What follows belongs to an exercise in optimizing a design on an open flow for small area, a short achievable clock period and few clock cycles per item; a production flow would make more cautious choices.
RTL that was checked went through simulation tests only; none was proved equivalent to the original.
Not every run is shown, and edits may drop behaviour that the tests do not exercise.
For runs 8 to 12, only the layout was checked, not whether the RTL still works.
The clock port is modelled as an ideal driver; clocking choices that lean on that would not hold on a real chip.
Power and IR drop assume default switching activity.

==> design.v <==
module fastInvSqrt #(
    parameter INT_WIDTH = 12,       
    parameter FRACT_WIDTH = 4        
    )
    (
    input wire clk,
    input wire rst_n,
    input wire [INT_WIDTH+FRACT_WIDTH-1:0] data_in,
    input wire valid_in,
    output reg ready_in,
    output wire [INT_WIDTH+FRACT_WIDTH-1:0] data_out,
    output reg valid_out,
    input wire ready_out
    );
    localparam WORD_WIDTH = INT_WIDTH + FRACT_WIDTH;
    function automatic [6:0] rsqrt_q4(input [15:0] x);
        begin
            if      (x == 16'd0)     rsqrt_q4 = 7'd0;
            else if (x <  16'd2)     rsqrt_q4 = 7'd93;
            else if (x <  16'd3)     rsqrt_q4 = 7'd45;
            else if (x <  16'd4)     rsqrt_q4 = 7'd44;
            else if (x <  16'd6)     rsqrt_q4 = 7'd32;
            else if (x <  16'd8)     rsqrt_q4 = 7'd26;
            else if (x <  16'd10)    rsqrt_q4 = 7'd23;
            else if (x <  16'd12)    rsqrt_q4 = 7'd20;
            else if (x <  16'd14)    rsqrt_q4 = 7'd18;
            else if (x <  16'd16)    rsqrt_q4 = 7'd17;
            else if (x <  16'd18)    rsqrt_q4 = 7'd16;
            else if (x <  16'd20)    rsqrt_q4 = 7'd15;
            else if (x <  16'd24)    rsqrt_q4 = 7'd14;
            else if (x <  16'd28)    rsqrt_q4 = 7'd13;
            else if (x <  16'd32)    rsqrt_q4 = 7'd12;
            else if (x <  16'd38)    rsqrt_q4 = 7'd11;
            else if (x <  16'd46)    rsqrt_q4 = 7'd10;
            else if (x <  16'd58)    rsqrt_q4 = 7'd9;
            else if (x <  16'd72)    rsqrt_q4 = 7'd8;
            else if (x <  16'd96)    rsqrt_q4 = 7'd7;
            else if (x <  16'd134)   rsqrt_q4 = 7'd6;
            else if (x <  16'd198)   rsqrt_q4 = 7'd5;
            else if (x <  16'd322)   rsqrt_q4 = 7'd4;
            else if (x <  16'd608)   rsqrt_q4 = 7'd3;
            else if (x <  16'd1538)  rsqrt_q4 = 7'd2;
            else if (x <  16'd8194)  rsqrt_q4 = 7'd1;
            else                     rsqrt_q4 = 7'd0;
        end
    endfunction
    reg [6:0] result;    
    wire full_next = valid_in | ~ready_in;   
    always @(posedge clk) begin
        if (!rst_n) begin
            valid_out <= 1'b0;
            ready_in <= 1'b1;
        end else begin
            valid_out <= ready_out & full_next;
            ready_in <= ready_out | ~full_next;
        end
    end
    always @(posedge clk) begin
        if (ready_in) result <= rsqrt_q4(data_in);
    end
    assign data_out = {{(WORD_WIDTH-7){1'b0}}, result};
endmodule
==> run.sh <==
#!/bin/bash
# synth_recipe.tcl (not shown) runs the flow's synth.tcl, then flattens the netlist and writes it again
# the make line also repeats each setting of config.mk as NAME=value (left out here)
make -C /OpenROAD-flow-scripts/flow DESIGN_CONFIG=/design/flow/config.mk WORK_HOME=/design/flow/orfs CLKGATE_MAP_FILE= SYNTH_SCRIPT=/design/flow/synth_recipe.tcl finish
==> config.mk <==
export PLATFORM = sky130hd
export DESIGN_NAME = fastInvSqrt
export DESIGN_NICKNAME = fastInvSqrt
export VERILOG_FILES = /design/flow/design.v
export SDC_FILE = /design/flow/constraint.sdc
export NUM_CORES = 4
export LEC_CHECK = 0
export CAP_MARGIN = 20
export CORE_AREA = 2.5 2.5 61.5 61.5
export DIE_AREA = 0 0 64 64
export SLEW_MARGIN = 20
==> constraint.sdc <==
create_clock -name core_clock -period 12.5 [get_ports {clk}]
set_input_delay 2.5000 -clock core_clock [delete_from_list [all_inputs] [get_ports {clk}]]
set_output_delay 2.5000 -clock core_clock [all_outputs]
set_load 0.01 [all_outputs]
==> run_1/met1.png <==
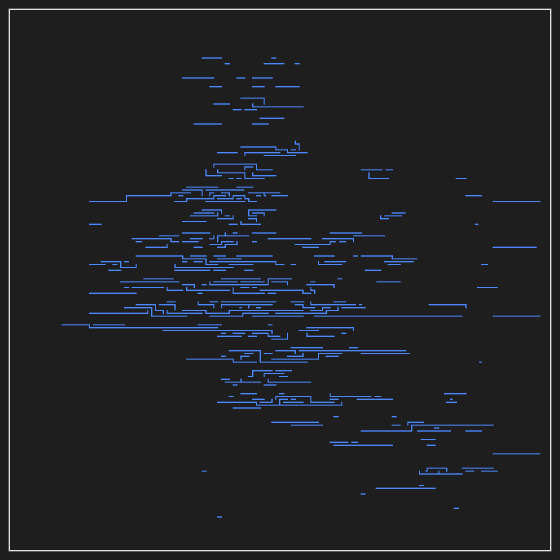
nets with wire on the layer = 124
wire length on this layer = 802 um
main direction = horizontal
share of all routed wire = 40%
longest straight run = 17.5 um

==> run_1/met2.png <==
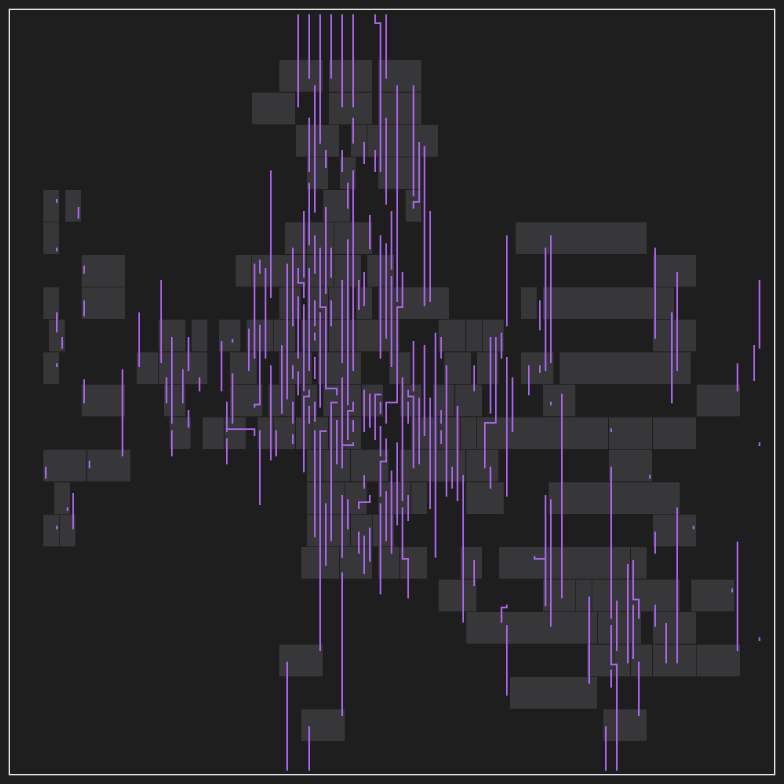
wire length on this layer = 976 um
share of all routed wire = 49%

==> reports/results.ini, run 1 <==
[pwr]
p_per_area_nw_per_um2=66.5
power.total_mw=0.0773
leakage_nw=0.427

[worst_setup_path]
start_kind=input pin
crit_end=result[0]$_SDFFCE_PP0P_
cp.arrival_ns=4.51
r2r_cells=3
cp-startpoint=data_in[2]
end_kind=flop
path_class=in -> reg

[route]
ant_nets=0
vias=864
drc=0

[synth]
avgSynthCellArea_um2=8.29
synthCells=107
synth_seq_cells=9
yosysTopAreaCell=edfxtp_1
yosys.area.top_type_share=0.237
synth-edff-count=7

[global_routing]
grt_use_met2=0.159
grt_start_max_net_pins=14
grt_pass1_vias=740
grt_busiest_layer=met2
gr-usage-met1=0.119
grtUsageTotal=0.0974

[hold_path]
min_from=ready_in$_SDFF_PN1_
hp-class=reg -> reg

[final_layout]
utilization=0.348
design_area_um2=1160
synthToLayoutAreaGrowth_pct=31.0
antennaDiodeCount=0
fin_nets=154
instances_no_fill=179

[die]
dieArea_um2=4100
io_pins=38
start_util=0.266
die_w_um=64

[sta]
fin_skew_ns=0.000245
setup_tns_ns=0
drv_slew=0
setup-violations-final=0
hold_slack_ns=0.633
worst_slack_ns=7.98
finalHoldViolCount=0

[cts]
postCtsSetupBuffers=0
clockBufferDepth=2
cts.sinks=9
cts_resized=0

[placement]
hpwl_um=1630
placedInstanceArea_um2=1140
io_buffers=28
dp.cells=175

[status]
status=timing/DRC/antenna clean

[run]
cap_violations=0

Testbench counts for the RTL of run 1, summed over its fixed seeds: cycles 1,028, items 1,024.
==> run_1/met3.png <==
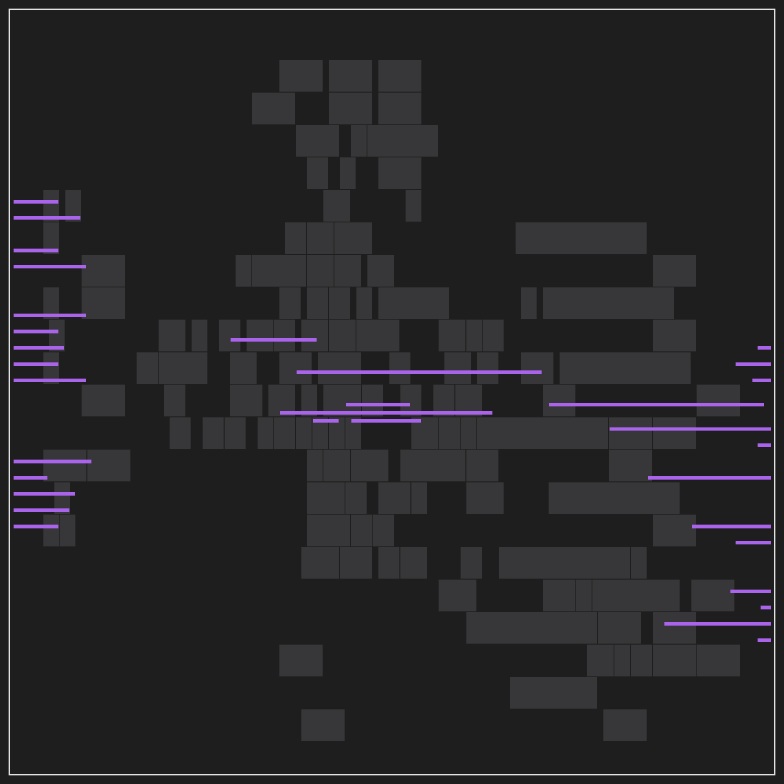
nets with wire on the layer = 32
share of all routed wire = 9.5%

[run 1: worst min path at each step]
stage	end	slack, ns	cells after the start
2_1_floorplan	result[0]$_SDFFCE_PP0P_	0.60	0
3_3_place_gp	result[5]$_SDFFCE_PP0P_	0.61	0
3_5_place_dp	result[0]$_SDFFCE_PP0P_	0.63	0
4_1_cts	result[0]$_SDFFCE_PP0P_	0.64	0
5_1_grt	result[0]$_SDFFCE_PP0P_	0.67	0
6_report	result[0]$_SDFFCE_PP0P_	0.63	0
[run 1: where the power goes]
group | internal, mW | switching (mW) | total (mW)
clock | 0.0122 | 0.00888 | 0.0211
combinational | 0.0110 | 0.0109 | 0.0219
sequential | 0.0336 | 0.000789 | 0.0343
total | 0.0568 | 0.0205 | 0.0773
[run 1: critical path: stages]
cell             delay (ns)
clkdlybuf4s50_1        0.60
nor3_2                 0.45
a31oi_1                0.14
nor3_1                 0.37
o31ai_1                0.13
a31oi_1                0.26
a2111oi_2              0.06
[run 1: registers in the layout (all words and copies together), names as in the netlist]
register	flops
valid_out	1
result	7
ready_in	1
[run 1: cell usage in the layout, fill, tap and decap left out, drive strengths merged, types with 2 or more instances in the layout]
cell | synthesis | routed
a31oi | 4 | 4
dfxtp | 2 | 2
nand2b | 2 | 2
conb | 1 | 9
xnor2 | 2 | 2
a21oi | 3 | 3
nand3 | 3 | 3
o31ai | 2 | 2
clkdlybuf4s50 | 0 | 28
nand2 | 5 | 5
o22ai | 2 | 2
clkbuf | 1 | 4
nor3 | 11 | 11
o21ai | 13 | 13
inv | 5 | 5
edfxtp | 7 | 7
nor2b | 5 | 5
nor2 | 9 | 9
[run 1: kinds of logic (layout without fill, tap and decap cells)]
| logic type | Yosys count | after routing | synth area share |
|---|---|---|---|
| other | 1 | 9 | 0.00423 |
| AOI/OAI and AO/OA | 30 | 30 | 0.213 |
| DFF | 9 | 9 | 0.282 |
| and+or+nand+nor | 46 | 46 | 0.326 |
| xor gates and xnor gates | 2 | 2 | 0.0197 |
| buffers and inverters | 19 | 37 | 0.155 |
[run 1: routing by layer]
metal	wire, um	vias up
met3	187	2
met4	17	0
met1	802	395
met5	0	-
li1	-	428
met2	975	39
[run 1: area by class of cell]
type | instances | area [um^2]
fill | 350 | 2170
clock buffer | 4 | 26.3
inverter | 5 | 18.8
timing repair buffer | 28 | 280
tap | 46 | 57.6
sequential | 9 | 250
multi-input combinational | 87 | 529
==> run_1/final_congestion.png <==
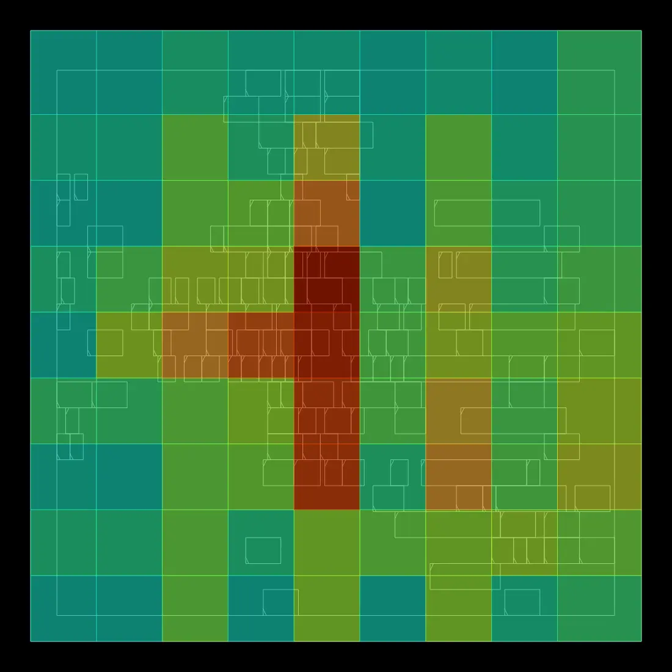

--- run 2 (diff from run 1) ---
==> flow/run.sh (new file) <==
#!/bin/bash
# Standard layout, with the port buffers made of buf_2 cells instead of the
# cell buffer_ports picks by default.
set -euo pipefail
bash standard.sh "BUFFER_PORTS_ARGS=-buffer_cell sky130_fd_sc_hd__buf_2" SETUP_SLACK_MARGIN=9.3 finish > standard.log 2>&1
==> standard.sh (new file) <==
#!/bin/bash
# synth_recipe.tcl (not shown) runs the flow's synth.tcl, then flattens the netlist and writes it again
# the make line also repeats each setting of config.mk as NAME=value (left out here)
make -C /OpenROAD-flow-scripts/flow DESIGN_CONFIG=/design/flow/config.mk WORK_HOME=/design/flow/orfs CLKGATE_MAP_FILE= SYNTH_SCRIPT=/design/flow/synth_recipe.tcl "${@:-finish}"
removed: run.sh
==> run_2/final_congestion.png <==
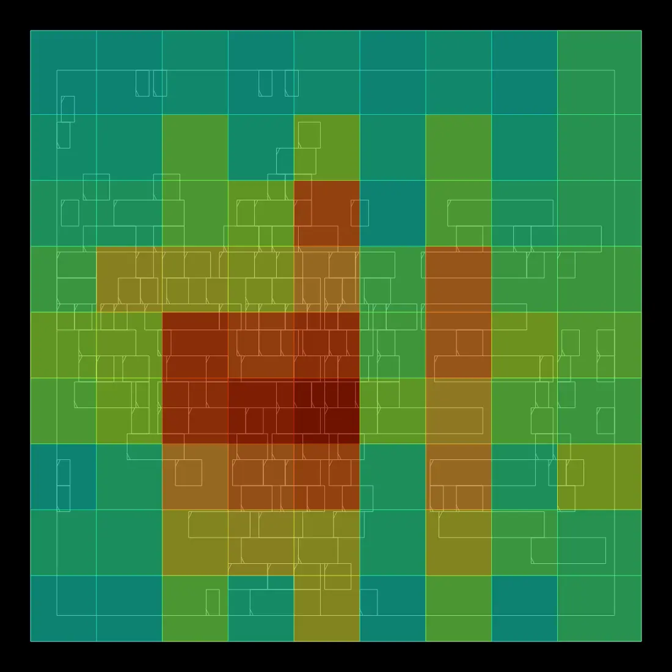
GR met3 Demand/Resource: 0.0194
global routing usage on met2: 0.259

==> run 2 against run 1 <==
Net effect:
- maximum frequency increased by 21%
- synthesized cell count stayed put
- die area unchanged
- critical path type unchanged
- worst hold slack worse by 0.068 ns
- total power rose by 5.3%
- still clean on timing, DRC and antenna
==> reports/results.ini, run 2 <==
[status]
status=timing/DRC/antenna clean

[sta]
setup-violations-final=0
drv_slew=0
fin_skew_ns=0.00245
setup_tns_ns=0
post-route-period-util=0.299
finalHoldViolCount=0

[synth]
syn-cell-area_um2=887
avgSynthCellArea_um2=8.29
synth-edff-count=7
ys_types=40
yosys.area.top_type_share=0.237
synthCells=107
synth_seq_cells=9
synthTopCellsByCount=11 x buf_4, 11 x o21ai_0, 9 x nor2_1
synthTopCellsByArea=edfxtp_1 24%, buf_4 9.3%, o21ai_0 6.2%, dfxtp_1 4.5%, nor3_1 4.5%
yosysWarnings=1
yosysTopAreaCell=edfxtp_1

[die]
die_w_um=64
io_pins=38
dieArea_um2=4100
start_util=0.266
core_um2=3340

[hold_path]
min_to=result[5]$_SDFFCE_PP0P_
holdPathStages=0
hp-class=reg -> reg
min_from=ready_in$_SDFF_PN1_

[final_layout]
final_common_cell=buf_2
layout_common_cells=20 x buf_2, 18 x buf_4, 9 x conb_1, 7 x edfxtp_1
largest_register_ffs=7
reg.largest.list=result: 7 flops, ready_in: 1 flops, valid_out: 1 flops
fin_nets=172
design_area_um2=1360
regMostFlops=result
synthToLayoutAreaGrowth_pct=53.7
antennaDiodeCount=0

[cts]
cts_root_buf=clkbuf_4
postCtsHoldBufs=0
cts.sinks=9
clockBufferDepth=2

[placement]
io_buffers=28
hpwl_um=1720
placedInstanceArea_um2=1020

[route]
ant_nets=0
drc=0
initialDrtViolationCount=22

[worst_setup_path]
start_kind=input pin
required_ns=12.50
cp.arrival_ns=3.73
r2r_cells=3
end_kind=flop
path_class=in -> reg

[pwr]
leakage_nw=0.580
power.total_mw=0.0814
p_per_area_nw_per_um2=59.7

[global_routing]
grt_pass1_vias=1002
grt_start_max_net_pins=12
grt-ovfl-total=0
grtUsageTotal=0.131

[run]
cap_violations=0

==> run_2/met3.png <==
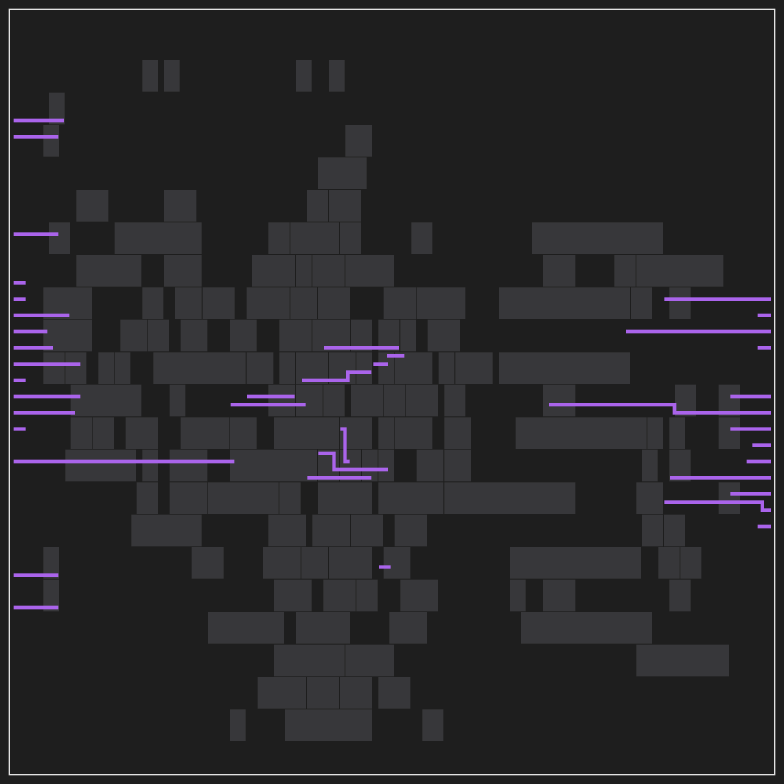
wire length on this layer = 175 um
share of all routed wire = 6.8%
main direction = horizontal
longest straight run = 18.2 um
nets with wire on the layer = 37
Post-Route WL: 2580 um
Vias: 958

## run 2: changes by cell type in the layout (fill, tap and decap cells not counted), sizes merged
cell           previous run  this run
buf                       0        46
clkdlybuf4s50            28         0
## run 2: metrics by stage
| stage | worst slack, ns | utilization | cells | hold WS (ns) |
|---|---|---|---|---|
| global placement | 8.22 | 0.305 | 175 | 0.608 |
| detailed placement | 8.25 | 0.305 | 175 | 0.629 |
| finish | 8.77 | 0.409 | 197 | 0.564 |
| CTS | 8.76 | 0.399 | 196 | 0.570 |
| floorplan | 8.73 | - | 115 | 0.604 |
| global route | 8.70 | 0.409 | 197 | 0.572 |
## run 2: area by class of cell
class,instances,area (um^2)
fill,341,1970
timing repair buffer,46,355
inverter,5,18.8
sequential,9,251
tap,46,57.6
clock buffer,4,26.3
multi-input combinational,87,654
## run 2: worst max-delay path, cell delays in order
cell and delay, ns:
buf_2 0.21, nor2_2 0.09, and4_4 0.21, buf_4 0.13, or2_2 0.27, a311oi_2 0.24, a2111oi_2 0.07
## run 2: cells by family (layout without fill, tap and decap cells)
kind of cell,after synthesis,in the layout,synth area share
AO/OA/AOI/OAI,30,30,0.213
AND/OR/NAND/NOR,46,46,0.326
XOR/XNOR,2,2,0.0197
other,1,9,0.00423
buffers and inverters,19,55,0.155
flip-flops,9,9,0.282
## run 2: repair_timing
item                       CTS  global route
setup endpoints to repair   15            16
gates resized for setup     40             5
pin swaps                   18             8
gates cloned                 0             0
setup buffers               17             1
## run 2: how the worst max path moves through the flow
| stage | depth (start not counted) | start | endpoint | slack (ns) |
|---|---|---|---|---|
| floorplan | 6 | data_in[9] | result[0]$_SDFFCE_PP0P_ | 8.73 |
| global placement | 7 | data_in[2] | result[0]$_SDFFCE_PP0P_ | 8.22 |
| detailed placement | 7 | data_in[2] | result[0]$_SDFFCE_PP0P_ | 8.25 |
| CTS | 7 | data_in[7] | result[0]$_SDFFCE_PP0P_ | 8.76 |
| global route | 7 | data_in[11] | result[0]$_SDFFCE_PP0P_ | 8.70 |
| finish | 7 | data_in[5] | result[0]$_SDFFCE_PP0P_ | 8.77 |
## run 2: where the power goes
part	internal [mW]	switching [mW]	total, mW
Sequential	0.0336	0.000720	0.0343
Clock	0.0122	0.00903	0.0213
Combinational	0.0117	0.0141	0.0259
## run 2: metal layers
metal | vias to the layer above | share of wire | GRT usage
li1 | 467 | - | -
met1 | 442 | 0.39 | 0.140
met2 | 47 | 0.54 | 0.259
met3 | 2 | 0.068 | 0.0194
met4 | 0 | 0.0066 | 0.0435
met5 | - | 0 | 0
==> run_2/met2.png <==
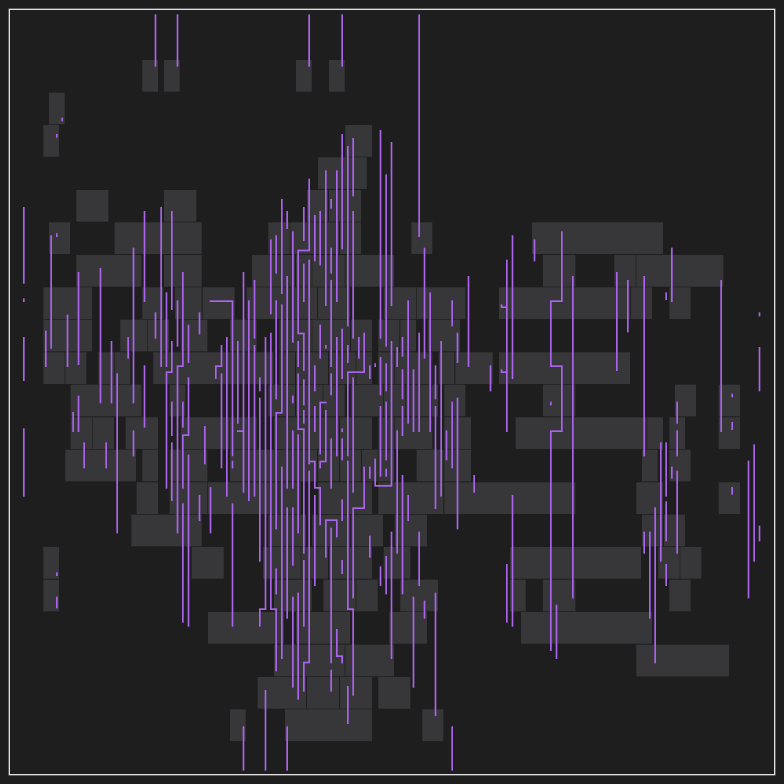

--- run 3 (diff from run 2) ---
==> flow/run.sh (replaced) <==
#!/bin/bash
# Standard layout, with the port buffers made of buf_2 cells instead of the
# cell buffer_ports picks by default.
set -euo pipefail
bash standard.sh "BUFFER_PORTS_ARGS=-buffer_cell sky130_fd_sc_hd__buf_2" finish > standard.log 2>&1
--- a/config.mk
+++ b/config.mk
@@ -5,6 +5,7 @@
 export SDC_FILE = /design/flow/constraint.sdc
 export NUM_CORES = 4
 export LEC_CHECK = 0
+export ABC_CLOCK_PERIOD_IN_PS = 1000
 export CAP_MARGIN = 20
 export CORE_AREA = 2.5 2.5 61.5 61.5
 export DIE_AREA = 0 0 64 64
==> run_3/met2.png <==
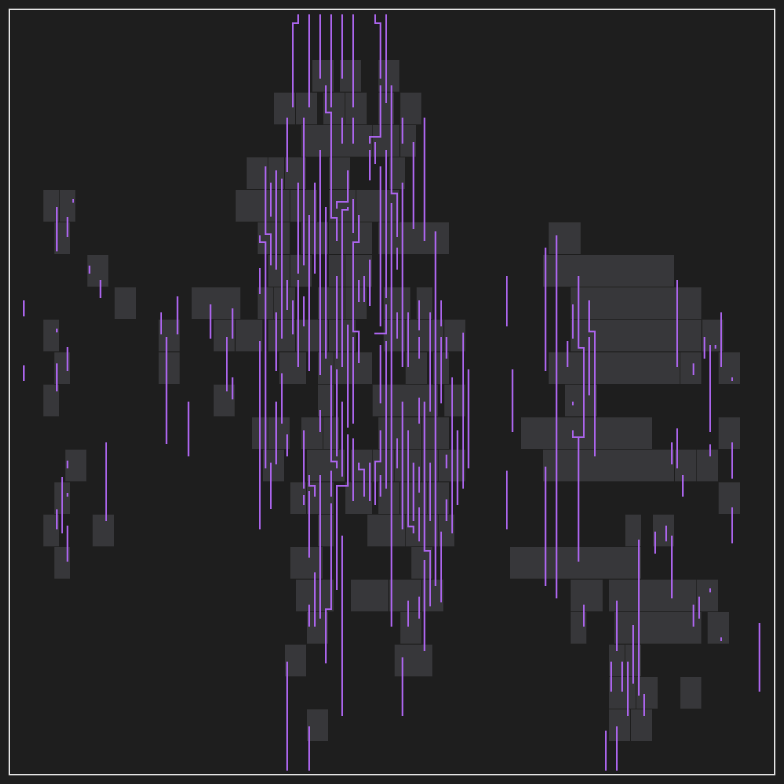
global routing usage on met2: 0.178
Post-Route WL: 2030 um
Vias: 845

==> run 3 against run 2 <==
Net effect:
- critical path depth unchanged
- count of clock-buffer cells in the layout unchanged
- first-iteration DRC count up 4.5%
- total power down 11%
- routed wire length down 21%
- maximum frequency down 4.3%
- cell area down 25%
- clock power down 2%
- critical endpoint unchanged
- clock skew down 0.0019 ns
- via count down 12%
- synthesized area unchanged
- non-clock buffer count down 18
==> reports/results.ini, run 3 <==
[final_layout]
fin_nets=154
layout_common_cells=28 x buf_2, 11 x o21ai_0, 9 x nor2_1, 9 x conb_1, 8 x nor3_1
synthToLayoutAreaGrowth_pct=15.2
final_common_cell=buf_2
largest_register_ffs=7
utilization=0.306

[placement]
io_buffers=28
hpwl_um=1680

[sta]
fin_skew_ns=0.000561
setup-violations-final=0
post-route-period-util=0.312
finalHoldViolCount=0

[worst_setup_path]
r2r_cells=3
start_kind=input pin
required_ns=12.55

[synth]
synthTopCellsByCount=11 x buf_4, 11 x o21ai_0, 9 x nor2_1
synthCells=107
synthTopCellsByArea=edfxtp_1 24%, buf_4 9.3%, o21ai_0 6.2%, dfxtp_1 4.5%, nor3_1 4.5%
synth_seq_cells=9

[global_routing]
grt-ovfl-total=0

[pwr]
power.internal_mw=0.0524
leakage_nw=0.439
switchingPower_mw=0.0204

[die]
dieArea_um2=4100
io_pins=38
core_um2=3340

[route]
wl_met2_um=1030
met1_length_um=861
initialDrtViolationCount=23

[status]
status=timing/DRC/antenna clean

[cts]
postCtsHoldBufs=0
cts_root_buf=clkbuf_4
postCtsSetupBuffers=0
clockBufferDepth=2

==> run_3/met1.png <==
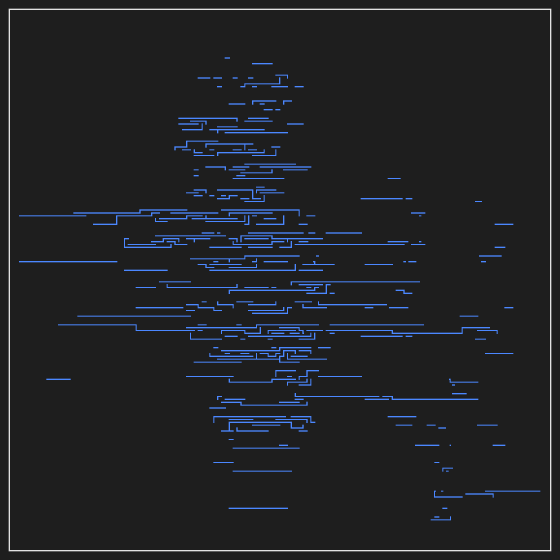
met1 usage: 0.122

==> run 3: cell types whose count changed in the layout (fill, tap and decap cells not counted), sizes merged <==
cell	previous run	this run
buf	46	28
==> run 3: through the flow <==
step	hold slack, ns	setup WS (ns)	area [um^2]	cells
after floorplan	0.604	8.66	917	115
after global placement	0.605	8.40	996	175
after detailed placement	0.607	8.31	996	175
after CTS	0.620	8.59	1020	179
after global routing	0.649	8.39	1020	179
final	0.610	8.60	1020	179
==> run 3: critical path: stages <==
cell and delay, ns:
buf_2 0.12, nor3_4 0.29, and4_2 0.34, nor3b_1 0.06, o21ai_0 0.18, a311oi_1 0.14, a2111oi_2 0.32
==> run 3: routing by layer <==
metal | up-vias | global-route usage
met1 | 387 | 0.122
met3 | 2 | 0.0123
met4 | 0 | 0.0543
met2 | 26 | 0.178
li1 | 430 | -
met5 | - | 0
==> run 3: final cells by class <==
| cell class | instances | area, um^2 |
|---|---|---|
| clock buffer | 4 | 26.3 |
| fill | 360 | 2310 |
| inverter | 5 | 18.8 |
| multi-input combinational | 87 | 529 |
| sequential | 9 | 250 |
| tap | 46 | 57.6 |
| timing repair buffer | 28 | 140 |
==> run 3: power by group through the flow <==
stage	sequential, mW	clock (mW)	combinational, mW
2_1_floorplan	0.0356	0	0.0125
3_3_place_gp	0.0348	0	0.0172
3_5_place_dp	0.0349	0	0.0175
4_1_cts	0.0343	0.0223	0.0176
5_1_grt	0.0344	0.0234	0.0198
6_report	0.0342	0.0209	0.0177
==> run 3: logic make-up (layout without fill, tap and decap cells) <==
family / count (synthesis) / after routing / synth area share
DFF: 9 / 9 / 0.282
other: 1 / 9 / 0.00423
and+or+nand+nor: 46 / 46 / 0.326
xor gates and xnor gates: 2 / 2 / 0.0197
AOI/OAI and AO/OA: 30 / 30 / 0.213
buffers and inverters: 19 / 37 / 0.155
==> run 3: final timing paths <==
kind | startpoint | to | slack [ns]
hold reg to reg | ready_in$_SDFF_PN1_ | result[6]$_SDFFCE_PP0P_ | 0.61
setup reg to reg | ready_in$_SDFF_PN1_ | ready_in$_SDFF_PN1_ | 11.53
hold / removal | ready_in$_SDFF_PN1_ | result[6]$_SDFFCE_PP0P_ | 0.61
setup / recovery | data_in[12] | result[0]$_SDFFCE_PP0P_ | 8.60
--- run 4 (diff from run 3) ---
--- a/config.mk
+++ b/config.mk
@@ -5,7 +5,6 @@
 export SDC_FILE = /design/flow/constraint.sdc
 export NUM_CORES = 4
 export LEC_CHECK = 0
-export ABC_CLOCK_PERIOD_IN_PS = 1000
 export CAP_MARGIN = 20
 export CORE_AREA = 2.5 2.5 61.5 61.5
 export DIE_AREA = 0 0 64 64
==> run 4 against run 3 <==
Net effect:
- first-iteration DRC count unchanged
- utilization unchanged
- via count unchanged
- global-route usage stayed put
- synthesized area unchanged
- setup slack stayed put
- worst hold slack did not move
- non-clock buffer count is the same
- critical path depth unchanged
- sequential power about the same
- largest cell class unchanged
==> reports/results.ini, run 4 <==
[status]
status=timing/DRC/antenna clean

[cts]
cts_root_buf=clkbuf_4
postCtsHoldBufs=0
cts.sinks=9
clockBufferDepth=2
postCtsSetupBuffers=0
cts_resized=0

[placement]
hpwl_um=1680
post-place-ws_ns=8.31
io_buffers=28

[final_layout]
reg.largest.list=result: 7 flops, ready_in: 1 flops, valid_out: 1 flops
fin_nets=154
multi_input_area_um2=529
final-seq-area_um2=250
final_common_cell=buf_2
nFillCells=360

[synth]
synth-edff-count=7
ys_types=40
synthTopCellsByArea=edfxtp_1 24%, buf_4 9.3%, o21ai_0 6.2%, dfxtp_1 4.5%, nor3_1 4.5%
synthCells=107
synthTopCellsByCount=11 x buf_4, 11 x o21ai_0, 9 x nor2_1
avgSynthCellArea_um2=8.29
yosysTopAreaCell=edfxtp_1
yosys.area.top_type_share=0.237
synth_seq_cells=9
syn-cell-area_um2=887
yosysWarnings=1

[pwr]
p_per_area_nw_per_um2=71.2
p_comb_frac=0.243
switchingPower_mw=0.0204
p_sw_frac=0.280
p_seq_frac=0.470
clkPwrFrac=0.287
leakage_nw=0.439
power.total_mw=0.0728

[route]
vias=845
drc=0

[die]
dieArea_um2=4100
start_util=0.266
core_um2=3340
die_w_um=64

[sta]
setup_tns_ns=0
drv_slew=0
finalHoldViolCount=0

[hold_path]
holdPathStages=0

[worst_setup_path]
slowest_stage=and4_2
path_cells=buf_2 > nor3_4 > and4_2 > nor3b_1 > o21ai_0 > a311oi_1 > a2111oi_2
cp_num_cells=7
cpLargestDelayFamily=simple AND/OR/NAND/NOR gates
path_class=in -> reg
start_kind=input pin
cp.arrival_ns=3.95

[run]
cap_violations=0

[run 4: kinds of logic after synthesis]
family	share of synthesized area
xor gates and xnor gates	0.0197
other	0.00423
AOI/OAI and AO/OA	0.213
DFF	0.282
buffers and inverters	0.155
and+or+nand+nor	0.326
[run 4: layer usage]
layer | vias to the layer above | track usage | wire length (um) | share of wire
met4 | 0 | 0.0543 | 17 | 0.0084
met5 | - | 0 | 0 | 0
li1 | 430 | - | - | -
met2 | 26 | 0.178 | 1030 | 0.51
met1 | 387 | 0.122 | 861 | 0.42
met3 | 2 | 0.0123 | 119 | 0.059
[run 4: power groups by stage]
stage	Sequential, mW	Combinational [mW]	Clock, mW
after floorplan	0.0356	0.0125	0
after global placement	0.0348	0.0172	0
after detailed placement	0.0349	0.0175	0
after CTS	0.0343	0.0176	0.0223
after global routing	0.0344	0.0198	0.0234
final	0.0342	0.0177	0.0209
[run 4: worst register-to-register path: cells and delay by family, from the launching register on]
family	cells	cell delay, ns
buffers and inverters	1	0.08
DFF	1	0.51
AOI/OAI and AO/OA	1	0.20
and+or+nand+nor	1	0.13
[run 4: per-stage QoR]
stage	cells	cell area, um^2	util	hold WS (ns)
after floorplan	115	917	-	0.604
after global placement	175	996	0.298	0.605
after detailed placement	175	996	0.298	0.607
after CTS	179	1020	0.306	0.620
after global routing	179	1020	0.306	0.649
final	179	1020	0.306	0.610
[run 4: worst paths after layout]
path,from,end,slack (ns)
max,data_in[12],result[0]$_SDFFCE_PP0P_,8.60
min,ready_in$_SDFF_PN1_,result[6]$_SDFFCE_PP0P_,0.61
max reg2reg,ready_in$_SDFF_PN1_,ready_in$_SDFF_PN1_,11.53
min reg2reg,ready_in$_SDFF_PN1_,result[6]$_SDFFCE_PP0P_,0.61
[run 4: cell type report]
cell class,count,share of cell area
clock buffers,4,0.0257
inverters,5,0.0184
multi-input cells,87,0.518
flip-flops and latches,9,0.245
well taps,46,0.0563
repair buffers,28,0.137
==> run_4/met3.png <==
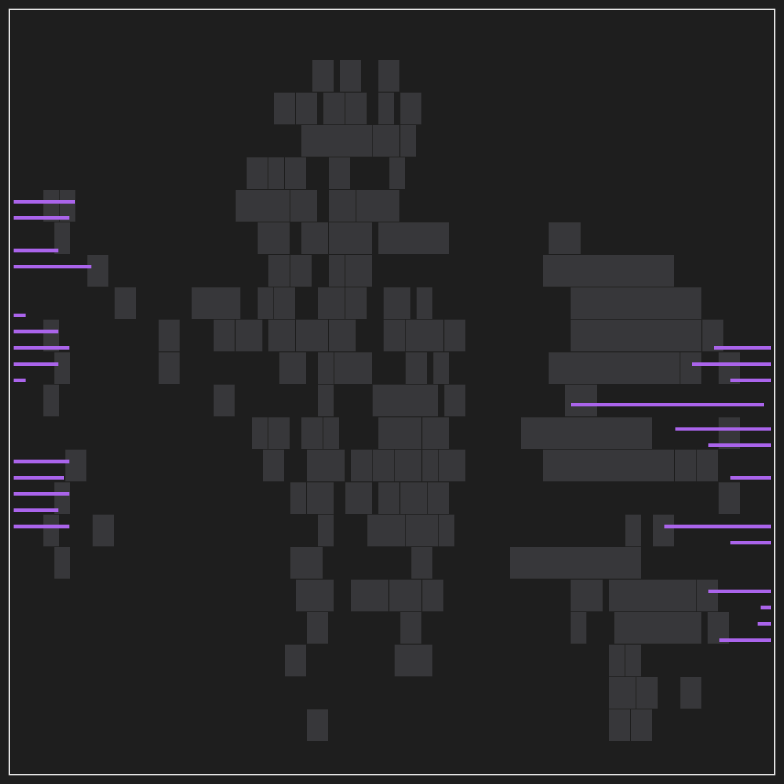
nets with wire on the layer = 26
share of all routed wire = 5.9%
longest straight run = 15.9 um
wire length on this layer = 120 um
main direction = horizontal
GR met3 Demand/Resource: 0.0123

==> run_4/drive_strength.png <==
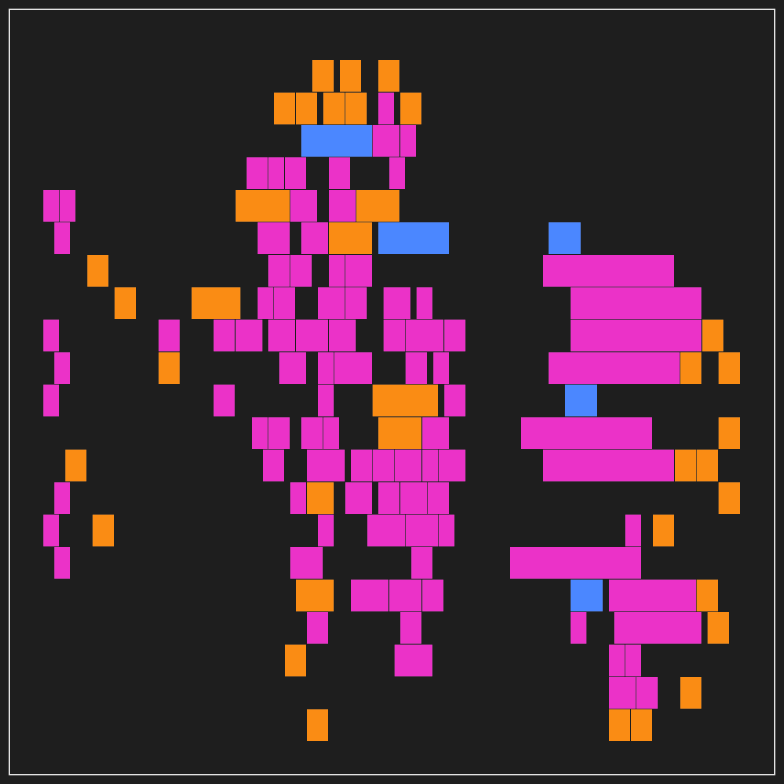
drive 3 to 4 -> blue  # cells 5, most used clkbuf_4
drive 1 or less -> magenta  # cells 92, most used o21ai_0
drive 2 -> orange  # cells 36, most used buf_2
Final WS setup: 8.60 ns
layout buffer count excluding clock buffers: 28
Layout area overhead: 15.2%
Design Area, Final: 1020 um^2

==> run_4/final_congestion.png <==
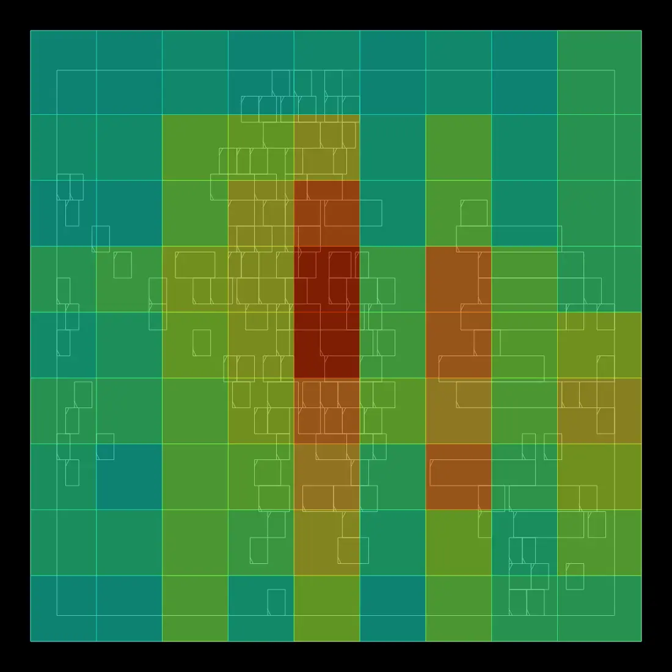

--- run 5 (diff from run 4) ---
==> flow/run.sh (replaced) <==
#!/bin/bash
# The standard layout, except:
#  - synthesis maps the logic with flow/abc_custom.script instead of ORFS's
#    abc_speed.script (the rest of the synthesis script is the standard flow's own);
#  - port buffers are buf_2 cells;
#  - the constant outputs share one tie cell.
set -euo pipefail
here=$PWD
# A scripts folder that is ORFS's, with abc_speed.script replaced.
mkdir -p scripts_custom
for f in "$FLOW_HOME"/scripts/*; do ln -sf "$f" scripts_custom/; done
rm -f scripts_custom/abc_speed.script
cp flow/abc_custom.script scripts_custom/abc_speed.script
cat > synth_custom.tcl <<EOT
set ::env(SCRIPTS_DIR) $here/scripts_custom
source $here/synth_recipe.tcl
EOT
bash standard.sh SYNTH_SCRIPT=$here/synth_custom.tcl synth > synth.log 2>&1
bash standard.sh "BUFFER_PORTS_ARGS=-buffer_cell sky130_fd_sc_hd__buf_2" SKIP_REPAIR_TIE_FANOUT=1 finish > standard.log 2>&1
==> flow/abc_custom.script (new file) <==
strash
dc2
collapse
strash
dc2
dc2
dch
map -B 0.3
topo
stime -c
==> run_5/final_congestion.png <==
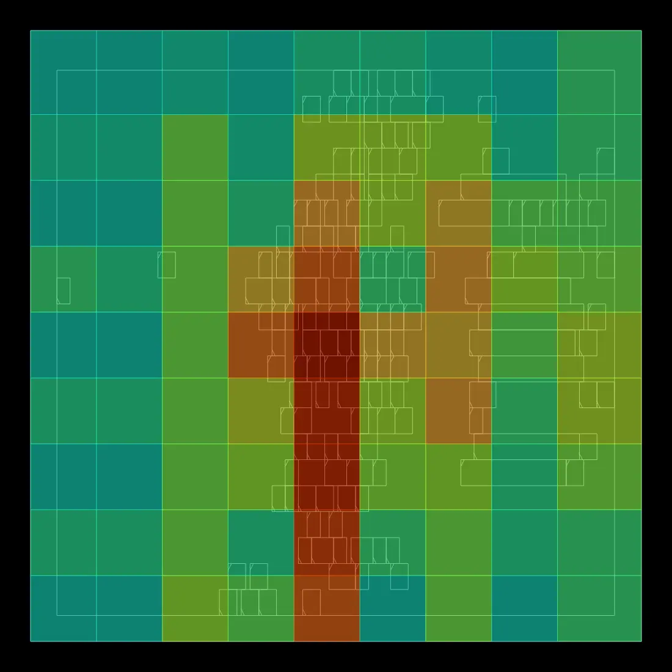
DR WL/cell: 11.3 um
global routing usage on met2: 0.193
GR met3 Demand/Resource: 0.0176

==> run_5/met1.png <==
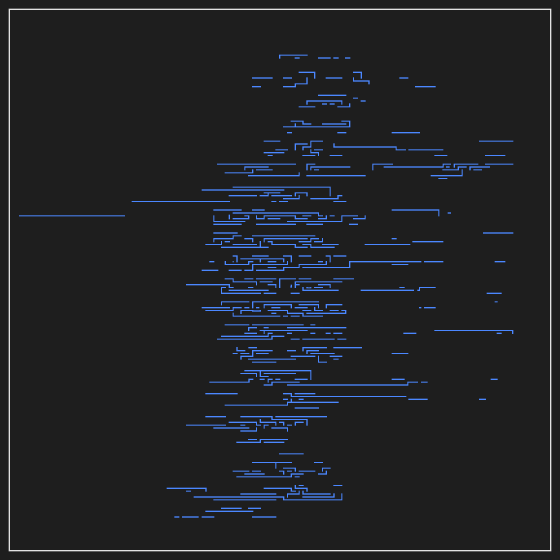
wire length on this layer = 864 um
share of all routed wire = 39%
main direction = horizontal
nets with wire on the layer = 150

==> run 5 against run 4 <==
Net effect:
- non-clock buffer count unchanged
- register-to-register slack improved by 0.12 ns
- still clean
- clock power about the same
- critical path type unchanged
- highest routed layer unchanged
- die area unchanged
- clock skew increased by 0.0044 ns
- critical path depth unchanged
==> reports/results.ini, run 5 <==
[global_routing]
grtUsageTotal=0.109
grt-ovfl-total=0
grt_pass1_vias=829
grt_start_max_net_pins=11

[synth]
avgSynthCellArea_um2=6.45
synthTopCellsByArea=edfxtp_1 25%, nand2_1 11%, nor2_1 9.5%, buf_4 8.2%, clkinv_1 7.7%
yosys.area.top_type_share=0.255
yosysTopAreaCell=edfxtp_1
synth-edff-count=7
synth_seq_cells=9
yosysWarnings=1
ys_types=21
syn-cell-area_um2=826

[sta]
setup-violations-final=0
fin_skew_ns=0.00501
hold_slack_ns=0.611
drv_slew=0
setup_tns_ns=0

[die]
core_um2=3340
dieArea_um2=4100
io_pins=38
die_w_um=64
start_util=0.247

[final_layout]
final_common_cell=buf_2
regMostFlops=result
layout_common_cells=28 x buf_2, 24 x nand2_1, 21 x nor2_1, 17 x clkinv_1, 12 x nand3_1
nFillCells=370
reg.largest.list=result: 7 flops, ready_in: 1 flops, valid_out: 1 flops
antennaDiodeCount=0
largest_register_ffs=7
fin_nets=172
synthToLayoutAreaGrowth_pct=18.9

[placement]
io_buffers=28

[run]
cap_violations=0

[worst_setup_path]
cpPeakStageDelay_ns=0.30
start_kind=input pin
r2r_setup_slack_ns=11.65
path_class=in -> reg
cp.arrival_ns=3.79
end_kind=flop

[cts]
cts_resized=0
postCtsSetupBuffers=0
cts.sinks=9
clockBufferDepth=2

[pwr]
power.total_mw=0.0763
leakage_nw=0.416

[route]
vias=959
initialDrtViolationCount=77
ant_nets=0
drc=0

[hold_path]
hp-class=reg -> reg

[status]
status=timing/DRC/antenna clean

run 5: area by class of cell:
cell class,count,area (um^2),share of cell area
multi-input combinational,93,444,0.452
sequential,9,250,0.255
timing repair buffer,28,140,0.143
inverter,17,63.8,0.0650
tap,46,57.6,0.0586
clock buffer,4,26.3,0.0268
run 5: final timing paths:
check	from	end	cells after the start
worst max register to register	ready_in$_SDFF_PN1_	result[3]$_SDFFCE_PP0P_	0
worst min register to register	ready_in$_SDFF_PN1_	result[0]$_SDFFCE_PP0P_	0
worst min-delay path	ready_in$_SDFF_PN1_	result[0]$_SDFFCE_PP0P_	0
worst max-delay path	data_in[2]	result[0]$_SDFFCE_PP0P_	7
run 5: metrics by stage:
step                      utilization  worst slack [ns]  cell area (um^2)  instances
final                           0.294              8.81               982        197
after global routing            0.294              8.65               982        197
after CTS                       0.294              8.84               982        197
after detailed placement        0.286              8.57               956        193
after global placement          0.286              8.56               956        193
after floorplan                     -              8.94               826        128
run 5: worst max-delay path, delay by kind of cell:
family / cells / cell delay [ns]
buf+inv: 1 / 0.16
compound gates: 2 / 0.41
simple gates: 4 / 0.72
run 5: metal layers:
metal | track usage | vias to the layer above | wire length (um)
met1 | 0.122 | 420 | 864
li1 | - | 476 | -
met5 | 0 | - | 0
met2 | 0.193 | 57 | 1130
met4 | 0.0625 | 0 | 39
met3 | 0.0176 | 6 | 196
run 5: power by group:
part	switching [mW]	internal [mW]	leakage (nW)	total, mW
Combinational	0.0141	0.00726	0.303	0.0214
Clock	0.00856	0.0122	0.0150	0.0208
Sequential	0.000628	0.0335	0.0975	0.0342
run 5: logic make-up (layout without fill, tap and decap cells):
group,count (synthesis),count (layout),synth area share
other,1,1,0.00454
AO/OA/AOI/OAI,29,29,0.215
flip-flops,9,9,0.303
AND/OR/NAND/NOR,63,63,0.318
buffers and inverters,26,49,0.159
--- run 6 (diff from run 5) ---
--- a/flow/run.sh
+++ b/flow/run.sh
@@ -2,7 +2,7 @@
 # The standard layout, except:
 #  - synthesis maps the logic with flow/abc_custom.script instead of ORFS's
 #    abc_speed.script (the rest of the synthesis script is the standard flow's own);
-#  - port buffers are buf_2 cells;
+#  - port buffers are buf_1 cells;
 #  - the constant outputs share one tie cell.
 set -euo pipefail
 here=$PWD
@@ -16,4 +16,4 @@
 source $here/synth_recipe.tcl
 EOT
 bash standard.sh SYNTH_SCRIPT=$here/synth_custom.tcl synth > synth.log 2>&1
-bash standard.sh "BUFFER_PORTS_ARGS=-buffer_cell sky130_fd_sc_hd__buf_2" SKIP_REPAIR_TIE_FANOUT=1 finish > standard.log 2>&1
+bash standard.sh "BUFFER_PORTS_ARGS=-buffer_cell sky130_fd_sc_hd__buf_1" SKIP_REPAIR_TIE_FANOUT=1 finish > standard.log 2>&1
==> run_6/met3.png <==
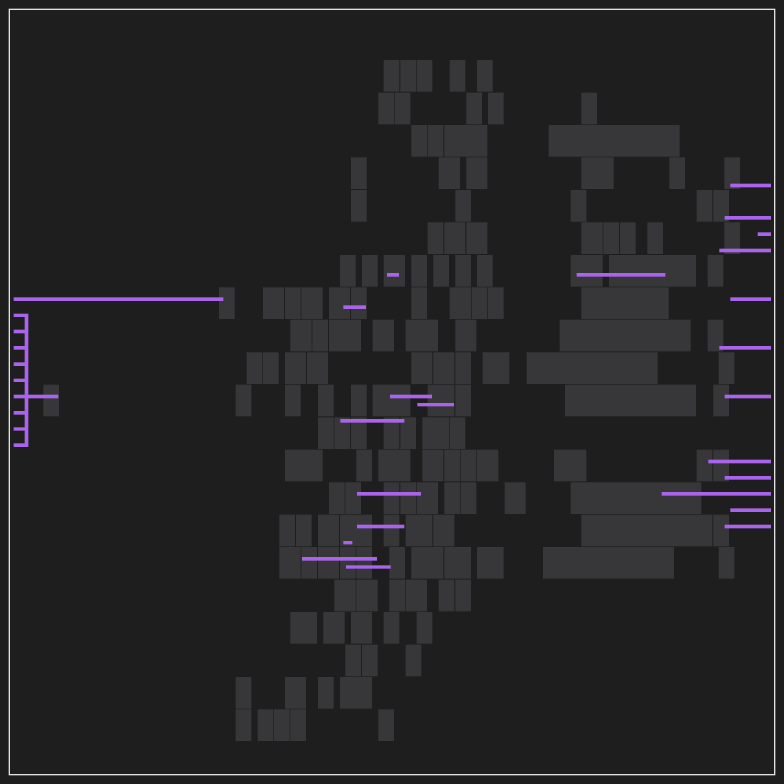
Vias: 935
GR met3 Demand/Resource: 0.0194
Post-Route WL: 2160 um

==> run_6/drive_strength.png <==
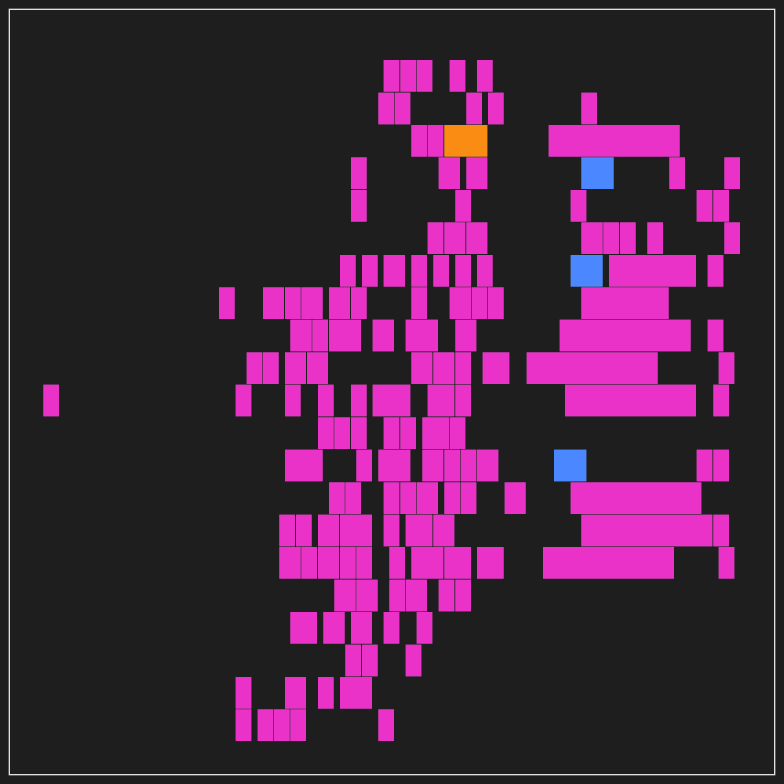
drive 3 to 4 -> blue  # cells 3, most used clkbuf_4
drive 2 -> orange  # cells 1, most used a211o_2
drive 1 or less -> magenta  # cells 147, most used buf_1

==> run 6 against run 5 <==
Net effect:
- cell area decreased by 3.6%
- synthesized cell count unchanged
- via count decreased by 2.5%
- largest power group unchanged
==> reports/results.ini, run 6 <==
[status]
status=timing/DRC/antenna clean

[placement]
post-place-ws_ns=8.46
dp.cells=193
hpwl_um=1810

[sta]
setup-violations-final=0
setup_tns_ns=0
post-route-period-util=0.303
hold_slack_ns=0.621

[global_routing]
grt_use_met2=0.198
grt_busiest_layer=met2
grt_pass1_vias=839

[pwr]
leakage_nw=0.330
switchingPower_mw=0.0233
p_sw_frac=0.310
power.total_mw=0.0750
p_seq_frac=0.456

[run]
cap_violations=0

[synth]
synthCells=128
avgSynthCellArea_um2=6.45
yosysTopAreaCell=edfxtp_1
syn-cell-area_um2=826
yosys.area.top_type_share=0.255

[final_layout]
reg.largest.list=result: 7 flops, ready_in: 1 flops, valid_out: 1 flops
instances_no_fill=197
regMostFlops=result
layout_common_cells=28 x buf_1, 24 x nand2_1, 21 x nor2_1, 17 x clkinv_1, 12 x nand3_1
largest_register_ffs=7
synthToLayoutAreaGrowth_pct=14.7
multi_input_area_um2=444
antennaDiodeCount=0

[cts]
cts_resized=0

[route]
drc=0

[die]
die_w_um=64

[worst_setup_path]
start_kind=input pin

[run 6: path summary, 6_finish.rpt]
path	slack [ns]	from	to	cells past startpoint
hold reg to reg	0.62	ready_in$_SDFF_PN1_	result[0]$_SDFFCE_PP0P_	0
setup reg to reg	11.64	ready_in$_SDFF_PN1_	result[3]$_SDFFCE_PP0P_	0
setup / recovery	8.72	data_in[3]	result[0]$_SDFFCE_PP0P_	7
hold / removal	0.62	ready_in$_SDFF_PN1_	result[0]$_SDFFCE_PP0P_	0
[run 6: layer usage]
layer,share of wire,vias up
met5,0,-
met4,0.029,0
met1,0.40,423
met2,0.52,30
li1,-,476
met3,0.057,6
[run 6: cells by family after synthesis]
family / count (synthesis)
buffers and inverters: 26
AOI/OAI and AO/OA: 29
other: 1
DFF: 9
and+or+nand+nor: 63
[run 6: layout make-up]
class / instances / area share
Timing Repair Buffer: 28 / 0.111
Clock buffer: 4 / 0.0277
Tap cell: 46 / 0.0608
Sequential cell: 9 / 0.264
Multi-Input combinational cell: 93 / 0.469
Inverter: 17 / 0.0674
[run 6: per-stage QoR]
stage          area [um^2]   util
2_1_floorplan          826      -
3_3_place_gp           921  0.276
3_5_place_dp           921  0.276
4_1_cts                947  0.284
5_1_grt                947  0.284
6_report               947  0.284
[run 6: power groups by stage]
stage	Clock, mW	Sequential, mW	Combinational [mW]
2_1_floorplan	0	0.0356	0.0130
3_3_place_gp	0	0.0349	0.0202
3_5_place_dp	0	0.0349	0.0197
4_1_cts	0.0221	0.0342	0.0197
5_1_grt	0.0242	0.0344	0.0224
6_report	0.0209	0.0342	0.0199
[run 6: critical path, cell delays in order]
cell     delay, ns
buf_1         0.20
nor2_1        0.31
nand3_1       0.17
nor2_1        0.18
nand3_1       0.09
a211o_2       0.30
a21oi_1       0.13
--- run 7 (diff from run 6) ---
--- a/design.v
+++ b/design.v
@@ -55,8 +55,9 @@
             ready_in <= ready_out | ~full_next;
         end
     end
+    wire [6:0] r = rsqrt_q4(data_in);
     always @(posedge clk) begin
-        if (ready_in) result <= rsqrt_q4(data_in);
+        if (ready_in) result <= {r[6:1], r[0] ^ r[1]};
     end
-    assign data_out = {{(WORD_WIDTH-7){1'b0}}, result};
+    assign data_out = {{(WORD_WIDTH-7){1'b0}}, result[6:1], result[0] ^ result[1]};
 endmodule
==> run_7/drive_strength.png <==
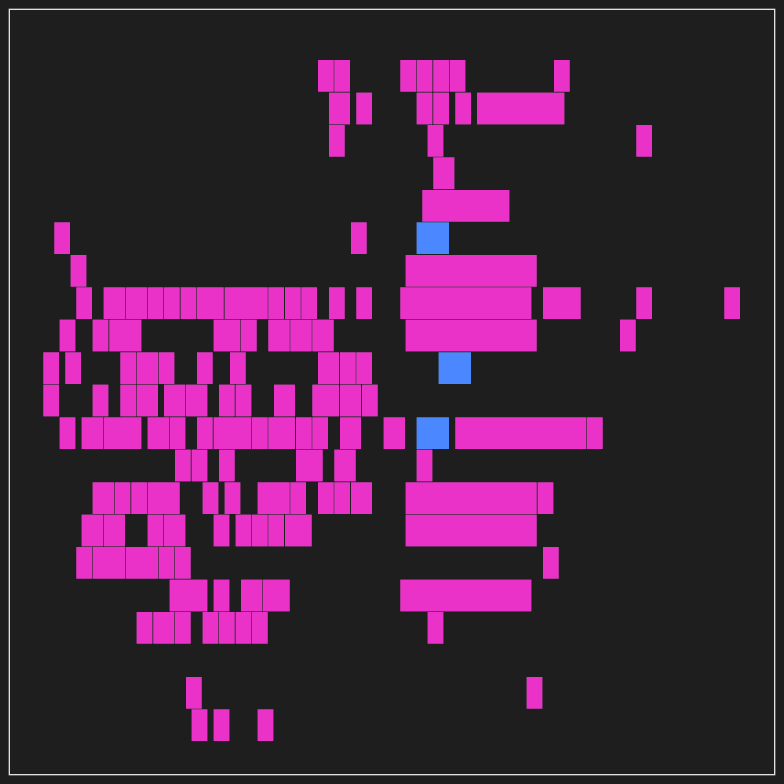
drive 1 or less -> magenta  # cells 139, most used buf_1
drive 3 to 4 -> blue  # cells 3, most used clkbuf_4

==> run 7 against run 6 <==
Net effect:
- maximum frequency increased by 2.8%
- total power decreased by 1.5%
- synthesized area increased by 1.4%
- synthesized cell count decreased by 2.3%
- count of clock-buffer cells in the layout unchanged
- utilization decreased by 1.0 points
- setup slack improved by 0.10 ns
- largest cell class unchanged
- via count decreased by 6.5%
==> reports/results.ini, run 7 <==
[status]
status=timing/DRC/antenna clean

[global_routing]
grtUsageTotal=0.102

[pwr]
p_sw_frac=0.300
switchingPower_mw=0.0221
p_comb_frac=0.260
p_seq_frac=0.466
power.internal_mw=0.0517

[route]
wl_met2_um=936
topRoutingLayerUsed=met4
met1_length_um=882
initialDrtViolationCount=20

[cts]
cts.sinks=9
cts_root_buf=clkbuf_4
cts_resized=0

[final_layout]
largest_register_ffs=7
utilization=0.274
regMostFlops=result
nFillCells=386
final_common_cell=buf_1
antennaDiodeCount=0
synthToLayoutAreaGrowth_pct=9.12

[sta]
setup_tns_ns=0
drv_slew=0
fin_skew_ns=0.00191
setup-violations-final=0

[synth]
synthCells=125
yosysWarnings=1
synth_seq_cells=9
avgSynthCellArea_um2=6.70
synth-edff-count=7
synthTopCellsByArea=edfxtp_1 25%, buf_4 13%, nand2_1 11%, clkinv_1 7.6%, nor2_1 7.2%
synthTopCellsByCount=24 x nand2_1, 17 x clkinv_1, 16 x nor2_1

[worst_setup_path]
cp.arrival_ns=3.68
r2r-start=ready_in$_SDFF_PN1_
required_ns=12.50
end_kind=flop

[run]
cap_violations=0

[die]
io_pins=38
start_util=0.251

[hold_path]
hp-class=reg -> reg
min_from=ready_in$_SDFF_PN1_

[placement]
hpwl_um=1630

Testbench counts for the RTL of run 7, summed over its fixed seeds: cycles 1,028, items 1,024.
==> run_7/met1.png <==
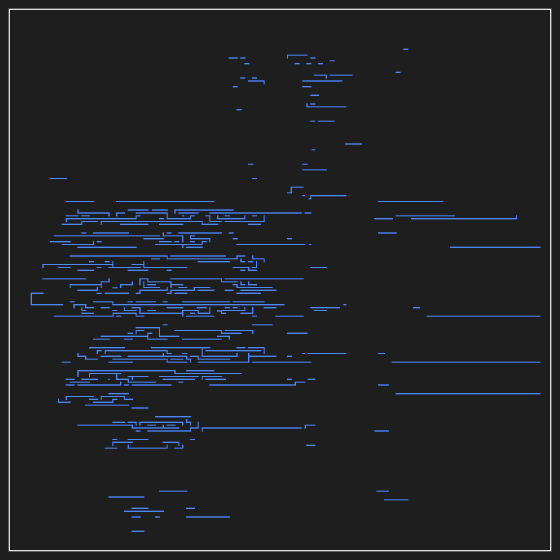
nets with wire on the layer = 142
wire length on this layer = 882 um
main direction = horizontal
longest straight run = 20.2 um
share of all routed wire = 44%
Post-Route WL: 1980 um
Vias: 874
met1 usage: 0.141

-- run 7: cell count changes in the layout (fill, tap and decap cells not counted), sizes merged, moves of 2 or more --
| cell | change |
|---|---|
| a21oi | +3 |
| a31oi | -2 |
| nand3 | -6 |
| nor2 | -5 |
| nor3 | +2 |
| o21a | +2 |
| o21ai | -4 |
| o21bai | -3 |
-- run 7: metrics by stage --
stage          total power, mW  setup slack (ns)  hold WS [ns]  instance area [um^2]  instances
6_report                0.0739              8.82         0.613                   913        188
5_1_grt                 0.0799              8.58         0.653                   913        188
4_1_cts                 0.0749              8.84         0.622                   913        188
3_5_place_dp            0.0540              8.59         0.608                   887        184
3_3_place_gp            0.0542              8.57         0.617                   887        184
2_1_floorplan           0.0491              9.00         0.604                   837        125
-- run 7: layout make-up --
| cell class | instances | share of cell area |
|---|---|---|
| Inverter | 17 | 0.0699 |
| Sequential cell | 9 | 0.274 |
| Tap cell | 46 | 0.0630 |
| Timing Repair Buffer | 28 | 0.115 |
| Multi-Input combinational cell | 84 | 0.449 |
| Clock buffer | 4 | 0.0288 |
-- run 7: power by group through the flow --
stage / combinational, mW / sequential [mW] / clock, mW
floorplan: 0.0141 / 0.0351 / 0
global placement: 0.0192 / 0.0351 / 0
detailed placement: 0.0190 / 0.0351 / 0
CTS: 0.0191 / 0.0344 / 0.0214
global route: 0.0219 / 0.0346 / 0.0235
finish: 0.0192 / 0.0344 / 0.0202
-- run 7: kinds of logic after synthesis --
group | synth area share
AND/OR/NAND/NOR | 0.275
buffers and inverters | 0.211
AO/OA/AOI/OAI | 0.200
flip-flops | 0.299
XOR/XNOR | 0.0105
other | 0.00448
-- run 7: layer usage --
layer,track usage,vias up
met3,0.00528,2
met2,0.154,37
met4,0.0652,0
met1,0.141,386
li1,-,449
met5,0,-
-- run 7: worst max-delay path, cell delays in order --
cell and delay (ns):
buf_1 0.19, nor2_1 0.19, clkinv_1 0.09, nor2_1 0.26, o22ai_1 0.11, nand2_1 0.08
nand3_1 0.07, a21oi_1 0.12, nor3_1 0.06
-- run 7: worst paths after layout --
check	slack (ns)	endpoint	depth (start not counted)
max	8.82	result[1]$_DFFE_PP_	9
min	0.61	result[5]$_SDFFCE_PP0P_	0
max reg2reg	11.65	result[3]$_SDFFCE_PN0P_	0
min reg2reg	0.61	result[5]$_SDFFCE_PP0P_	0
==> run 8: a larger rewrite; changed files in full <==
==> design.v <==
module fastInvSqrt #(
    parameter INT_WIDTH = 12,       
    parameter FRACT_WIDTH = 4        
    )
    (
    input wire clk,
    input wire rst_n,
    input wire [INT_WIDTH+FRACT_WIDTH-1:0] data_in,
    input wire valid_in,
    output reg ready_in,
    output wire [INT_WIDTH+FRACT_WIDTH-1:0] data_out,
    output reg valid_out,
    input wire ready_out
    );
    localparam WORD_WIDTH = INT_WIDTH + FRACT_WIDTH;
    wire [15:0] x = data_in;
    wire [5:0] s;
    wire n23, n24, n25, n26, n27, n28, n29, n30, n31, n32;
    wire n33, n34, n35, n36, n37, n38, n39, n40, n41, n42;
    wire n43, n44, n45, n46, n47, n48, n49, n50, n51, n52;
    wire n53, n54, n55, n56, n57, n58, n59, n60, n61, n62;
    wire n63, n64, n65, n66, n67, n68, n69, n70, n71, n72;
    wire n73, n75, n76, n77, n78, n79, n80, n81, n82, n83;
    wire n84, n85, n86, n87, n88, n89, n90, n91, n92, n93;
    wire n94, n95, n96, n97, n98, n100, n101, n102, n104, n105;
    wire n106, n107, n108, n110, n112;
    assign n23 = ~x[4] & ~x[3];
    assign n24 = ~x[1] & n23;
    assign n25 = ~x[6] & ~n24;
    assign n26 = ~x[4] & x[0];
    assign n27 = ~x[3] & ~x[2];
    assign n28 = ~x[1] & n27;
    assign n29 = ~n26 & n28;
    assign n30 = ~x[4] & x[2];
    assign n31 = ~x[6] & ~x[5];
    assign n32 = ~n30 & n31;
    assign n33 = ~n29 & n32;
    assign n34 = ~n25 & ~n33;
    assign n35 = ~x[4] & ~n27;
    assign n36 = x[4] & ~x[3];
    assign n37 = ~n35 & ~n36;
    assign n38 = ~x[5] & ~n26;
    assign n39 = x[1] & ~n38;
    assign n40 = n37 & n39;
    assign n41 = ~n34 & ~n40;
    assign n42 = ~x[5] & ~x[2];
    assign n43 = ~n37 & n42;
    assign n44 = x[2] & n37;
    assign n45 = ~x[9] & ~n44;
    assign n46 = ~n43 & n45;
    assign n47 = n41 & n46;
    assign n48 = ~x[8] & ~x[7];
    assign n49 = ~x[5] & n23;
    assign n50 = x[2] & x[1];
    assign n51 = n49 & ~n50;
    assign n52 = ~x[9] & x[6];
    assign n53 = ~n51 & n52;
    assign n54 = ~n48 & ~n53;
    assign n55 = ~x[7] & x[6];
    assign n56 = x[5] & n55;
    assign n57 = ~x[12] & ~x[11];
    assign n58 = ~x[10] & n57;
    assign n59 = ~x[13] & n58;
    assign n60 = ~n56 & n59;
    assign n61 = ~n54 & n60;
    assign n62 = ~n47 & n61;
    assign n63 = ~x[15] & ~x[14];
    assign n64 = ~x[13] & n63;
    assign n65 = ~x[9] & n58;
    assign n66 = x[8] & n65;
    assign n67 = n64 & ~n66;
    assign n68 = ~x[6] & n48;
    assign n69 = n24 & n42;
    assign n70 = n68 & n69;
    assign n71 = n63 & n65;
    assign n72 = n70 & n71;
    assign n73 = ~n67 & ~n72;
    assign s[0] = ~n62 & ~n73;
    assign n75 = x[6] & ~n69;
    assign n76 = ~x[7] & ~n75;
    assign n77 = x[8] & ~n76;
    assign n78 = ~x[13] & n71;
    assign n79 = ~n77 & n78;
    assign n80 = x[6] & ~n49;
    assign n81 = ~x[5] & ~x[3];
    assign n82 = ~n28 & n81;
    assign n83 = x[4] & ~n82;
    assign n84 = x[5] & ~x[2];
    assign n85 = x[3] & x[1];
    assign n86 = ~n84 & n85;
    assign n87 = ~x[6] & ~n86;
    assign n88 = ~n83 & n87;
    assign n89 = ~n80 & ~n88;
    assign n90 = ~n48 & ~n51;
    assign n91 = ~x[7] & n51;
    assign n92 = ~n90 & ~n91;
    assign n93 = ~n89 & n92;
    assign n94 = n79 & ~n93;
    assign n95 = x[10] & x[9];
    assign n96 = ~n70 & n95;
    assign n97 = n57 & n64;
    assign n98 = ~n96 & n97;
    assign s[1] = ~n94 & n98;
    assign n100 = n48 & n78;
    assign n101 = ~n80 & n100;
    assign n102 = ~n33 & n101;
    assign s[2] = n79 & ~n102;
    assign n104 = n23 & n41;
    assign n105 = ~n28 & ~n35;
    assign n106 = ~x[5] & ~n105;
    assign n107 = ~x[6] & n106;
    assign n108 = ~n104 & n107;
    assign s[3] = n101 & ~n108;
    assign n110 = ~n34 & n106;
    assign s[4] = n100 & n110;
    assign n112 = n68 & n82;
    assign s[5] = n94 & n112;
    reg [5:0] result;    
    wire full_next = valid_in | ~ready_in;   
    always @(posedge clk) begin
        if (!rst_n) begin
            valid_out <= 1'b0;
            ready_in <= 1'b1;
        end else begin
            valid_out <= ready_out & full_next;
            ready_in <= ready_out | ~full_next;
        end
    end
    always @(posedge clk) begin
        if (ready_in) result <= s;
    end
    assign data_out = {{(WORD_WIDTH-7){1'b0}}, result[4] & result[3] & result[2],
                       result[5:1], result[0] ^ result[1]};
endmodule
==> flow/run.sh <==
#!/bin/bash
# The standard layout, except:
#  - synthesis maps the logic with flow/abc_custom.script, a light mapping
#    that keeps the RTL's and-inverter graph, instead of ORFS's
#    abc_speed.script (the rest of the synthesis script is the standard flow's own);
#  - port buffers are buf_1 cells;
#  - the constant outputs share one tie cell.
set -euo pipefail
here=$PWD
# A scripts folder that is ORFS's, with abc_speed.script replaced.
mkdir -p scripts_custom
for f in "$FLOW_HOME"/scripts/*; do ln -sf "$f" scripts_custom/; done
rm -f scripts_custom/abc_speed.script
cp flow/abc_custom.script scripts_custom/abc_speed.script
cat > synth_custom.tcl <<EOT
set ::env(SCRIPTS_DIR) $here/scripts_custom
source $here/synth_recipe.tcl
EOT
bash standard.sh SYNTH_SCRIPT=$here/synth_custom.tcl synth > synth.log 2>&1
bash standard.sh "BUFFER_PORTS_ARGS=-buffer_cell sky130_fd_sc_hd__buf_1" SKIP_REPAIR_TIE_FANOUT=1 finish > standard.log 2>&1
==> flow/abc_custom.script <==
strash
dch
map -B 0.3
topo
stime -c
==> run_8/met3.png <==
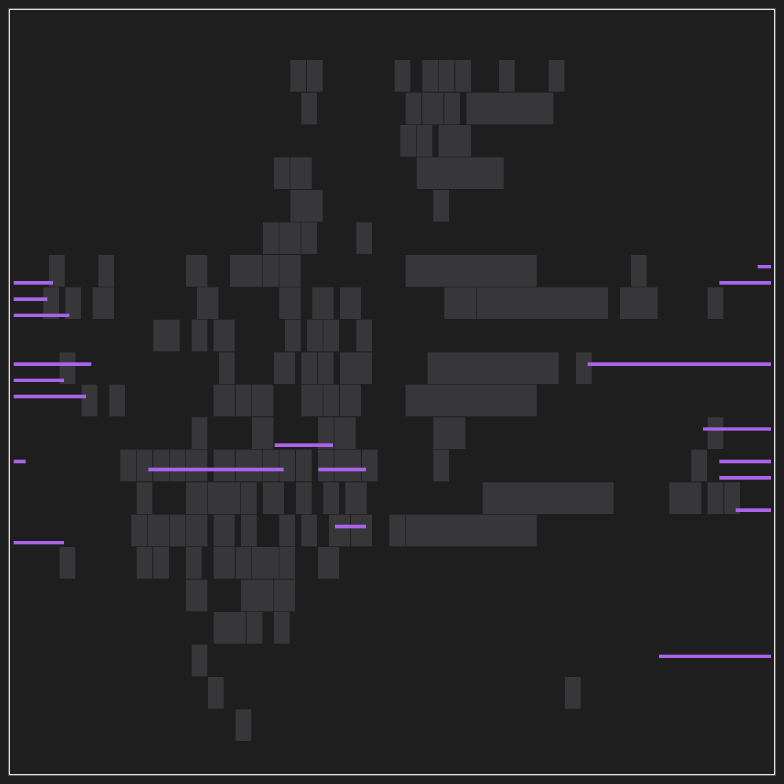
wire length on this layer = 97.1 um
nets with wire on the layer = 20
share of all routed wire = 5.9%
main direction = horizontal
longest straight run = 15.1 um
Vias: 743
Post-Route WL: 1630 um
GR met3 Demand/Resource: 0.00528

==> run_8/met1.png <==
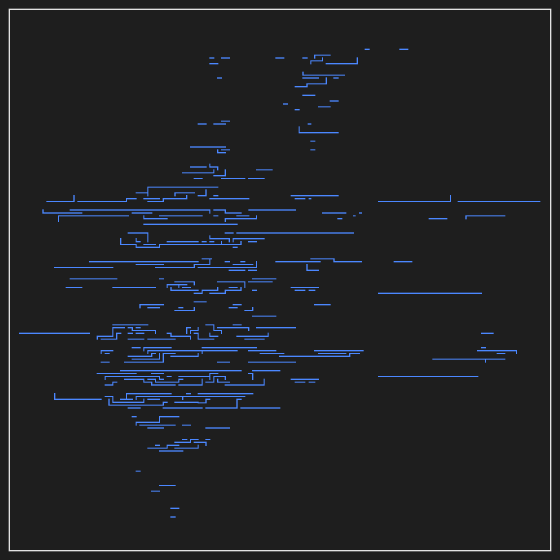
share of all routed wire = 45%
wire length on this layer = 731 um
main direction = horizontal
met1 usage: 0.105

==> run 8 against run 7 <==
Net effect:
- die area unchanged
- sequential share of layout area shrank 1.0 points
- setup slack better by 0.084 ns
- global-route usage is 1.5 points lower
- non-clock buffer count unchanged
- synthesized area down 10%
- routed wire length decreased by 18%
- critical path type unchanged
==> reports/results.ini, run 8 <==
[global_routing]
grt_start_max_net_pins=10
grtUsageTotal=0.0874
grt_pass1_vias=718

[final_layout]
nFillCells=394
utilization=0.250
regMostFlops=result
synthToLayoutAreaGrowth_pct=11.1

[die]
die_w_um=64
core_um2=3340
start_util=0.225
io_pins=38

[pwr]
leakage_nw=0.303

[sta]
drv_slew=0
worst_slack_ns=8.90
hold_slack_ns=0.599
finalHoldViolCount=0

[placement]
post-place-ws_ns=8.64
hpwl_um=1360

[worst_setup_path]
r2r-start=ready_in$_SDFF_PN1_
slowest_stage=nor2_1
critPathBufInv=2
cp.arrival_ns=3.59
r2r_end=valid_out$_SDFF_PN0_
path_class=in -> reg

[status]
status=timing/DRC/antenna clean

[cts]
cts_resized=0

[hold_path]
min_to=result[5]$_DFFE_PP_
hp-class=reg -> reg
min_from=ready_in$_SDFF_PN1_

[synth]
synthTopCellsByCount=23 x nand2_1, 16 x clkinv_1, 15 x nand3_1
synth_seq_cells=8
synthTopCellsByArea=edfxtp_1 24%, buf_4 14%, nand2_1 11%, nand3_1 10%, clkinv_1 8.0%
yosysWarnings=1

[route]
initialDrtViolationCount=17

run 8: cell types whose count changed in the layout (fill, tap and decap cells not counted), sizes merged, moves of 2 or more:
cell | before | now
nand3 | 6 | 15
nor2 | 16 | 8
nor4 | 2 | 0
o21ai | 5 | 3
o22ai | 2 | 0
run 8: metal layers:
layer  part of all wire  vias up
met4                  0        0
met2               0.49       26
met1               0.45      312
li1                   -      405
met5                  0        -
met3              0.059        0
run 8: cells by family after synthesis:
| family | synth area share |
|---|---|
| xor gates and xnor gates | 0.0116 |
| DFF | 0.293 |
| other | 0.00499 |
| and+or+nand+nor | 0.334 |
| AOI/OAI and AO/OA | 0.136 |
| buffers and inverters | 0.220 |
run 8: power breakdown:
group,switching [mW],total (mW),internal [mW],leakage (nW)
sequential,0.000832,0.0306,0.0298,0.0859
combinational,0.0109,0.0160,0.00510,0.202
clock,0.00844,0.0206,0.0122,0.0150
run 8: cell type report:
type,count,area [um^2],area share
Sequential cell,8,220,0.263
Inverter,16,60.1,0.0719
Clock buffer,4,26.3,0.0314
Multi-Input combinational cell,76,367,0.439
Timing Repair Buffer,28,105,0.126
Tap cell,46,57.6,0.0689
run 8: how the worst max path moves through the flow:
stage | from | to | slack, ns | depth (start not counted)
floorplan | data_in[3] | result[1]$_DFFE_PP_ | 8.95 | 6
global placement | data_in[3] | result[1]$_DFFE_PP_ | 8.68 | 7
detailed placement | data_in[3] | result[1]$_DFFE_PP_ | 8.64 | 7
CTS | data_in[3] | result[1]$_DFFE_PP_ | 8.91 | 7
global route | data_in[3] | result[1]$_DFFE_PP_ | 8.72 | 7
finish | data_in[3] | result[1]$_DFFE_PP_ | 8.90 | 7
run 8: through the flow:
step	cell area [um^2]	cells	total power, mW
final	836	178	0.0672
after global routing	836	178	0.0724
after CTS	836	178	0.0682
after detailed placement	810	174	0.0471
after global placement	810	174	0.0473
after floorplan	752	114	0.0438
==> run_8/drive_strength.png <==
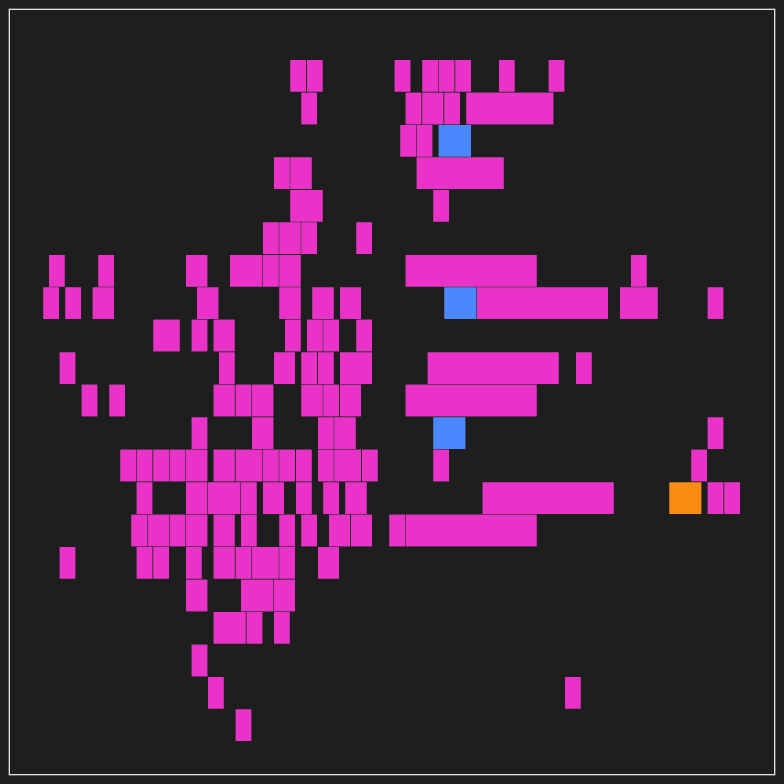

--- run 9 (diff from run 8) ---
--- a/flow/run.sh
+++ b/flow/run.sh
@@ -4,7 +4,7 @@
 #    that keeps the RTL's and-inverter graph, instead of ORFS's
 #    abc_speed.script (the rest of the synthesis script is the standard flow's own);
 #  - port buffers are buf_1 cells;
-#  - the constant outputs share one tie cell.
+#  - the constant outputs share one tie cell;
 set -euo pipefail
 here=$PWD
 # A scripts folder that is ORFS's, with abc_speed.script replaced.
@@ -17,4 +17,4 @@
 source $here/synth_recipe.tcl
 EOT
 bash standard.sh SYNTH_SCRIPT=$here/synth_custom.tcl synth > synth.log 2>&1
-bash standard.sh "BUFFER_PORTS_ARGS=-buffer_cell sky130_fd_sc_hd__buf_1" SKIP_REPAIR_TIE_FANOUT=1 finish > standard.log 2>&1
+bash standard.sh "BUFFER_PORTS_ARGS=-buffer_cell sky130_fd_sc_hd__buf_1" SKIP_REPAIR_TIE_FANOUT=1 POST_CTS_TCL=$here/flow/post_cts.tcl finish > standard.log 2>&1
==> flow/abc_custom.script (replaced) <==
strash
dch
map
topo
stime -c
==> flow/post_cts.tcl (new file) <==
source [file join [file dirname [info script]] sizeopt.tcl]
size_for_area_period $::env(FLOW_PERIOD_NS)
detailed_placement
check_placement -verbose
==> flow/sizeopt.tcl (new file) <==
proc so_eval {} {
  estimate_parasitics -placement
  set ends [find_timing_paths -path_delay max -group_path_count $::so_k -endpoint_path_count 1]
  set ws [get_property [lindex $ends 0] slack]
  set sum 0.0
  foreach e $ends { set sum [expr {$sum + [get_property $e slack]}] }
  return [list [expr {[rsz::design_area] * 1e12 * ($::so_period - $ws)}] $sum]
}
proc so_better {a b} {
  lassign $a m1 s1
  lassign $b m2 s2
  if {$m1 < $m2 - 1e-6} { return 1 }
  if {$m1 <= $m2 + 1e-9 && $s1 > $s2 + 1e-6} { return 1 }
  return 0
}
proc so_family {inst} {
  set m [get_name [get_property $inst liberty_cell]]
  if {![regexp {^(sky130_fd_sc_hd__[a-z0-9]+)_(\d+)$} $m -> base drive]} { return {} }
  set out {}
  foreach lc [get_lib_cells ${base}_*] {
    set n [get_name $lc]
    if {[regexp "^${base}_\\d+\$" $n] && $n ne $m} { lappend out $n }
  }
  return $out
}
proc so_skip {inst} {
  set lc [get_property $inst liberty_cell]
  if {$lc eq "" || $lc eq "NULL"} { return 1 }
  return [regexp {df|clkbuf_|conb|tap|fill} [get_name $lc]]
}
proc so_try {inst best} {
  set orig [get_name [get_property $inst liberty_cell]]
  set bestcell $orig
  foreach c [so_family $inst] {
    replace_cell $inst $c
    set v [so_eval]
    if {[so_better $v $best]} { set best $v; set bestcell $c }
  }
  replace_cell $inst $bestcell
  return [list $best [expr {$bestcell ne $orig}] $bestcell]
}
proc size_for_area_period {period {k 8}} {
  set ::so_period $period
  set ::so_k $k
  set best [so_eval]
  puts "sizeopt: start $best"
  for {set pass 0} {$pass < 40} {incr pass} {
    set changed 0
    set insts {}
    foreach e [find_timing_paths -path_delay max -group_path_count $k -endpoint_path_count 1] {
      foreach pt [get_property $e points] {
        if {[catch {set inst [get_cells -of_objects [get_property $pt pin]]}] || $inst eq ""} { continue }
        if {[lsearch -exact $insts [get_name $inst]] < 0} { lappend insts [get_name $inst] }
      }
    }
    foreach name $insts {
      set inst [get_cells $name]
      if {[so_skip $inst]} { continue }
      lassign [so_try $inst $best] best ch cell
      if {$ch} { incr changed; puts "sizeopt: $name -> $cell $best" }
    }
    if {!$changed} { break }
  }
  foreach inst [get_cells *] {
    if {[so_skip $inst]} { continue }
    lassign [so_try $inst $best] best ch cell
    if {$ch} { puts "sizeopt: [get_name $inst] -> $cell $best" }
  }
  puts "sizeopt: end $best"
}
==> run_9/drive_strength.png <==
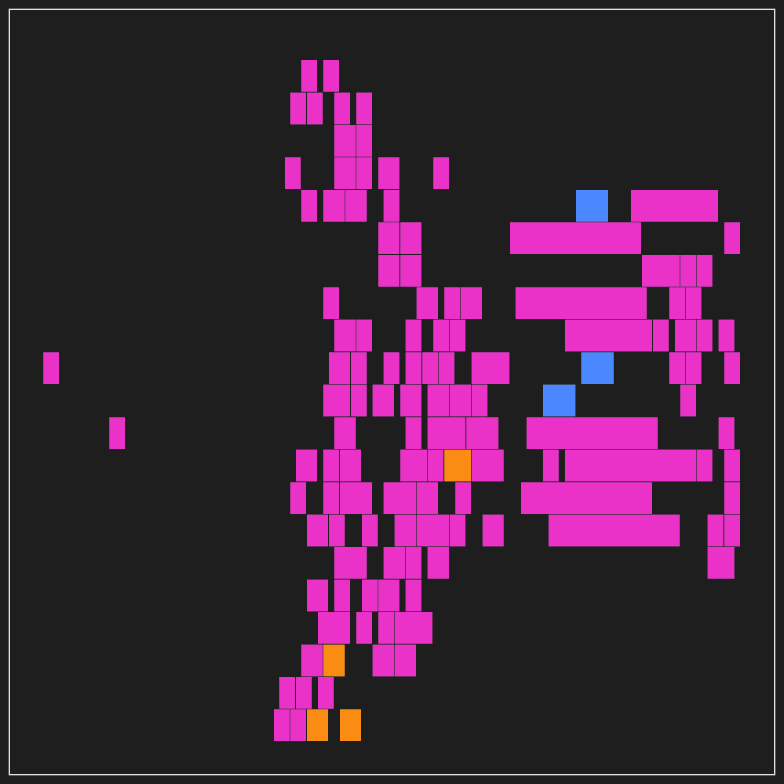
drive 1 or less -> magenta  # cells 120, most used buf_1
drive 3 to 4 -> blue  # cells 3, most used clkbuf_4
drive 2 -> orange  # cells 4, most used buf_2
Final WS setup: 9.04 ns
Design Area, Final: 836 um^2
Layout area overhead: 11.5%

==> run 9 against run 8 <==
Net effect:
- synthesized cell count decreased by 4.4%
- flip-flop and latch count unchanged
- maximum frequency grew 4.1%
- count of clock-buffer cells in the layout is the same
- routed wire length rose by 0.37%
- global-route usage is 0.78 points lower
- cell area is the same
- largest power group unchanged
- highest routed layer is now met4
==> reports/results.ini, run 9 <==
[route]
vias=746
wirelength_um=1640
initialDrtViolationCount=26
drc=0

[synth]
ys_types=22
synthTopCellsByArea=edfxtp_1 24%, buf_4 14%, nand3_1 8.0%, nand2_1 7.5%, clkinv_1 7.0%
synthCells=109
synth_seq_cells=8
yosysWarnings=1
syn-cell-area_um2=749
yosys.area.top_type_share=0.240
synthTopCellsByCount=15 x nand2_1, 14 x buf_4, 14 x clkinv_1
yosysTopAreaCell=edfxtp_1

[global_routing]
grt-ovfl-total=0
grt_start_max_net_pins=10
grt_pass1_vias=662

[final_layout]
regMostFlops=result
layout_common_cells=25 x buf_1, 15 x nand2_1, 14 x clkinv_1, 12 x nand3_1, 10 x nor2_1
antennaDiodeCount=0
nFillCells=397
final_common_cell=buf_1
fin_nets=148

[placement]
io_buffers=28
post-place-ws_ns=8.65
hpwl_um=1390

[hold_path]
min_from=ready_in$_SDFF_PN1_
hp-class=reg -> reg
min_to=result[5]$_DFFE_PP_
holdPathStages=0

[run]
cap_violations=0

[die]
die_w_um=64
dieArea_um2=4100
core_um2=3340
start_util=0.225
io_pins=38

[worst_setup_path]
cpPeakStageDelay_ns=0.33
slowest_stage=nor3_1
r2r-start=ready_in$_SDFF_PN1_
r2r_cells=3
end_kind=flop
r2r_setup_slack_ns=11.59
path_cells=buf_2 > nor3_1 > nand2_1 > nand2_1 > o21ai_1 > a211oi_1
required_ns=12.58
r2r_end=valid_out$_SDFF_PN0_
start_kind=input pin
cp.arrival_ns=3.53
path_class=in -> reg
crit_path_frequent_cell=nand2_1

[sta]
setup-violations-final=0
drv_slew=0
post-route-period-util=0.276
finalHoldViolCount=0
setup_tns_ns=0

[pwr]
switchingPower_mw=0.0193
p_sw_frac=0.290
leakage_nw=0.287
power.internal_mw=0.0473
clkPwrFrac=0.297

[cts]
cts.sinks=8

[status]
status=timing/DRC/antenna clean

==> run_9/final_congestion.png <==
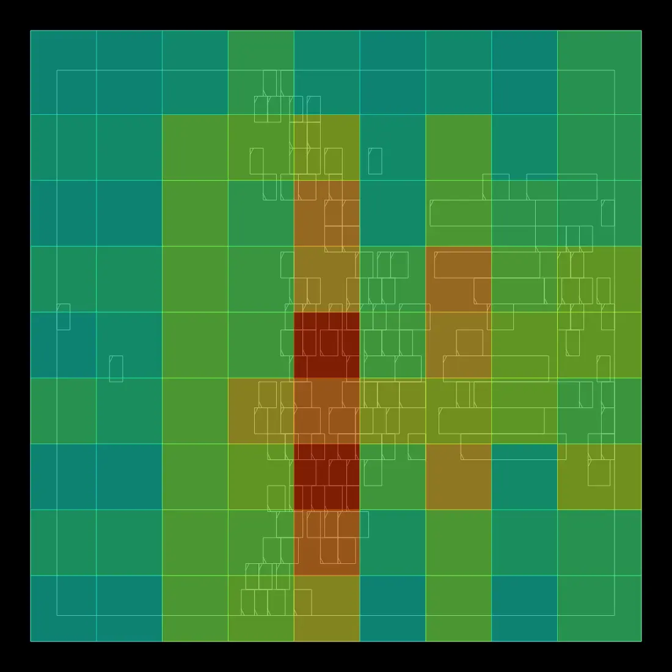
global routing usage on met2: 0.135
global-route layer with the greatest usage: met2
GRT Overall Usage: 0.0795
GR met3 Demand/Resource: 0.0123
DR WL/cell: 9.47 um

run 9: cell count changes after synthesis, sizes merged, moves of 2 or more:
cell,change
nand2,-8
nor2,+2
nand3,-3
a211oi,+2
o21ai,+2
clkinv,-2
o2bb2ai,+2
run 9: cell type report:
cell class / instances / area, um^2 / area share
multi-input combinational: 73 / 370 / 0.443
sequential: 8 / 220 / 0.263
timing repair buffer: 28 / 109 / 0.130
tap: 46 / 57.6 / 0.0689
inverter: 14 / 52.6 / 0.0629
clock buffer: 4 / 26.3 / 0.0314
run 9: power by group through the flow:
stage	combinational, mW	clock [mW]	sequential [mW]
finish	0.0163	0.0198	0.0306
global route	0.0186	0.0218	0.0307
detailed placement	0.0159	0	0.0311
global placement	0.0160	0	0.0311
floorplan	0.0123	0	0.0311
run 9: worst max-delay path by stage:
stage	startpoint	endpoint	slack, ns	cells after the start
final	data_in[3]	result[5]$_DFFE_PP_	9.04	6
after global routing	data_in[11]	result[4]$_DFFE_PP_	8.82	6
after detailed placement	data_in[4]	result[0]$_DFFE_PP_	8.65	7
after global placement	data_in[4]	result[0]$_DFFE_PP_	8.64	7
after floorplan	data_in[11]	result[5]$_DFFE_PP_	9.06	5
run 9: through the flow:
stage	cell area (um^2)	hold WS [ns]	cells	total power [mW]	util
after floorplan	749	0.592	109	0.0434	-
after global placement	807	0.600	169	0.0471	0.242
after detailed placement	807	0.592	169	0.0471	0.242
after global routing	836	0.629	173	0.0711	0.250
final	836	0.601	173	0.0666	0.250
run 9: logic make-up (layout without fill, tap and decap cells):
kind of cell	after synthesis	in the layout	share of synthesized area
flip-flops	8	8	0.294
XOR/XNOR	1	1	0.0117
AND/OR/NAND/NOR	49	49	0.302
other	1	1	0.00500
buffers and inverters	28	46	0.210
AO/OA/AOI/OAI	22	22	0.177
run 9: per-layer routing:
layer  wire length, um  share of wire  global-route usage
met2               773           0.47               0.135
met4                40          0.024              0.0380
met5                 0              0                   0
met3               112          0.068              0.0123
met1               712           0.43              0.0971
--- run 10 (diff from run 9) ---
==> design.v (replaced) <==
module fastInvSqrt #(
    parameter INT_WIDTH = 12,       
    parameter FRACT_WIDTH = 4        
    )
    (
    input wire clk,
    input wire rst_n,
    input wire [INT_WIDTH+FRACT_WIDTH-1:0] data_in,
    input wire valid_in,
    output reg ready_in,
    output wire [INT_WIDTH+FRACT_WIDTH-1:0] data_out,
    output reg valid_out,
    input wire ready_out
    );
    localparam WORD_WIDTH = INT_WIDTH + FRACT_WIDTH;
    wire [15:0] x = data_in;
    wire [5:0] s;
    wire n23, n24, n25, n26, n27, n28, n29, n30, n31, n32;
    wire n33, n34, n35, n36, n37, n38, n39, n40, n41, n42;
    wire n43, n44, n45, n46, n47, n48, n49, n50, n51, n52;
    wire n53, n54, n55, n56, n57, n58, n59, n60, n61, n62;
    wire n63, n64, n65, n66, n67, n68, n69, n71, n72, n73;
    wire n74, n75, n76, n77, n78, n79, n80, n81, n82, n83;
    wire n84, n85, n86, n87, n88, n89, n90, n92, n93, n94;
    wire n95, n96, n97, n99, n100, n101, n102, n104, n105, n107;
    assign n23 = ~x[8] & ~x[7];
    assign n24 = ~x[6] & n23;
    assign n25 = ~x[2] & ~x[1];
    assign n26 = x[4] & x[3];
    assign n27 = ~n25 & n26;
    assign n28 = ~x[5] & ~x[3];
    assign n29 = n25 & n28;
    assign n30 = ~x[4] & n29;
    assign n31 = x[0] & n30;
    assign n32 = ~x[4] & ~x[3];
    assign n33 = x[2] & x[1];
    assign n34 = n32 & ~n33;
    assign n35 = ~n31 & n34;
    assign n36 = ~n27 & ~n35;
    assign n37 = ~x[5] & ~n29;
    assign n38 = ~x[2] & n37;
    assign n39 = ~n36 & ~n38;
    assign n40 = ~x[9] & ~n39;
    assign n41 = n24 & ~n40;
    assign n42 = x[1] & x[0];
    assign n43 = n32 & ~n42;
    assign n44 = ~x[2] & ~n26;
    assign n45 = ~n43 & n44;
    assign n46 = ~x[6] & ~n45;
    assign n47 = ~x[5] & n23;
    assign n48 = ~n46 & n47;
    assign n49 = ~x[4] & n28;
    assign n50 = ~n33 & n49;
    assign n51 = ~n23 & ~n50;
    assign n52 = ~x[7] & n50;
    assign n53 = ~n51 & ~n52;
    assign n54 = x[6] & ~n53;
    assign n55 = ~x[8] & ~n54;
    assign n56 = ~x[9] & ~n55;
    assign n57 = ~n48 & ~n56;
    assign n58 = ~n41 & n57;
    assign n59 = ~x[12] & ~x[11];
    assign n60 = ~x[13] & n59;
    assign n61 = ~x[10] & n60;
    assign n62 = ~n58 & n61;
    assign n63 = ~x[15] & ~x[14];
    assign n64 = n24 & n30;
    assign n65 = ~x[10] & ~x[9];
    assign n66 = n59 & n65;
    assign n67 = n64 & n66;
    assign n68 = x[13] & ~n67;
    assign n69 = n63 & ~n68;
    assign s[0] = ~n62 & n69;
    assign n71 = n60 & n63;
    assign n72 = n65 & n71;
    assign n73 = x[6] & ~n30;
    assign n74 = ~x[7] & ~n73;
    assign n75 = x[8] & ~n74;
    assign n76 = n72 & ~n75;
    assign n77 = x[6] & ~n49;
    assign n78 = ~n25 & n28;
    assign n79 = x[4] & ~n78;
    assign n80 = x[5] & ~x[2];
    assign n81 = x[3] & x[1];
    assign n82 = ~n80 & n81;
    assign n83 = ~x[6] & ~n82;
    assign n84 = ~n79 & n83;
    assign n85 = ~n77 & ~n84;
    assign n86 = n53 & ~n85;
    assign n87 = n76 & ~n86;
    assign n88 = x[10] & x[9];
    assign n89 = ~n64 & n88;
    assign n90 = n71 & ~n89;
    assign s[1] = ~n87 & n90;
    assign n92 = ~n31 & ~n38;
    assign n93 = ~x[6] & ~n92;
    assign n94 = x[4] & n37;
    assign n95 = n23 & ~n77;
    assign n96 = ~n94 & n95;
    assign n97 = ~n93 & n96;
    assign s[2] = n76 & ~n97;
    assign n99 = ~x[5] & ~n94;
    assign n100 = ~n41 & n49;
    assign n101 = n99 & ~n100;
    assign n102 = n72 & n95;
    assign s[3] = ~n101 & n102;
    assign n104 = n24 & n72;
    assign n105 = ~n35 & n99;
    assign s[4] = n104 & n105;
    assign n107 = ~n25 & n50;
    assign s[5] = n104 & n107;
    reg [5:0] result;    
    wire full_next = valid_in | ~ready_in;   
    always @(posedge clk) begin
        if (!rst_n) begin
            valid_out <= 1'b0;
            ready_in <= 1'b1;
        end else begin
            valid_out <= ready_out & full_next;
            ready_in <= ready_out | ~full_next;
        end
    end
    always @(posedge clk) begin
        if (ready_in) result <= s;
    end
    assign data_out = {{(WORD_WIDTH-7){1'b0}}, result[4] & result[3] & result[2],
                       result[5:1], result[0] ^ result[1]};
endmodule
==> run 10 against run 9 <==
Net effect:
- maximum frequency fell by 1.3%
- final cell count fell by 3.5%
- largest cell class unchanged
- count of clock-buffer cells in the layout fell by 1
- synthesized cell count fell by 4.6%
- critical path type unchanged
- global-route usage fell by 0.30 points
- largest power group unchanged
- highest routed layer unchanged
- utilization fell by 1.0 points
==> reports/results.ini, run 10 <==
[status]
status=timing/DRC/antenna clean

[final_layout]
design_area_um2=802
largest_register_ffs=6
utilization=0.240
synthToLayoutAreaGrowth_pct=12.9
reg.largest.list=result: 6 flops, ready_in: 1 flops, valid_out: 1 flops
regMostFlops=result
antennaDiodeCount=0
fin_nets=143

[route]
drc=0
initialDrtViolationCount=27
wirelength_um=1570
vias=723

[synth]
synthTopCellsByCount=23 x nand2_1, 14 x buf_4, 11 x nor2_1
synth_seq_cells=8
syn-cell-area_um2=711
yosys.area.top_type_share=0.254
synth-edff-count=6
avgSynthCellArea_um2=6.83
ys_types=22
synthTopCellsByArea=edfxtp_1 25%, buf_4 15%, nand2_1 12%, nor2_1 5.8%, a21oi_1 5.6%
synthCells=104

[worst_setup_path]
cpLargestDelayFamily=simple AND/OR/NAND/NOR gates
crit_end=result[0]$_DFFE_PP_
path_class=in -> reg
cp_num_cells=9
end_kind=flop
r2r_cells=3
required_ns=12.60
r2r_setup_slack_ns=11.59
cp-startpoint=data_in[5]
r2r_end=valid_out$_SDFF_PN0_
crit_path_frequent_cell=nand2_1
slowest_stage=clkinv_1
r2r-start=ready_in$_SDFF_PN1_
critPathBufInv=2

[sta]
setup_tns_ns=0
setup-violations-final=0
worst_slack_ns=9.00
post-route-period-util=0.280
drv_slew=0
finalHoldViolCount=0

[die]
io_pins=38
core_um2=3340
dieArea_um2=4100

[run]
cap_violations=0

[placement]
post-place-ws_ns=8.63
hpwl_um=1320
placedInstanceArea_um2=768
io_buffers=28

[global_routing]
grt-ovfl-total=0
grt_start_max_net_pins=10
grt_pass1_vias=677
grtUsageTotal=0.0766

[cts]
cts.sinks=8

-- run 10: cell types whose count changed in the layout (fill, tap and decap cells not counted), moves of 2 or more --
cell,change
clkinv_1,-4
nand2_1,+8
nand3_1,-4
nand3b_1,-2
o21a_1,+2
o21ai_0,-2
o21ai_1,-2
o2bb2ai_1,-2
-- run 10: final cells by class --
| cell class | count | area, um^2 |
|---|---|---|
| clock buffers | 3 | 22.5 |
| fillers | 376 | 2530 |
| flip-flops and latches | 8 | 220 |
| inverters | 10 | 37.5 |
| well taps | 46 | 57.6 |
| multi-input cells | 72 | 355 |
| repair buffers | 28 | 109 |
-- run 10: kinds of logic (layout without fill, tap and decap cells) --
logic type             Yosys count  in the layout  synth area share
flip-flops                       8              8             0.310
AND/OR/NAND/NOR                 52             52             0.315
other                            1              1           0.00528
buffers and inverters           24             41             0.201
AO/OA/AOI/OAI                   18             18             0.157
XOR/XNOR                         1              1            0.0123
-- run 10: report_power, final --
group	internal (mW)	leakage, nW	total, mW	switching, mW
Clock	0.0110	0.0138	0.0193	0.00832
Sequential	0.0298	0.0859	0.0306	0.000803
Combinational	0.00516	0.187	0.0155	0.0103
Total	0.0459	0.286	0.0653	0.0195
-- run 10: through the flow --
stage          power (mW)  hold slack [ns]  instances
2_1_floorplan      0.0428            0.592        104
3_3_place_gp       0.0461            0.596        164
3_5_place_dp       0.0462            0.598        164
5_1_grt            0.0694            0.636        167
6_report           0.0653            0.607        167
-- run 10: how the worst min path moves through the flow --
stage                   startpoint                  end  slack [ns]
6_report       ready_in$_SDFF_PN1_  result[3]$_DFFE_PP_        0.61
5_1_grt        ready_in$_SDFF_PN1_  result[3]$_DFFE_PP_        0.64
3_5_place_dp   ready_in$_SDFF_PN1_  result[2]$_DFFE_PP_        0.60
3_3_place_gp   ready_in$_SDFF_PN1_  result[2]$_DFFE_PP_        0.60
2_1_floorplan  ready_in$_SDFF_PN1_  result[0]$_DFFE_PP_        0.59
-- run 10: layer usage --
metal  up-vias  share of wire  track usage  wire length [um]
met4         0          0.012       0.0462                19
met2        28           0.47        0.125               735
met1       322           0.43       0.0894               677
met5         -              0            0                 0
met3         2          0.085       0.0194               133
li1        371              -            -                 -
-- run 10: worst reg2reg max path, stage by stage, from the launching register on --
cell and delay [ns]:
dfxtp_1 0.51, clkinv_1 0.10, nor2_1 0.13, nor3_1 0.06
==> run_10/met3.png <==
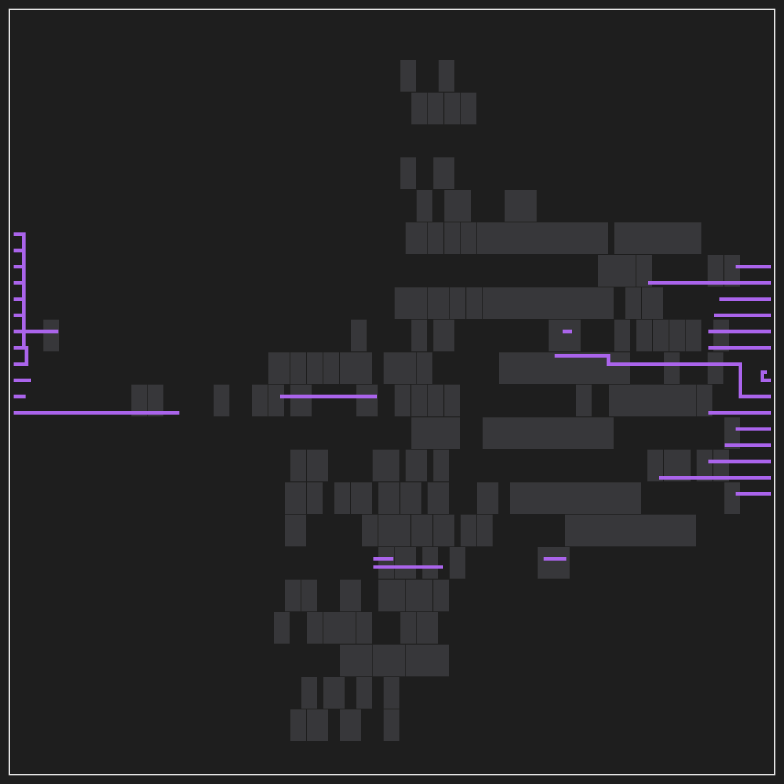
nets with wire on the layer = 22
share of all routed wire = 8.6%

==> run_10/met2.png <==
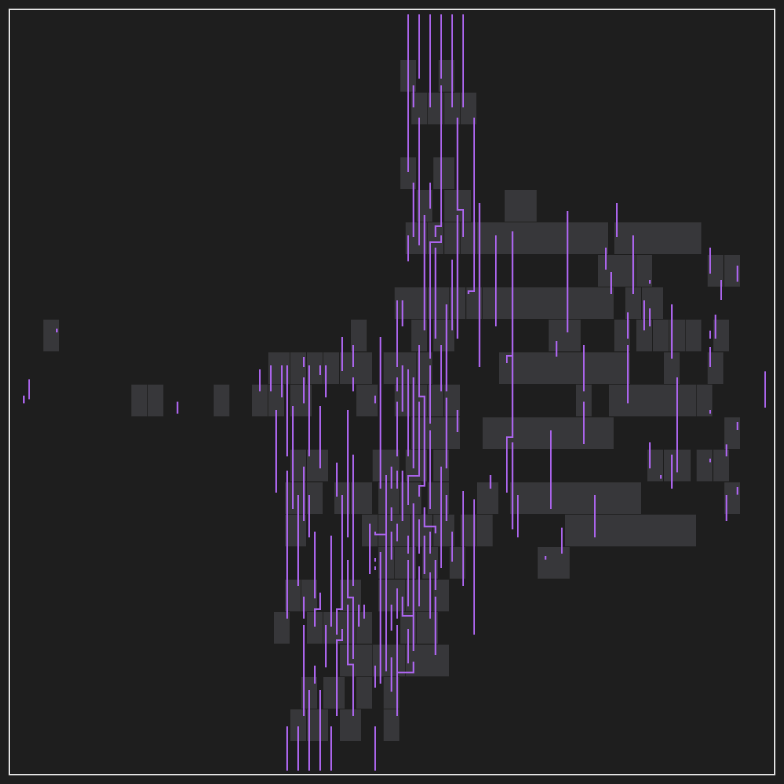
share of all routed wire = 47%
nets with wire on the layer = 117
longest straight run = 17.2 um
wire length on this layer = 735 um

--- run 11 (diff from run 10) ---
==> design.v (replaced) <==
module fastInvSqrt #(
    parameter INT_WIDTH = 12,       
    parameter FRACT_WIDTH = 4        
    )
    (
    input wire clk,
    input wire rst_n,
    input wire [INT_WIDTH+FRACT_WIDTH-1:0] data_in,
    input wire valid_in,
    output reg ready_in,
    output wire [INT_WIDTH+FRACT_WIDTH-1:0] data_out,
    output reg valid_out,
    input wire ready_out
    );
    localparam WORD_WIDTH = INT_WIDTH + FRACT_WIDTH;
    wire [15:0] x = data_in;
    wire [5:0] s;
    wire n23, n24, n25, n26, n27, n28, n29, n30, n31, n32;
    wire n33, n34, n35, n36, n37, n38, n39, n40, n41, n42;
    wire n43, n44, n45, n46, n47, n48, n49, n50, n51, n52;
    wire n53, n54, n55, n56, n57, n58, n59, n60, n61, n62;
    wire n63, n64, n65, n66, n68, n69, n70, n71, n72, n73;
    wire n74, n75, n76, n77, n78, n79, n80, n81, n82, n83;
    wire n84, n85, n86, n87, n89, n90, n91, n92, n93, n94;
    wire n95, n96, n97, n98, n100, n101, n102, n103, n105, n107;
    assign n23 = ~x[12] & ~x[11];
    assign n24 = ~x[10] & n23;
    assign n25 = ~x[8] & ~x[7];
    assign n26 = n24 & n25;
    assign n27 = ~x[4] & ~x[3];
    assign n28 = x[5] & ~x[2];
    assign n29 = x[1] & ~n28;
    assign n30 = n27 & ~n29;
    assign n31 = ~x[2] & ~x[1];
    assign n32 = x[4] & x[3];
    assign n33 = ~n31 & n32;
    assign n34 = ~n30 & ~n33;
    assign n35 = ~x[0] & n27;
    assign n36 = ~x[2] & ~n35;
    assign n37 = ~x[5] & n36;
    assign n38 = ~n34 & ~n37;
    assign n39 = ~x[13] & n38;
    assign n40 = ~x[9] & ~n39;
    assign n41 = ~x[6] & ~n40;
    assign n42 = ~x[5] & n27;
    assign n43 = n31 & n42;
    assign n44 = ~n32 & n36;
    assign n45 = ~n43 & n44;
    assign n46 = ~x[6] & ~n45;
    assign n47 = ~x[5] & ~n46;
    assign n48 = ~n41 & ~n47;
    assign n49 = n26 & ~n48;
    assign n50 = x[2] & x[1];
    assign n51 = n42 & ~n50;
    assign n52 = x[7] & ~n51;
    assign n53 = ~x[7] & n51;
    assign n54 = ~n52 & ~n53;
    assign n55 = ~x[8] & n54;
    assign n56 = ~x[15] & ~x[14];
    assign n57 = ~x[13] & n56;
    assign n58 = ~x[9] & n24;
    assign n59 = n57 & n58;
    assign n60 = ~x[8] & ~x[6];
    assign n61 = n59 & ~n60;
    assign n62 = ~n55 & n61;
    assign n63 = n26 & n43;
    assign n64 = x[13] & ~n63;
    assign n65 = n56 & ~n64;
    assign n66 = ~n62 & n65;
    assign s[0] = ~n49 & n66;
    assign n68 = x[6] & ~n43;
    assign n69 = ~x[7] & ~n68;
    assign n70 = x[8] & ~n69;
    assign n71 = n59 & ~n70;
    assign n72 = x[6] & ~n42;
    assign n73 = ~x[5] & ~x[3];
    assign n74 = ~n31 & n73;
    assign n75 = x[4] & ~n74;
    assign n76 = x[3] & n29;
    assign n77 = n60 & ~n76;
    assign n78 = ~n75 & n77;
    assign n79 = ~n72 & ~n78;
    assign n80 = n54 & ~n79;
    assign n81 = n71 & ~n80;
    assign n82 = ~x[7] & n60;
    assign n83 = n43 & n82;
    assign n84 = x[10] & x[9];
    assign n85 = ~n83 & n84;
    assign n86 = n23 & n57;
    assign n87 = ~n85 & n86;
    assign s[1] = ~n81 & n87;
    assign n89 = n25 & ~n72;
    assign n90 = ~x[4] & n36;
    assign n91 = ~x[3] & ~x[2];
    assign n92 = ~x[4] & ~n91;
    assign n93 = ~x[3] & n31;
    assign n94 = ~n92 & ~n93;
    assign n95 = ~n90 & ~n94;
    assign n96 = ~x[6] & ~x[5];
    assign n97 = ~n95 & n96;
    assign n98 = n89 & ~n97;
    assign s[2] = n71 & ~n98;
    assign n100 = n59 & n89;
    assign n101 = ~n94 & n96;
    assign n102 = ~x[3] & ~n49;
    assign n103 = n101 & ~n102;
    assign s[3] = n100 & ~n103;
    assign n105 = ~n38 & n101;
    assign s[4] = n100 & n105;
    assign n107 = n74 & n82;
    assign s[5] = n81 & n107;
    reg [5:0] result;    
    wire full_next = valid_in | ~ready_in;   
    always @(posedge clk) begin
        if (!rst_n) begin
            valid_out <= 1'b0;
            ready_in <= 1'b1;
        end else begin
            valid_out <= ready_out & full_next;
            ready_in <= ready_out | ~full_next;
        end
    end
    always @(posedge clk) begin
        if (ready_in) result <= s;
    end
    assign data_out = {{(WORD_WIDTH-7){1'b0}}, result[4] & result[3] & result[2],
                       result[5:1], result[0] ^ result[1]};
endmodule
==> run 11 against run 10 <==
Net effect:
- combinational power is essentially flat
- flip-flop and latch count is the same
- worst hold slack gained 0.0025 ns
- clock skew grew 0.0028 ns
- total power grew 0.19%
- non-clock buffer count is the same
- via count shrank 6.2%
- clock power is essentially flat
- global-route usage grew 0.67 points
- register-to-register slack lost 0.08 ns
- critical endpoint is now result[5]$_DFFE_PP_
- largest cell class unchanged
- highest routed layer is now met3
==> reports/results.ini, run 11 <==
[worst_setup_path]
path_class=in -> reg
r2r_setup_slack_ns=11.51
r2r-start=ready_in$_SDFF_PN1_
required_ns=12.59
end_kind=flop
cp.arrival_ns=3.66
r2r_end=valid_out$_SDFF_PN0_
r2r_cells=5

[die]
dieArea_um2=4100
io_pins=38
core_um2=3340

[final_layout]
regMostFlops=result
largest_register_ffs=6
reg.largest.list=result: 6 flops, ready_in: 1 flops, valid_out: 1 flops
antennaDiodeCount=0
final_common_cell=buf_1

[global_routing]
grtUsageTotal=0.0833
grt_pass1_vias=584
grt_start_max_net_pins=10

[route]
initialDrtViolationCount=27
ant_nets=0
wl_per_cell_um=9.89

[hold_path]
hp-class=reg -> reg
min_from=ready_in$_SDFF_PN1_
holdPathStages=0
min_to=result[0]$_DFFE_PP_

[sta]
post-route-period-util=0.286
fin_skew_ns=0.00420
setup_tns_ns=0
hold_slack_ns=0.609
setup-violations-final=0

[status]
status=timing/DRC/antenna clean

[synth]
avgSynthCellArea_um2=6.94
ys_types=22
syn-cell-area_um2=714
synthCells=103

[run]
cap_violations=0

[placement]
io_buffers=28
hpwl_um=1390

[pwr]
leakage_nw=0.296

## run 11: changes by cell type after synthesis, moves of 2 or more
| cell | previous run | this run |
|---|---|---|
| clkinv_1 | 10 | 16 |
| o21a_1 | 2 | 0 |
| a211oi_1 | 3 | 0 |
| nor2_1 | 11 | 8 |
| o21ai_0 | 1 | 4 |
| nand2_1 | 23 | 19 |
| nor3_1 | 6 | 2 |
## run 11: where the power goes
part | total (mW) | leakage [nW] | internal (mW) | switching (mW)
sequential | 0.0307 | 0.0859 | 0.0298 | 0.000880
combinational | 0.0158 | 0.196 | 0.00513 | 0.0106
clock | 0.0190 | 0.0138 | 0.0109 | 0.00809
total | 0.0655 | 0.296 | 0.0458 | 0.0196
## run 11: per-stage QoR
stage	instances	setup slack [ns]	cell area, um^2	power (mW)	utilization
2_1_floorplan	103	8.81	714	0.0431	-
3_3_place_gp	163	8.26	772	0.0463	0.231
3_5_place_dp	163	8.36	772	0.0462	0.231
5_1_grt	166	8.79	820	0.0702	0.246
6_report	166	8.92	820	0.0655	0.246
## run 11: worst max-delay path: stages
cell and delay (ns):
buf_1 0.13, nor3_2 0.24, nand3_1 0.18, nand2_1 0.09, nand2_1 0.05, nand2_1 0.05
nand2_1 0.06, a21oi_1 0.16, nor3b_2 0.20
## run 11: worst max path at each step
stage,start,endpoint
after floorplan,data_in[14],result[5]$_DFFE_PP_
after global placement,data_in[14],result[5]$_DFFE_PP_
after detailed placement,data_in[14],result[5]$_DFFE_PP_
after global routing,data_in[3],result[5]$_DFFE_PP_
final,data_in[5],result[5]$_DFFE_PP_
## run 11: cells by family after synthesis
group	Yosys count	synth area share
buffers and inverters	30	0.231
XOR/XNOR	2	0.0245
flip-flops	8	0.308
AO/OA/AOI/OAI	16	0.133
AND/OR/NAND/NOR	46	0.298
other	1	0.00525
## run 11: area by class of cell
class	instances	area [um^2]
Fill cell	379	2520
Multi-Input combinational cell	65	353
Sequential cell	8	220
Timing Repair Buffer	28	106
Inverter	16	60.1
Tap cell	46	57.6
Clock buffer	3	22.5
## run 11: metal layers
layer / vias to the layer above / routed length (um) / track usage
li1: 370 / - / -
met1: 287 / 772 / 0.108
met2: 21 / 743 / 0.128
met3: 0 / 126 / 0.0264
met4: 0 / 0 / 0.0326
met5: - / 0 / 0
==> run_11/met2.png <==
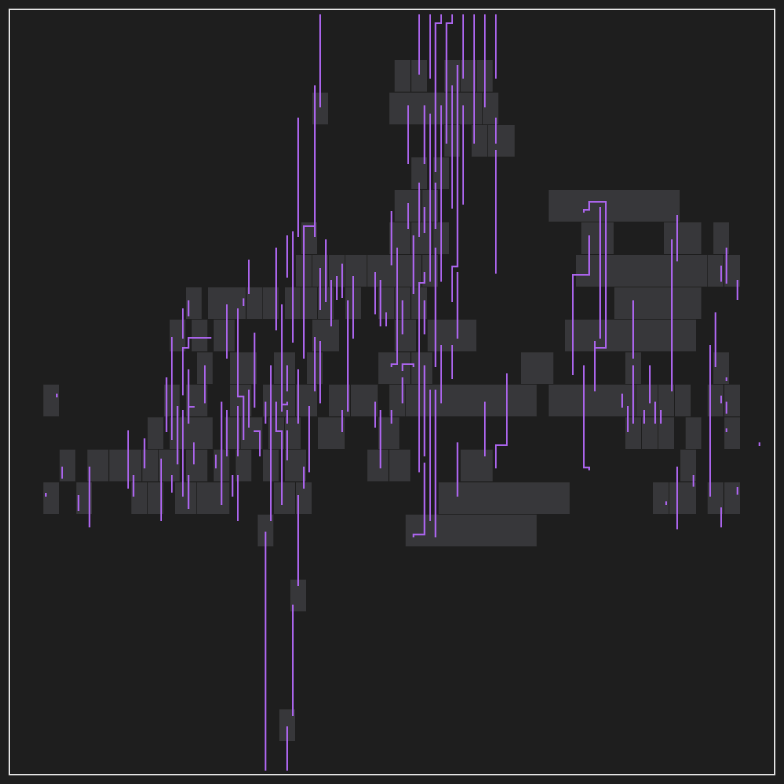
global routing usage on met2: 0.128
Vias: 678
Post-Route WL: 1640 um

==> run_11/drive_strength.png <==
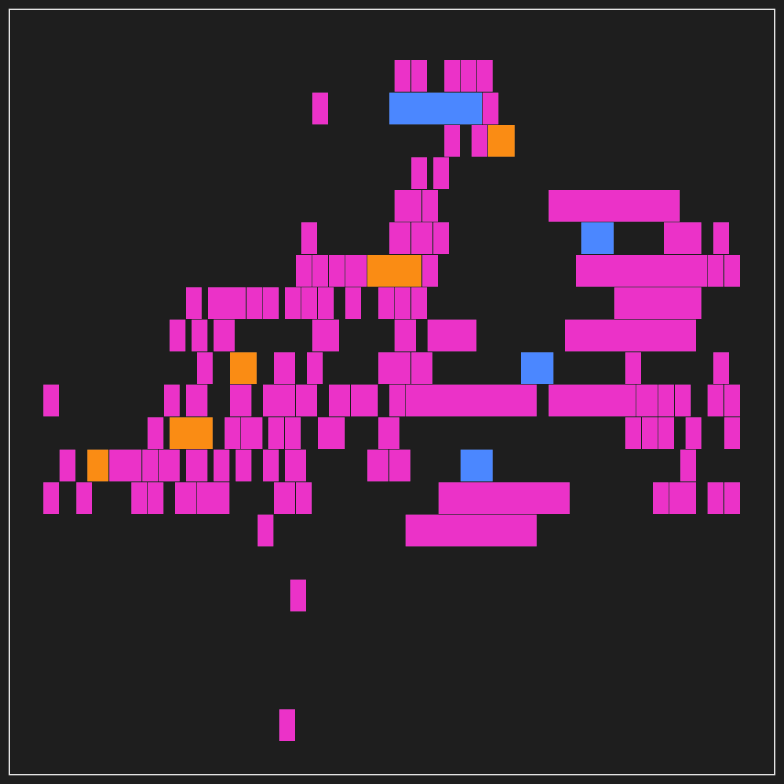
Layout area overhead: 14.7%
Design Area, Final: 820 um^2

--- run 12 (diff from run 11) ---
==> design.v (replaced) <==
module fastInvSqrt #(
    parameter INT_WIDTH = 12,       
    parameter FRACT_WIDTH = 4        
    )
    (
    input wire clk,
    input wire rst_n,
    input wire [INT_WIDTH+FRACT_WIDTH-1:0] data_in,
    input wire valid_in,
    output reg ready_in,
    output wire [INT_WIDTH+FRACT_WIDTH-1:0] data_out,
    output reg valid_out,
    input wire ready_out
    );
    localparam WORD_WIDTH = INT_WIDTH + FRACT_WIDTH;
    wire [15:0] x = data_in;
    wire [5:0] s;
    wire n23, n24, n25, n26, n27, n28, n29, n30, n31, n32;
    wire n33, n34, n35, n36, n37, n38, n39, n40, n41, n42;
    wire n43, n44, n45, n46, n47, n48, n49, n50, n51, n52;
    wire n53, n54, n55, n56, n57, n58, n59, n60, n61, n62;
    wire n63, n64, n65, n67, n68, n69, n70, n71, n72, n73;
    wire n74, n75, n76, n77, n78, n79, n80, n81, n82, n83;
    wire n84, n85, n86, n87, n88, n89, n90, n91, n93, n94;
    wire n95, n96, n97, n98, n99, n100, n101, n102, n103, n105;
    wire n107, n109;
    assign n23 = x[4] & x[3];
    assign n24 = ~x[4] & ~x[3];
    assign n25 = ~x[2] & ~n24;
    assign n26 = ~n23 & n25;
    assign n27 = ~x[6] & ~n26;
    assign n28 = ~x[5] & ~n27;
    assign n29 = ~x[2] & ~x[1];
    assign n30 = x[0] & ~n29;
    assign n31 = ~x[1] & ~x[0];
    assign n32 = ~x[5] & ~n31;
    assign n33 = ~n30 & n32;
    assign n34 = x[2] & x[1];
    assign n35 = n24 & ~n34;
    assign n36 = ~n33 & n35;
    assign n37 = x[5] & x[1];
    assign n38 = ~x[2] & ~n37;
    assign n39 = n23 & ~n38;
    assign n40 = ~x[9] & ~n39;
    assign n41 = ~n36 & n40;
    assign n42 = ~x[13] & ~x[6];
    assign n43 = ~n41 & n42;
    assign n44 = ~n28 & ~n43;
    assign n45 = ~x[12] & ~x[11];
    assign n46 = ~x[10] & n45;
    assign n47 = ~x[8] & ~x[7];
    assign n48 = n46 & n47;
    assign n49 = ~n44 & n48;
    assign n50 = ~x[5] & n24;
    assign n51 = ~n34 & n50;
    assign n52 = x[7] & ~n51;
    assign n53 = ~x[7] & n51;
    assign n54 = ~x[8] & ~n53;
    assign n55 = ~n52 & n54;
    assign n56 = ~x[9] & n46;
    assign n57 = ~x[8] & ~x[6];
    assign n58 = n56 & ~n57;
    assign n59 = ~n55 & n58;
    assign n60 = ~x[15] & ~x[14];
    assign n61 = n29 & n53;
    assign n62 = n56 & n61;
    assign n63 = x[13] & ~n62;
    assign n64 = n60 & ~n63;
    assign n65 = ~n59 & n64;
    assign s[0] = ~n49 & n65;
    assign n67 = ~x[13] & n60;
    assign n68 = n56 & n67;
    assign n69 = ~x[7] & ~x[6];
    assign n70 = x[8] & ~n69;
    assign n71 = ~n61 & n70;
    assign n72 = n68 & ~n71;
    assign n73 = ~x[6] & ~x[5];
    assign n74 = x[3] & x[1];
    assign n75 = n73 & n74;
    assign n76 = x[2] & n74;
    assign n77 = ~x[6] & ~x[4];
    assign n78 = ~n76 & n77;
    assign n79 = x[6] & ~n50;
    assign n80 = ~x[3] & ~n29;
    assign n81 = n73 & n80;
    assign n82 = ~n79 & ~n81;
    assign n83 = ~n78 & n82;
    assign n84 = ~n75 & ~n83;
    assign n85 = n55 & n84;
    assign n86 = n72 & ~n85;
    assign n87 = n57 & n61;
    assign n88 = x[10] & x[9];
    assign n89 = ~n87 & n88;
    assign n90 = n45 & n67;
    assign n91 = ~n89 & n90;
    assign s[1] = ~n86 & n91;
    assign n93 = n47 & ~n79;
    assign n94 = n24 & ~n36;
    assign n95 = ~x[4] & x[2];
    assign n96 = n80 & ~n95;
    assign n97 = ~n23 & n73;
    assign n98 = ~n96 & n97;
    assign n99 = ~n94 & n98;
    assign n100 = ~x[3] & n99;
    assign n101 = n73 & ~n95;
    assign n102 = ~n100 & n101;
    assign n103 = n93 & ~n102;
    assign s[2] = n72 & ~n103;
    assign n105 = n68 & n93;
    assign s[3] = ~n99 & n105;
    assign n107 = ~n36 & n98;
    assign s[4] = n105 & n107;
    assign n109 = n47 & n81;
    assign s[5] = n86 & n109;
    reg [5:0] result;    
    wire full_next = valid_in | ~ready_in;   
    always @(posedge clk) begin
        if (!rst_n) begin
            valid_out <= 1'b0;
            ready_in <= 1'b1;
        end else begin
            valid_out <= ready_out & full_next;
            ready_in <= ready_out | ~full_next;
        end
    end
    always @(posedge clk) begin
        if (ready_in) result <= s;
    end
    assign data_out = {{(WORD_WIDTH-7){1'b0}}, result[4] & result[3] & result[2],
                       result[5:1], result[0] ^ result[1]};
endmodule
==> run 12 against run 11 <==
Net effect:
- critical path depth shrank 3
- combinational power is essentially flat
- non-clock buffer count is the same
- largest power group unchanged
==> reports/results.ini, run 12 <==
[final_layout]
final_common_cell=buf_1
synthToLayoutAreaGrowth_pct=12.3
reg.largest.list=result: 6 flops, ready_in: 1 flops, valid_out: 1 flops
design_area_um2=823
layout_common_cells=27 x buf_1, 15 x clkinv_1, 14 x nor2_1, 14 x nand2_1, 9 x a21oi_1

[pwr]
power.total_mw=0.0671
p_seq_frac=0.456
p_comb_frac=0.237
clkPwrFrac=0.307
leakage_nw=0.285

[synth]
ys_types=24
yosys.area.top_type_share=0.246
yosysWarnings=1
synthTopCellsByArea=edfxtp_1 25%, buf_4 14%, clkinv_1 7.7%, nand2_1 7.2%, nor2_1 7.2%
synthTopCellsByCount=15 x clkinv_1, 14 x buf_4, 14 x nand2_1, 14 x nor2_1, 9 x a21oi_1

[placement]
io_buffers=28
post-place-ws_ns=8.43
hpwl_um=1340
placedInstanceArea_um2=791

[die]
die_w_um=64
start_util=0.220
io_pins=38

[run]
cap_violations=0

[global_routing]
grt_pass1_vias=625
grt_start_max_net_pins=10
grtUsageTotal=0.0762
grt-ovfl-total=0

[worst_setup_path]
end_kind=flop
start_kind=input pin
required_ns=12.51
r2r-start=ready_in$_SDFF_PN1_
r2r_setup_slack_ns=11.49
path_class=in -> reg

[sta]
hold_slack_ns=0.594
drv_slew=0
post-route-period-util=0.288
worst_slack_ns=8.90
finalHoldViolCount=0

[route]
ant_nets=0
initialDrtViolationCount=13
drc=0
wl_per_cell_um=9.04

[hold_path]
hp-class=reg -> reg

[status]
status=timing/DRC/antenna clean

run 12: cell types whose count changed in the layout (fill, tap and decap cells not counted), moves of 2 or more:
cell and delta:
a21oi_1 +2, a211oi_1 +2, o21ai_0 -2, o22ai_1 +2
nor2_1 +7, o21bai_1 +2, nand2_1 -5
run 12: worst min-delay path by stage:
stage	from	end	slack, ns	cells after the start
final	ready_in$_SDFF_PN1_	result[2]$_DFFE_PP_	0.59	0
after global routing	ready_in$_SDFF_PN1_	result[2]$_DFFE_PP_	0.61	0
after detailed placement	ready_in$_SDFF_PN1_	result[4]$_DFFE_PP_	0.59	0
after global placement	ready_in$_SDFF_PN1_	result[4]$_DFFE_PP_	0.59	0
after floorplan	ready_in$_SDFF_PN1_	result[0]$_DFFE_PP_	0.59	0
run 12: power groups by stage:
| stage | sequential (mW) | clock, mW | combinational, mW |
|---|---|---|---|
| after global placement | 0.0311 | 0 | 0.0156 |
| final | 0.0306 | 0.0206 | 0.0159 |
| after floorplan | 0.0311 | 0 | 0.0122 |
| after detailed placement | 0.0311 | 0 | 0.0156 |
| after global routing | 0.0308 | 0.0231 | 0.0179 |
run 12: logic make-up (layout without fill, tap and decap cells):
logic type,count (synthesis),in the layout,synth area share
and+or+nand+nor,44,44,0.270
buffers and inverters,29,47,0.220
AOI/OAI and AO/OA,23,23,0.193
DFF,8,8,0.300
other,1,1,0.00511
xor gates and xnor gates,1,1,0.0119
run 12: final cells by class:
type,instances,area (um^2)
Clock buffer,4,26.3
Tap cell,46,57.6
Multi-Input combinational cell,69,354
Fill cell,385,2510
Timing Repair Buffer,28,109
Sequential cell,8,220
Inverter,15,56.3
run 12: metrics by stage:
| stage | std cells | util |
|---|---|---|
| 5_1_grt | 170 | 0.247 |
| 3_3_place_gp | 166 | 0.237 |
| 3_5_place_dp | 166 | 0.237 |
| 6_report | 170 | 0.247 |
| 2_1_floorplan | 106 | - |
run 12: layer usage:
| metal | part of all wire | track usage | wire (um) | up-vias |
|---|---|---|---|---|
| li1 | - | - | - | 383 |
| met2 | 0.47 | 0.132 | 715 | 28 |
| met1 | 0.44 | 0.0841 | 674 | 309 |
| met4 | 0.0039 | 0.0245 | 6 | 0 |
| met3 | 0.091 | 0.0317 | 140 | 2 |
| met5 | 0 | 0 | 0 | - |
run 12: worst max-delay path, stage by stage:
cell and delay (ns):
buf_1 0.27, nand2_1 0.15, nand3_1 0.10, nor3b_1 0.28, nand3_1 0.14, and3_1 0.17
==> run_12/met1.png <==
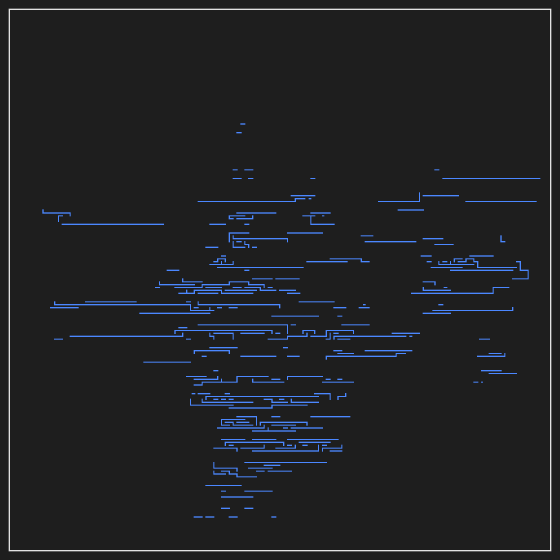
longest straight run = 16.1 um
share of all routed wire = 44%
nets with wire on the layer = 117
main direction = horizontal

==> run_12/met3.png <==
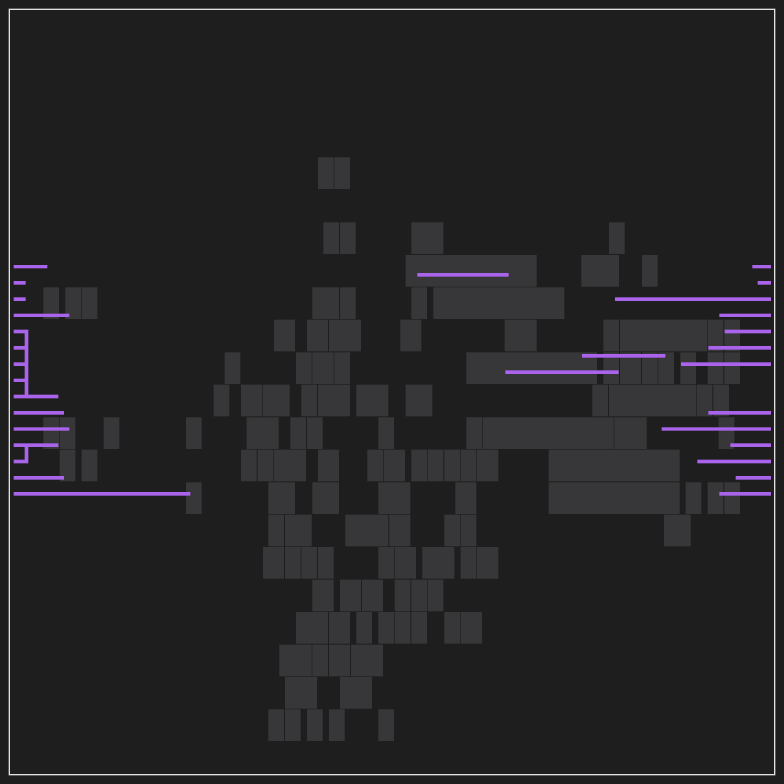
share of all routed wire = 9.2%
wire length on this layer = 141 um
longest straight run = 14.5 um
Post-Route WL: 1540 um
Vias: 722
GR met3 Demand/Resource: 0.0317


==> screenshots <==
Sizing map.
panel A
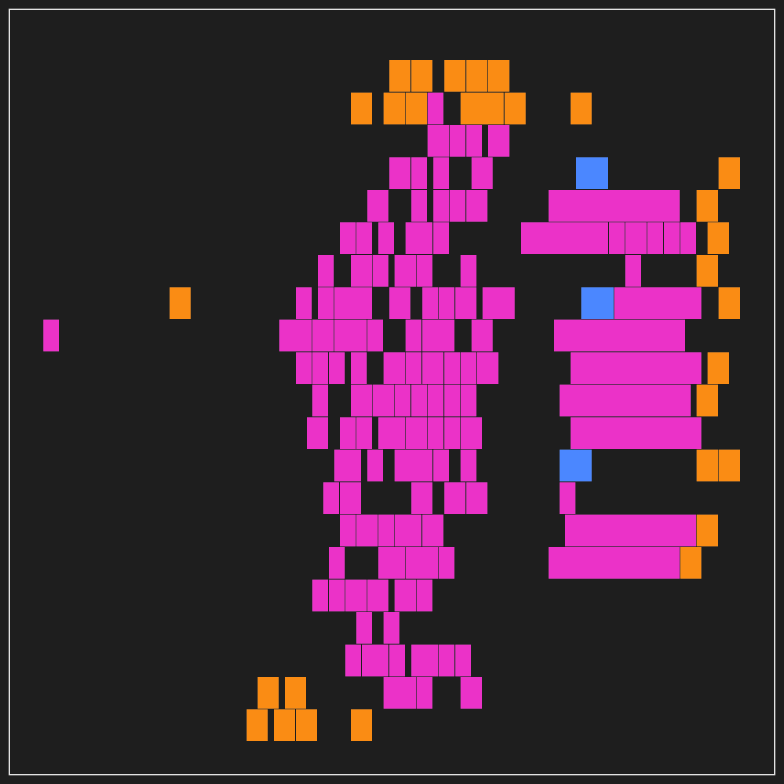
panel B
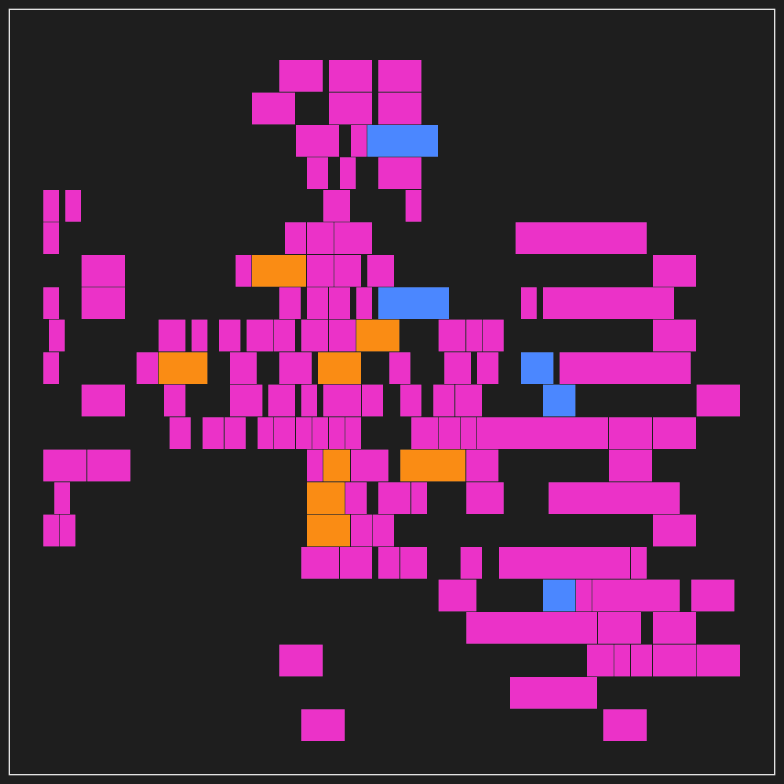
panel C
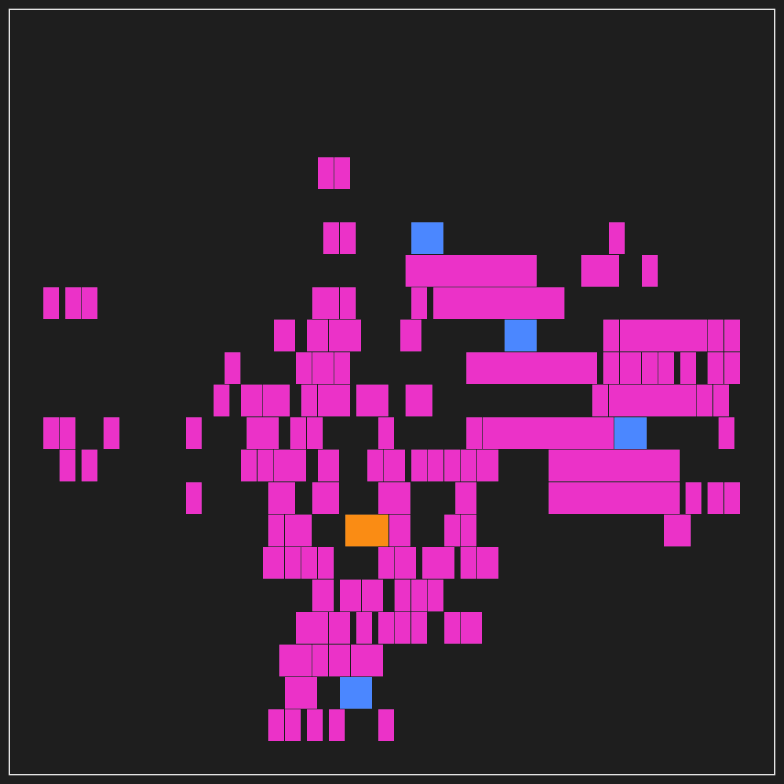
panel D
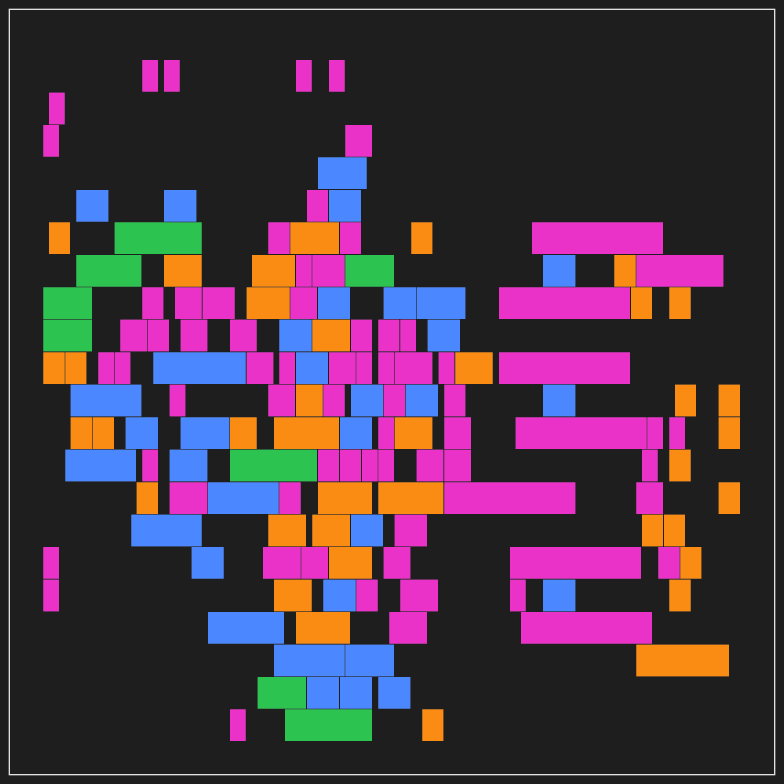
For run 12, see panel C.
For run 2, see panel D.
For run 1, see panel B.
For run 5, see panel A.

Key to panel C:
drive 2 -> orange  # cells 1, most used nor3_2
drive 1 or less -> magenta  # cells 119, most used buf_1
drive 3 to 4 -> blue  # cells 4, most used clkbuf_4

-- static timing again, ports no longer ideal --
Ports are ideal in the flow. The routed layouts listed here were re-timed in OpenROAD.
Step 1, drivers: a clkbuf_16 drives clk and a buf_2 each remaining input, both assumed.
Step 2, shift: input delay + t, output delay - t, t = (earliest + latest rising clock arrival at the registers) / 2. This alone moves slack from input paths to output paths.
Three values: ideal ports, drivers, drivers and shift; two values: the first two.
run	shift t [ns]	setup WS [ns]	worst hold slack (ns)	pins driven straight from the clock port
run 1	0.267	7.979 / 7.975 / 7.709	0.633 / 0.633 / 0.633	1
run 2	0.266	8.766 / 8.754 / 8.488	0.564 / 0.564 / 0.564	1
run 3	0.269	8.599 / 8.597 / 8.329	0.610 / 0.610 / 0.610	1
run 4	0.269	8.599 / 8.597 / 8.329	0.610 / 0.610 / 0.610	1
run 5	0.267	8.815 / 8.811 / 8.544	0.611 / 0.611 / 0.611	1
run 6	0.268	8.716 / 8.715 / 8.448	0.621 / 0.621 / 0.621	1
run 7	0.262	8.820 / 8.818 / 8.556	0.613 / 0.613 / 0.613	1
run 8	0.263	8.904 / 8.898 / 8.635	0.599 / 0.599 / 0.599	1
run 9	0.258	9.044 / 9.036 / 8.785	0.601 / 0.601 / 0.601	1
run 10	0.267	8.997 / 8.993 / 8.727	0.607 / 0.607 / 0.607	1
run 11	0.263	8.923 / 8.914 / 8.651	0.609 / 0.609 / 0.609	1
run 12	0.269	8.902 / 8.898 / 8.630	0.594 / 0.594 / 0.594	1
After both steps every run listed still meets setup and hold. The setup slack of run 2, which loses most, moves by -0.012 ns with the drivers and by -0.278 ns with both steps.
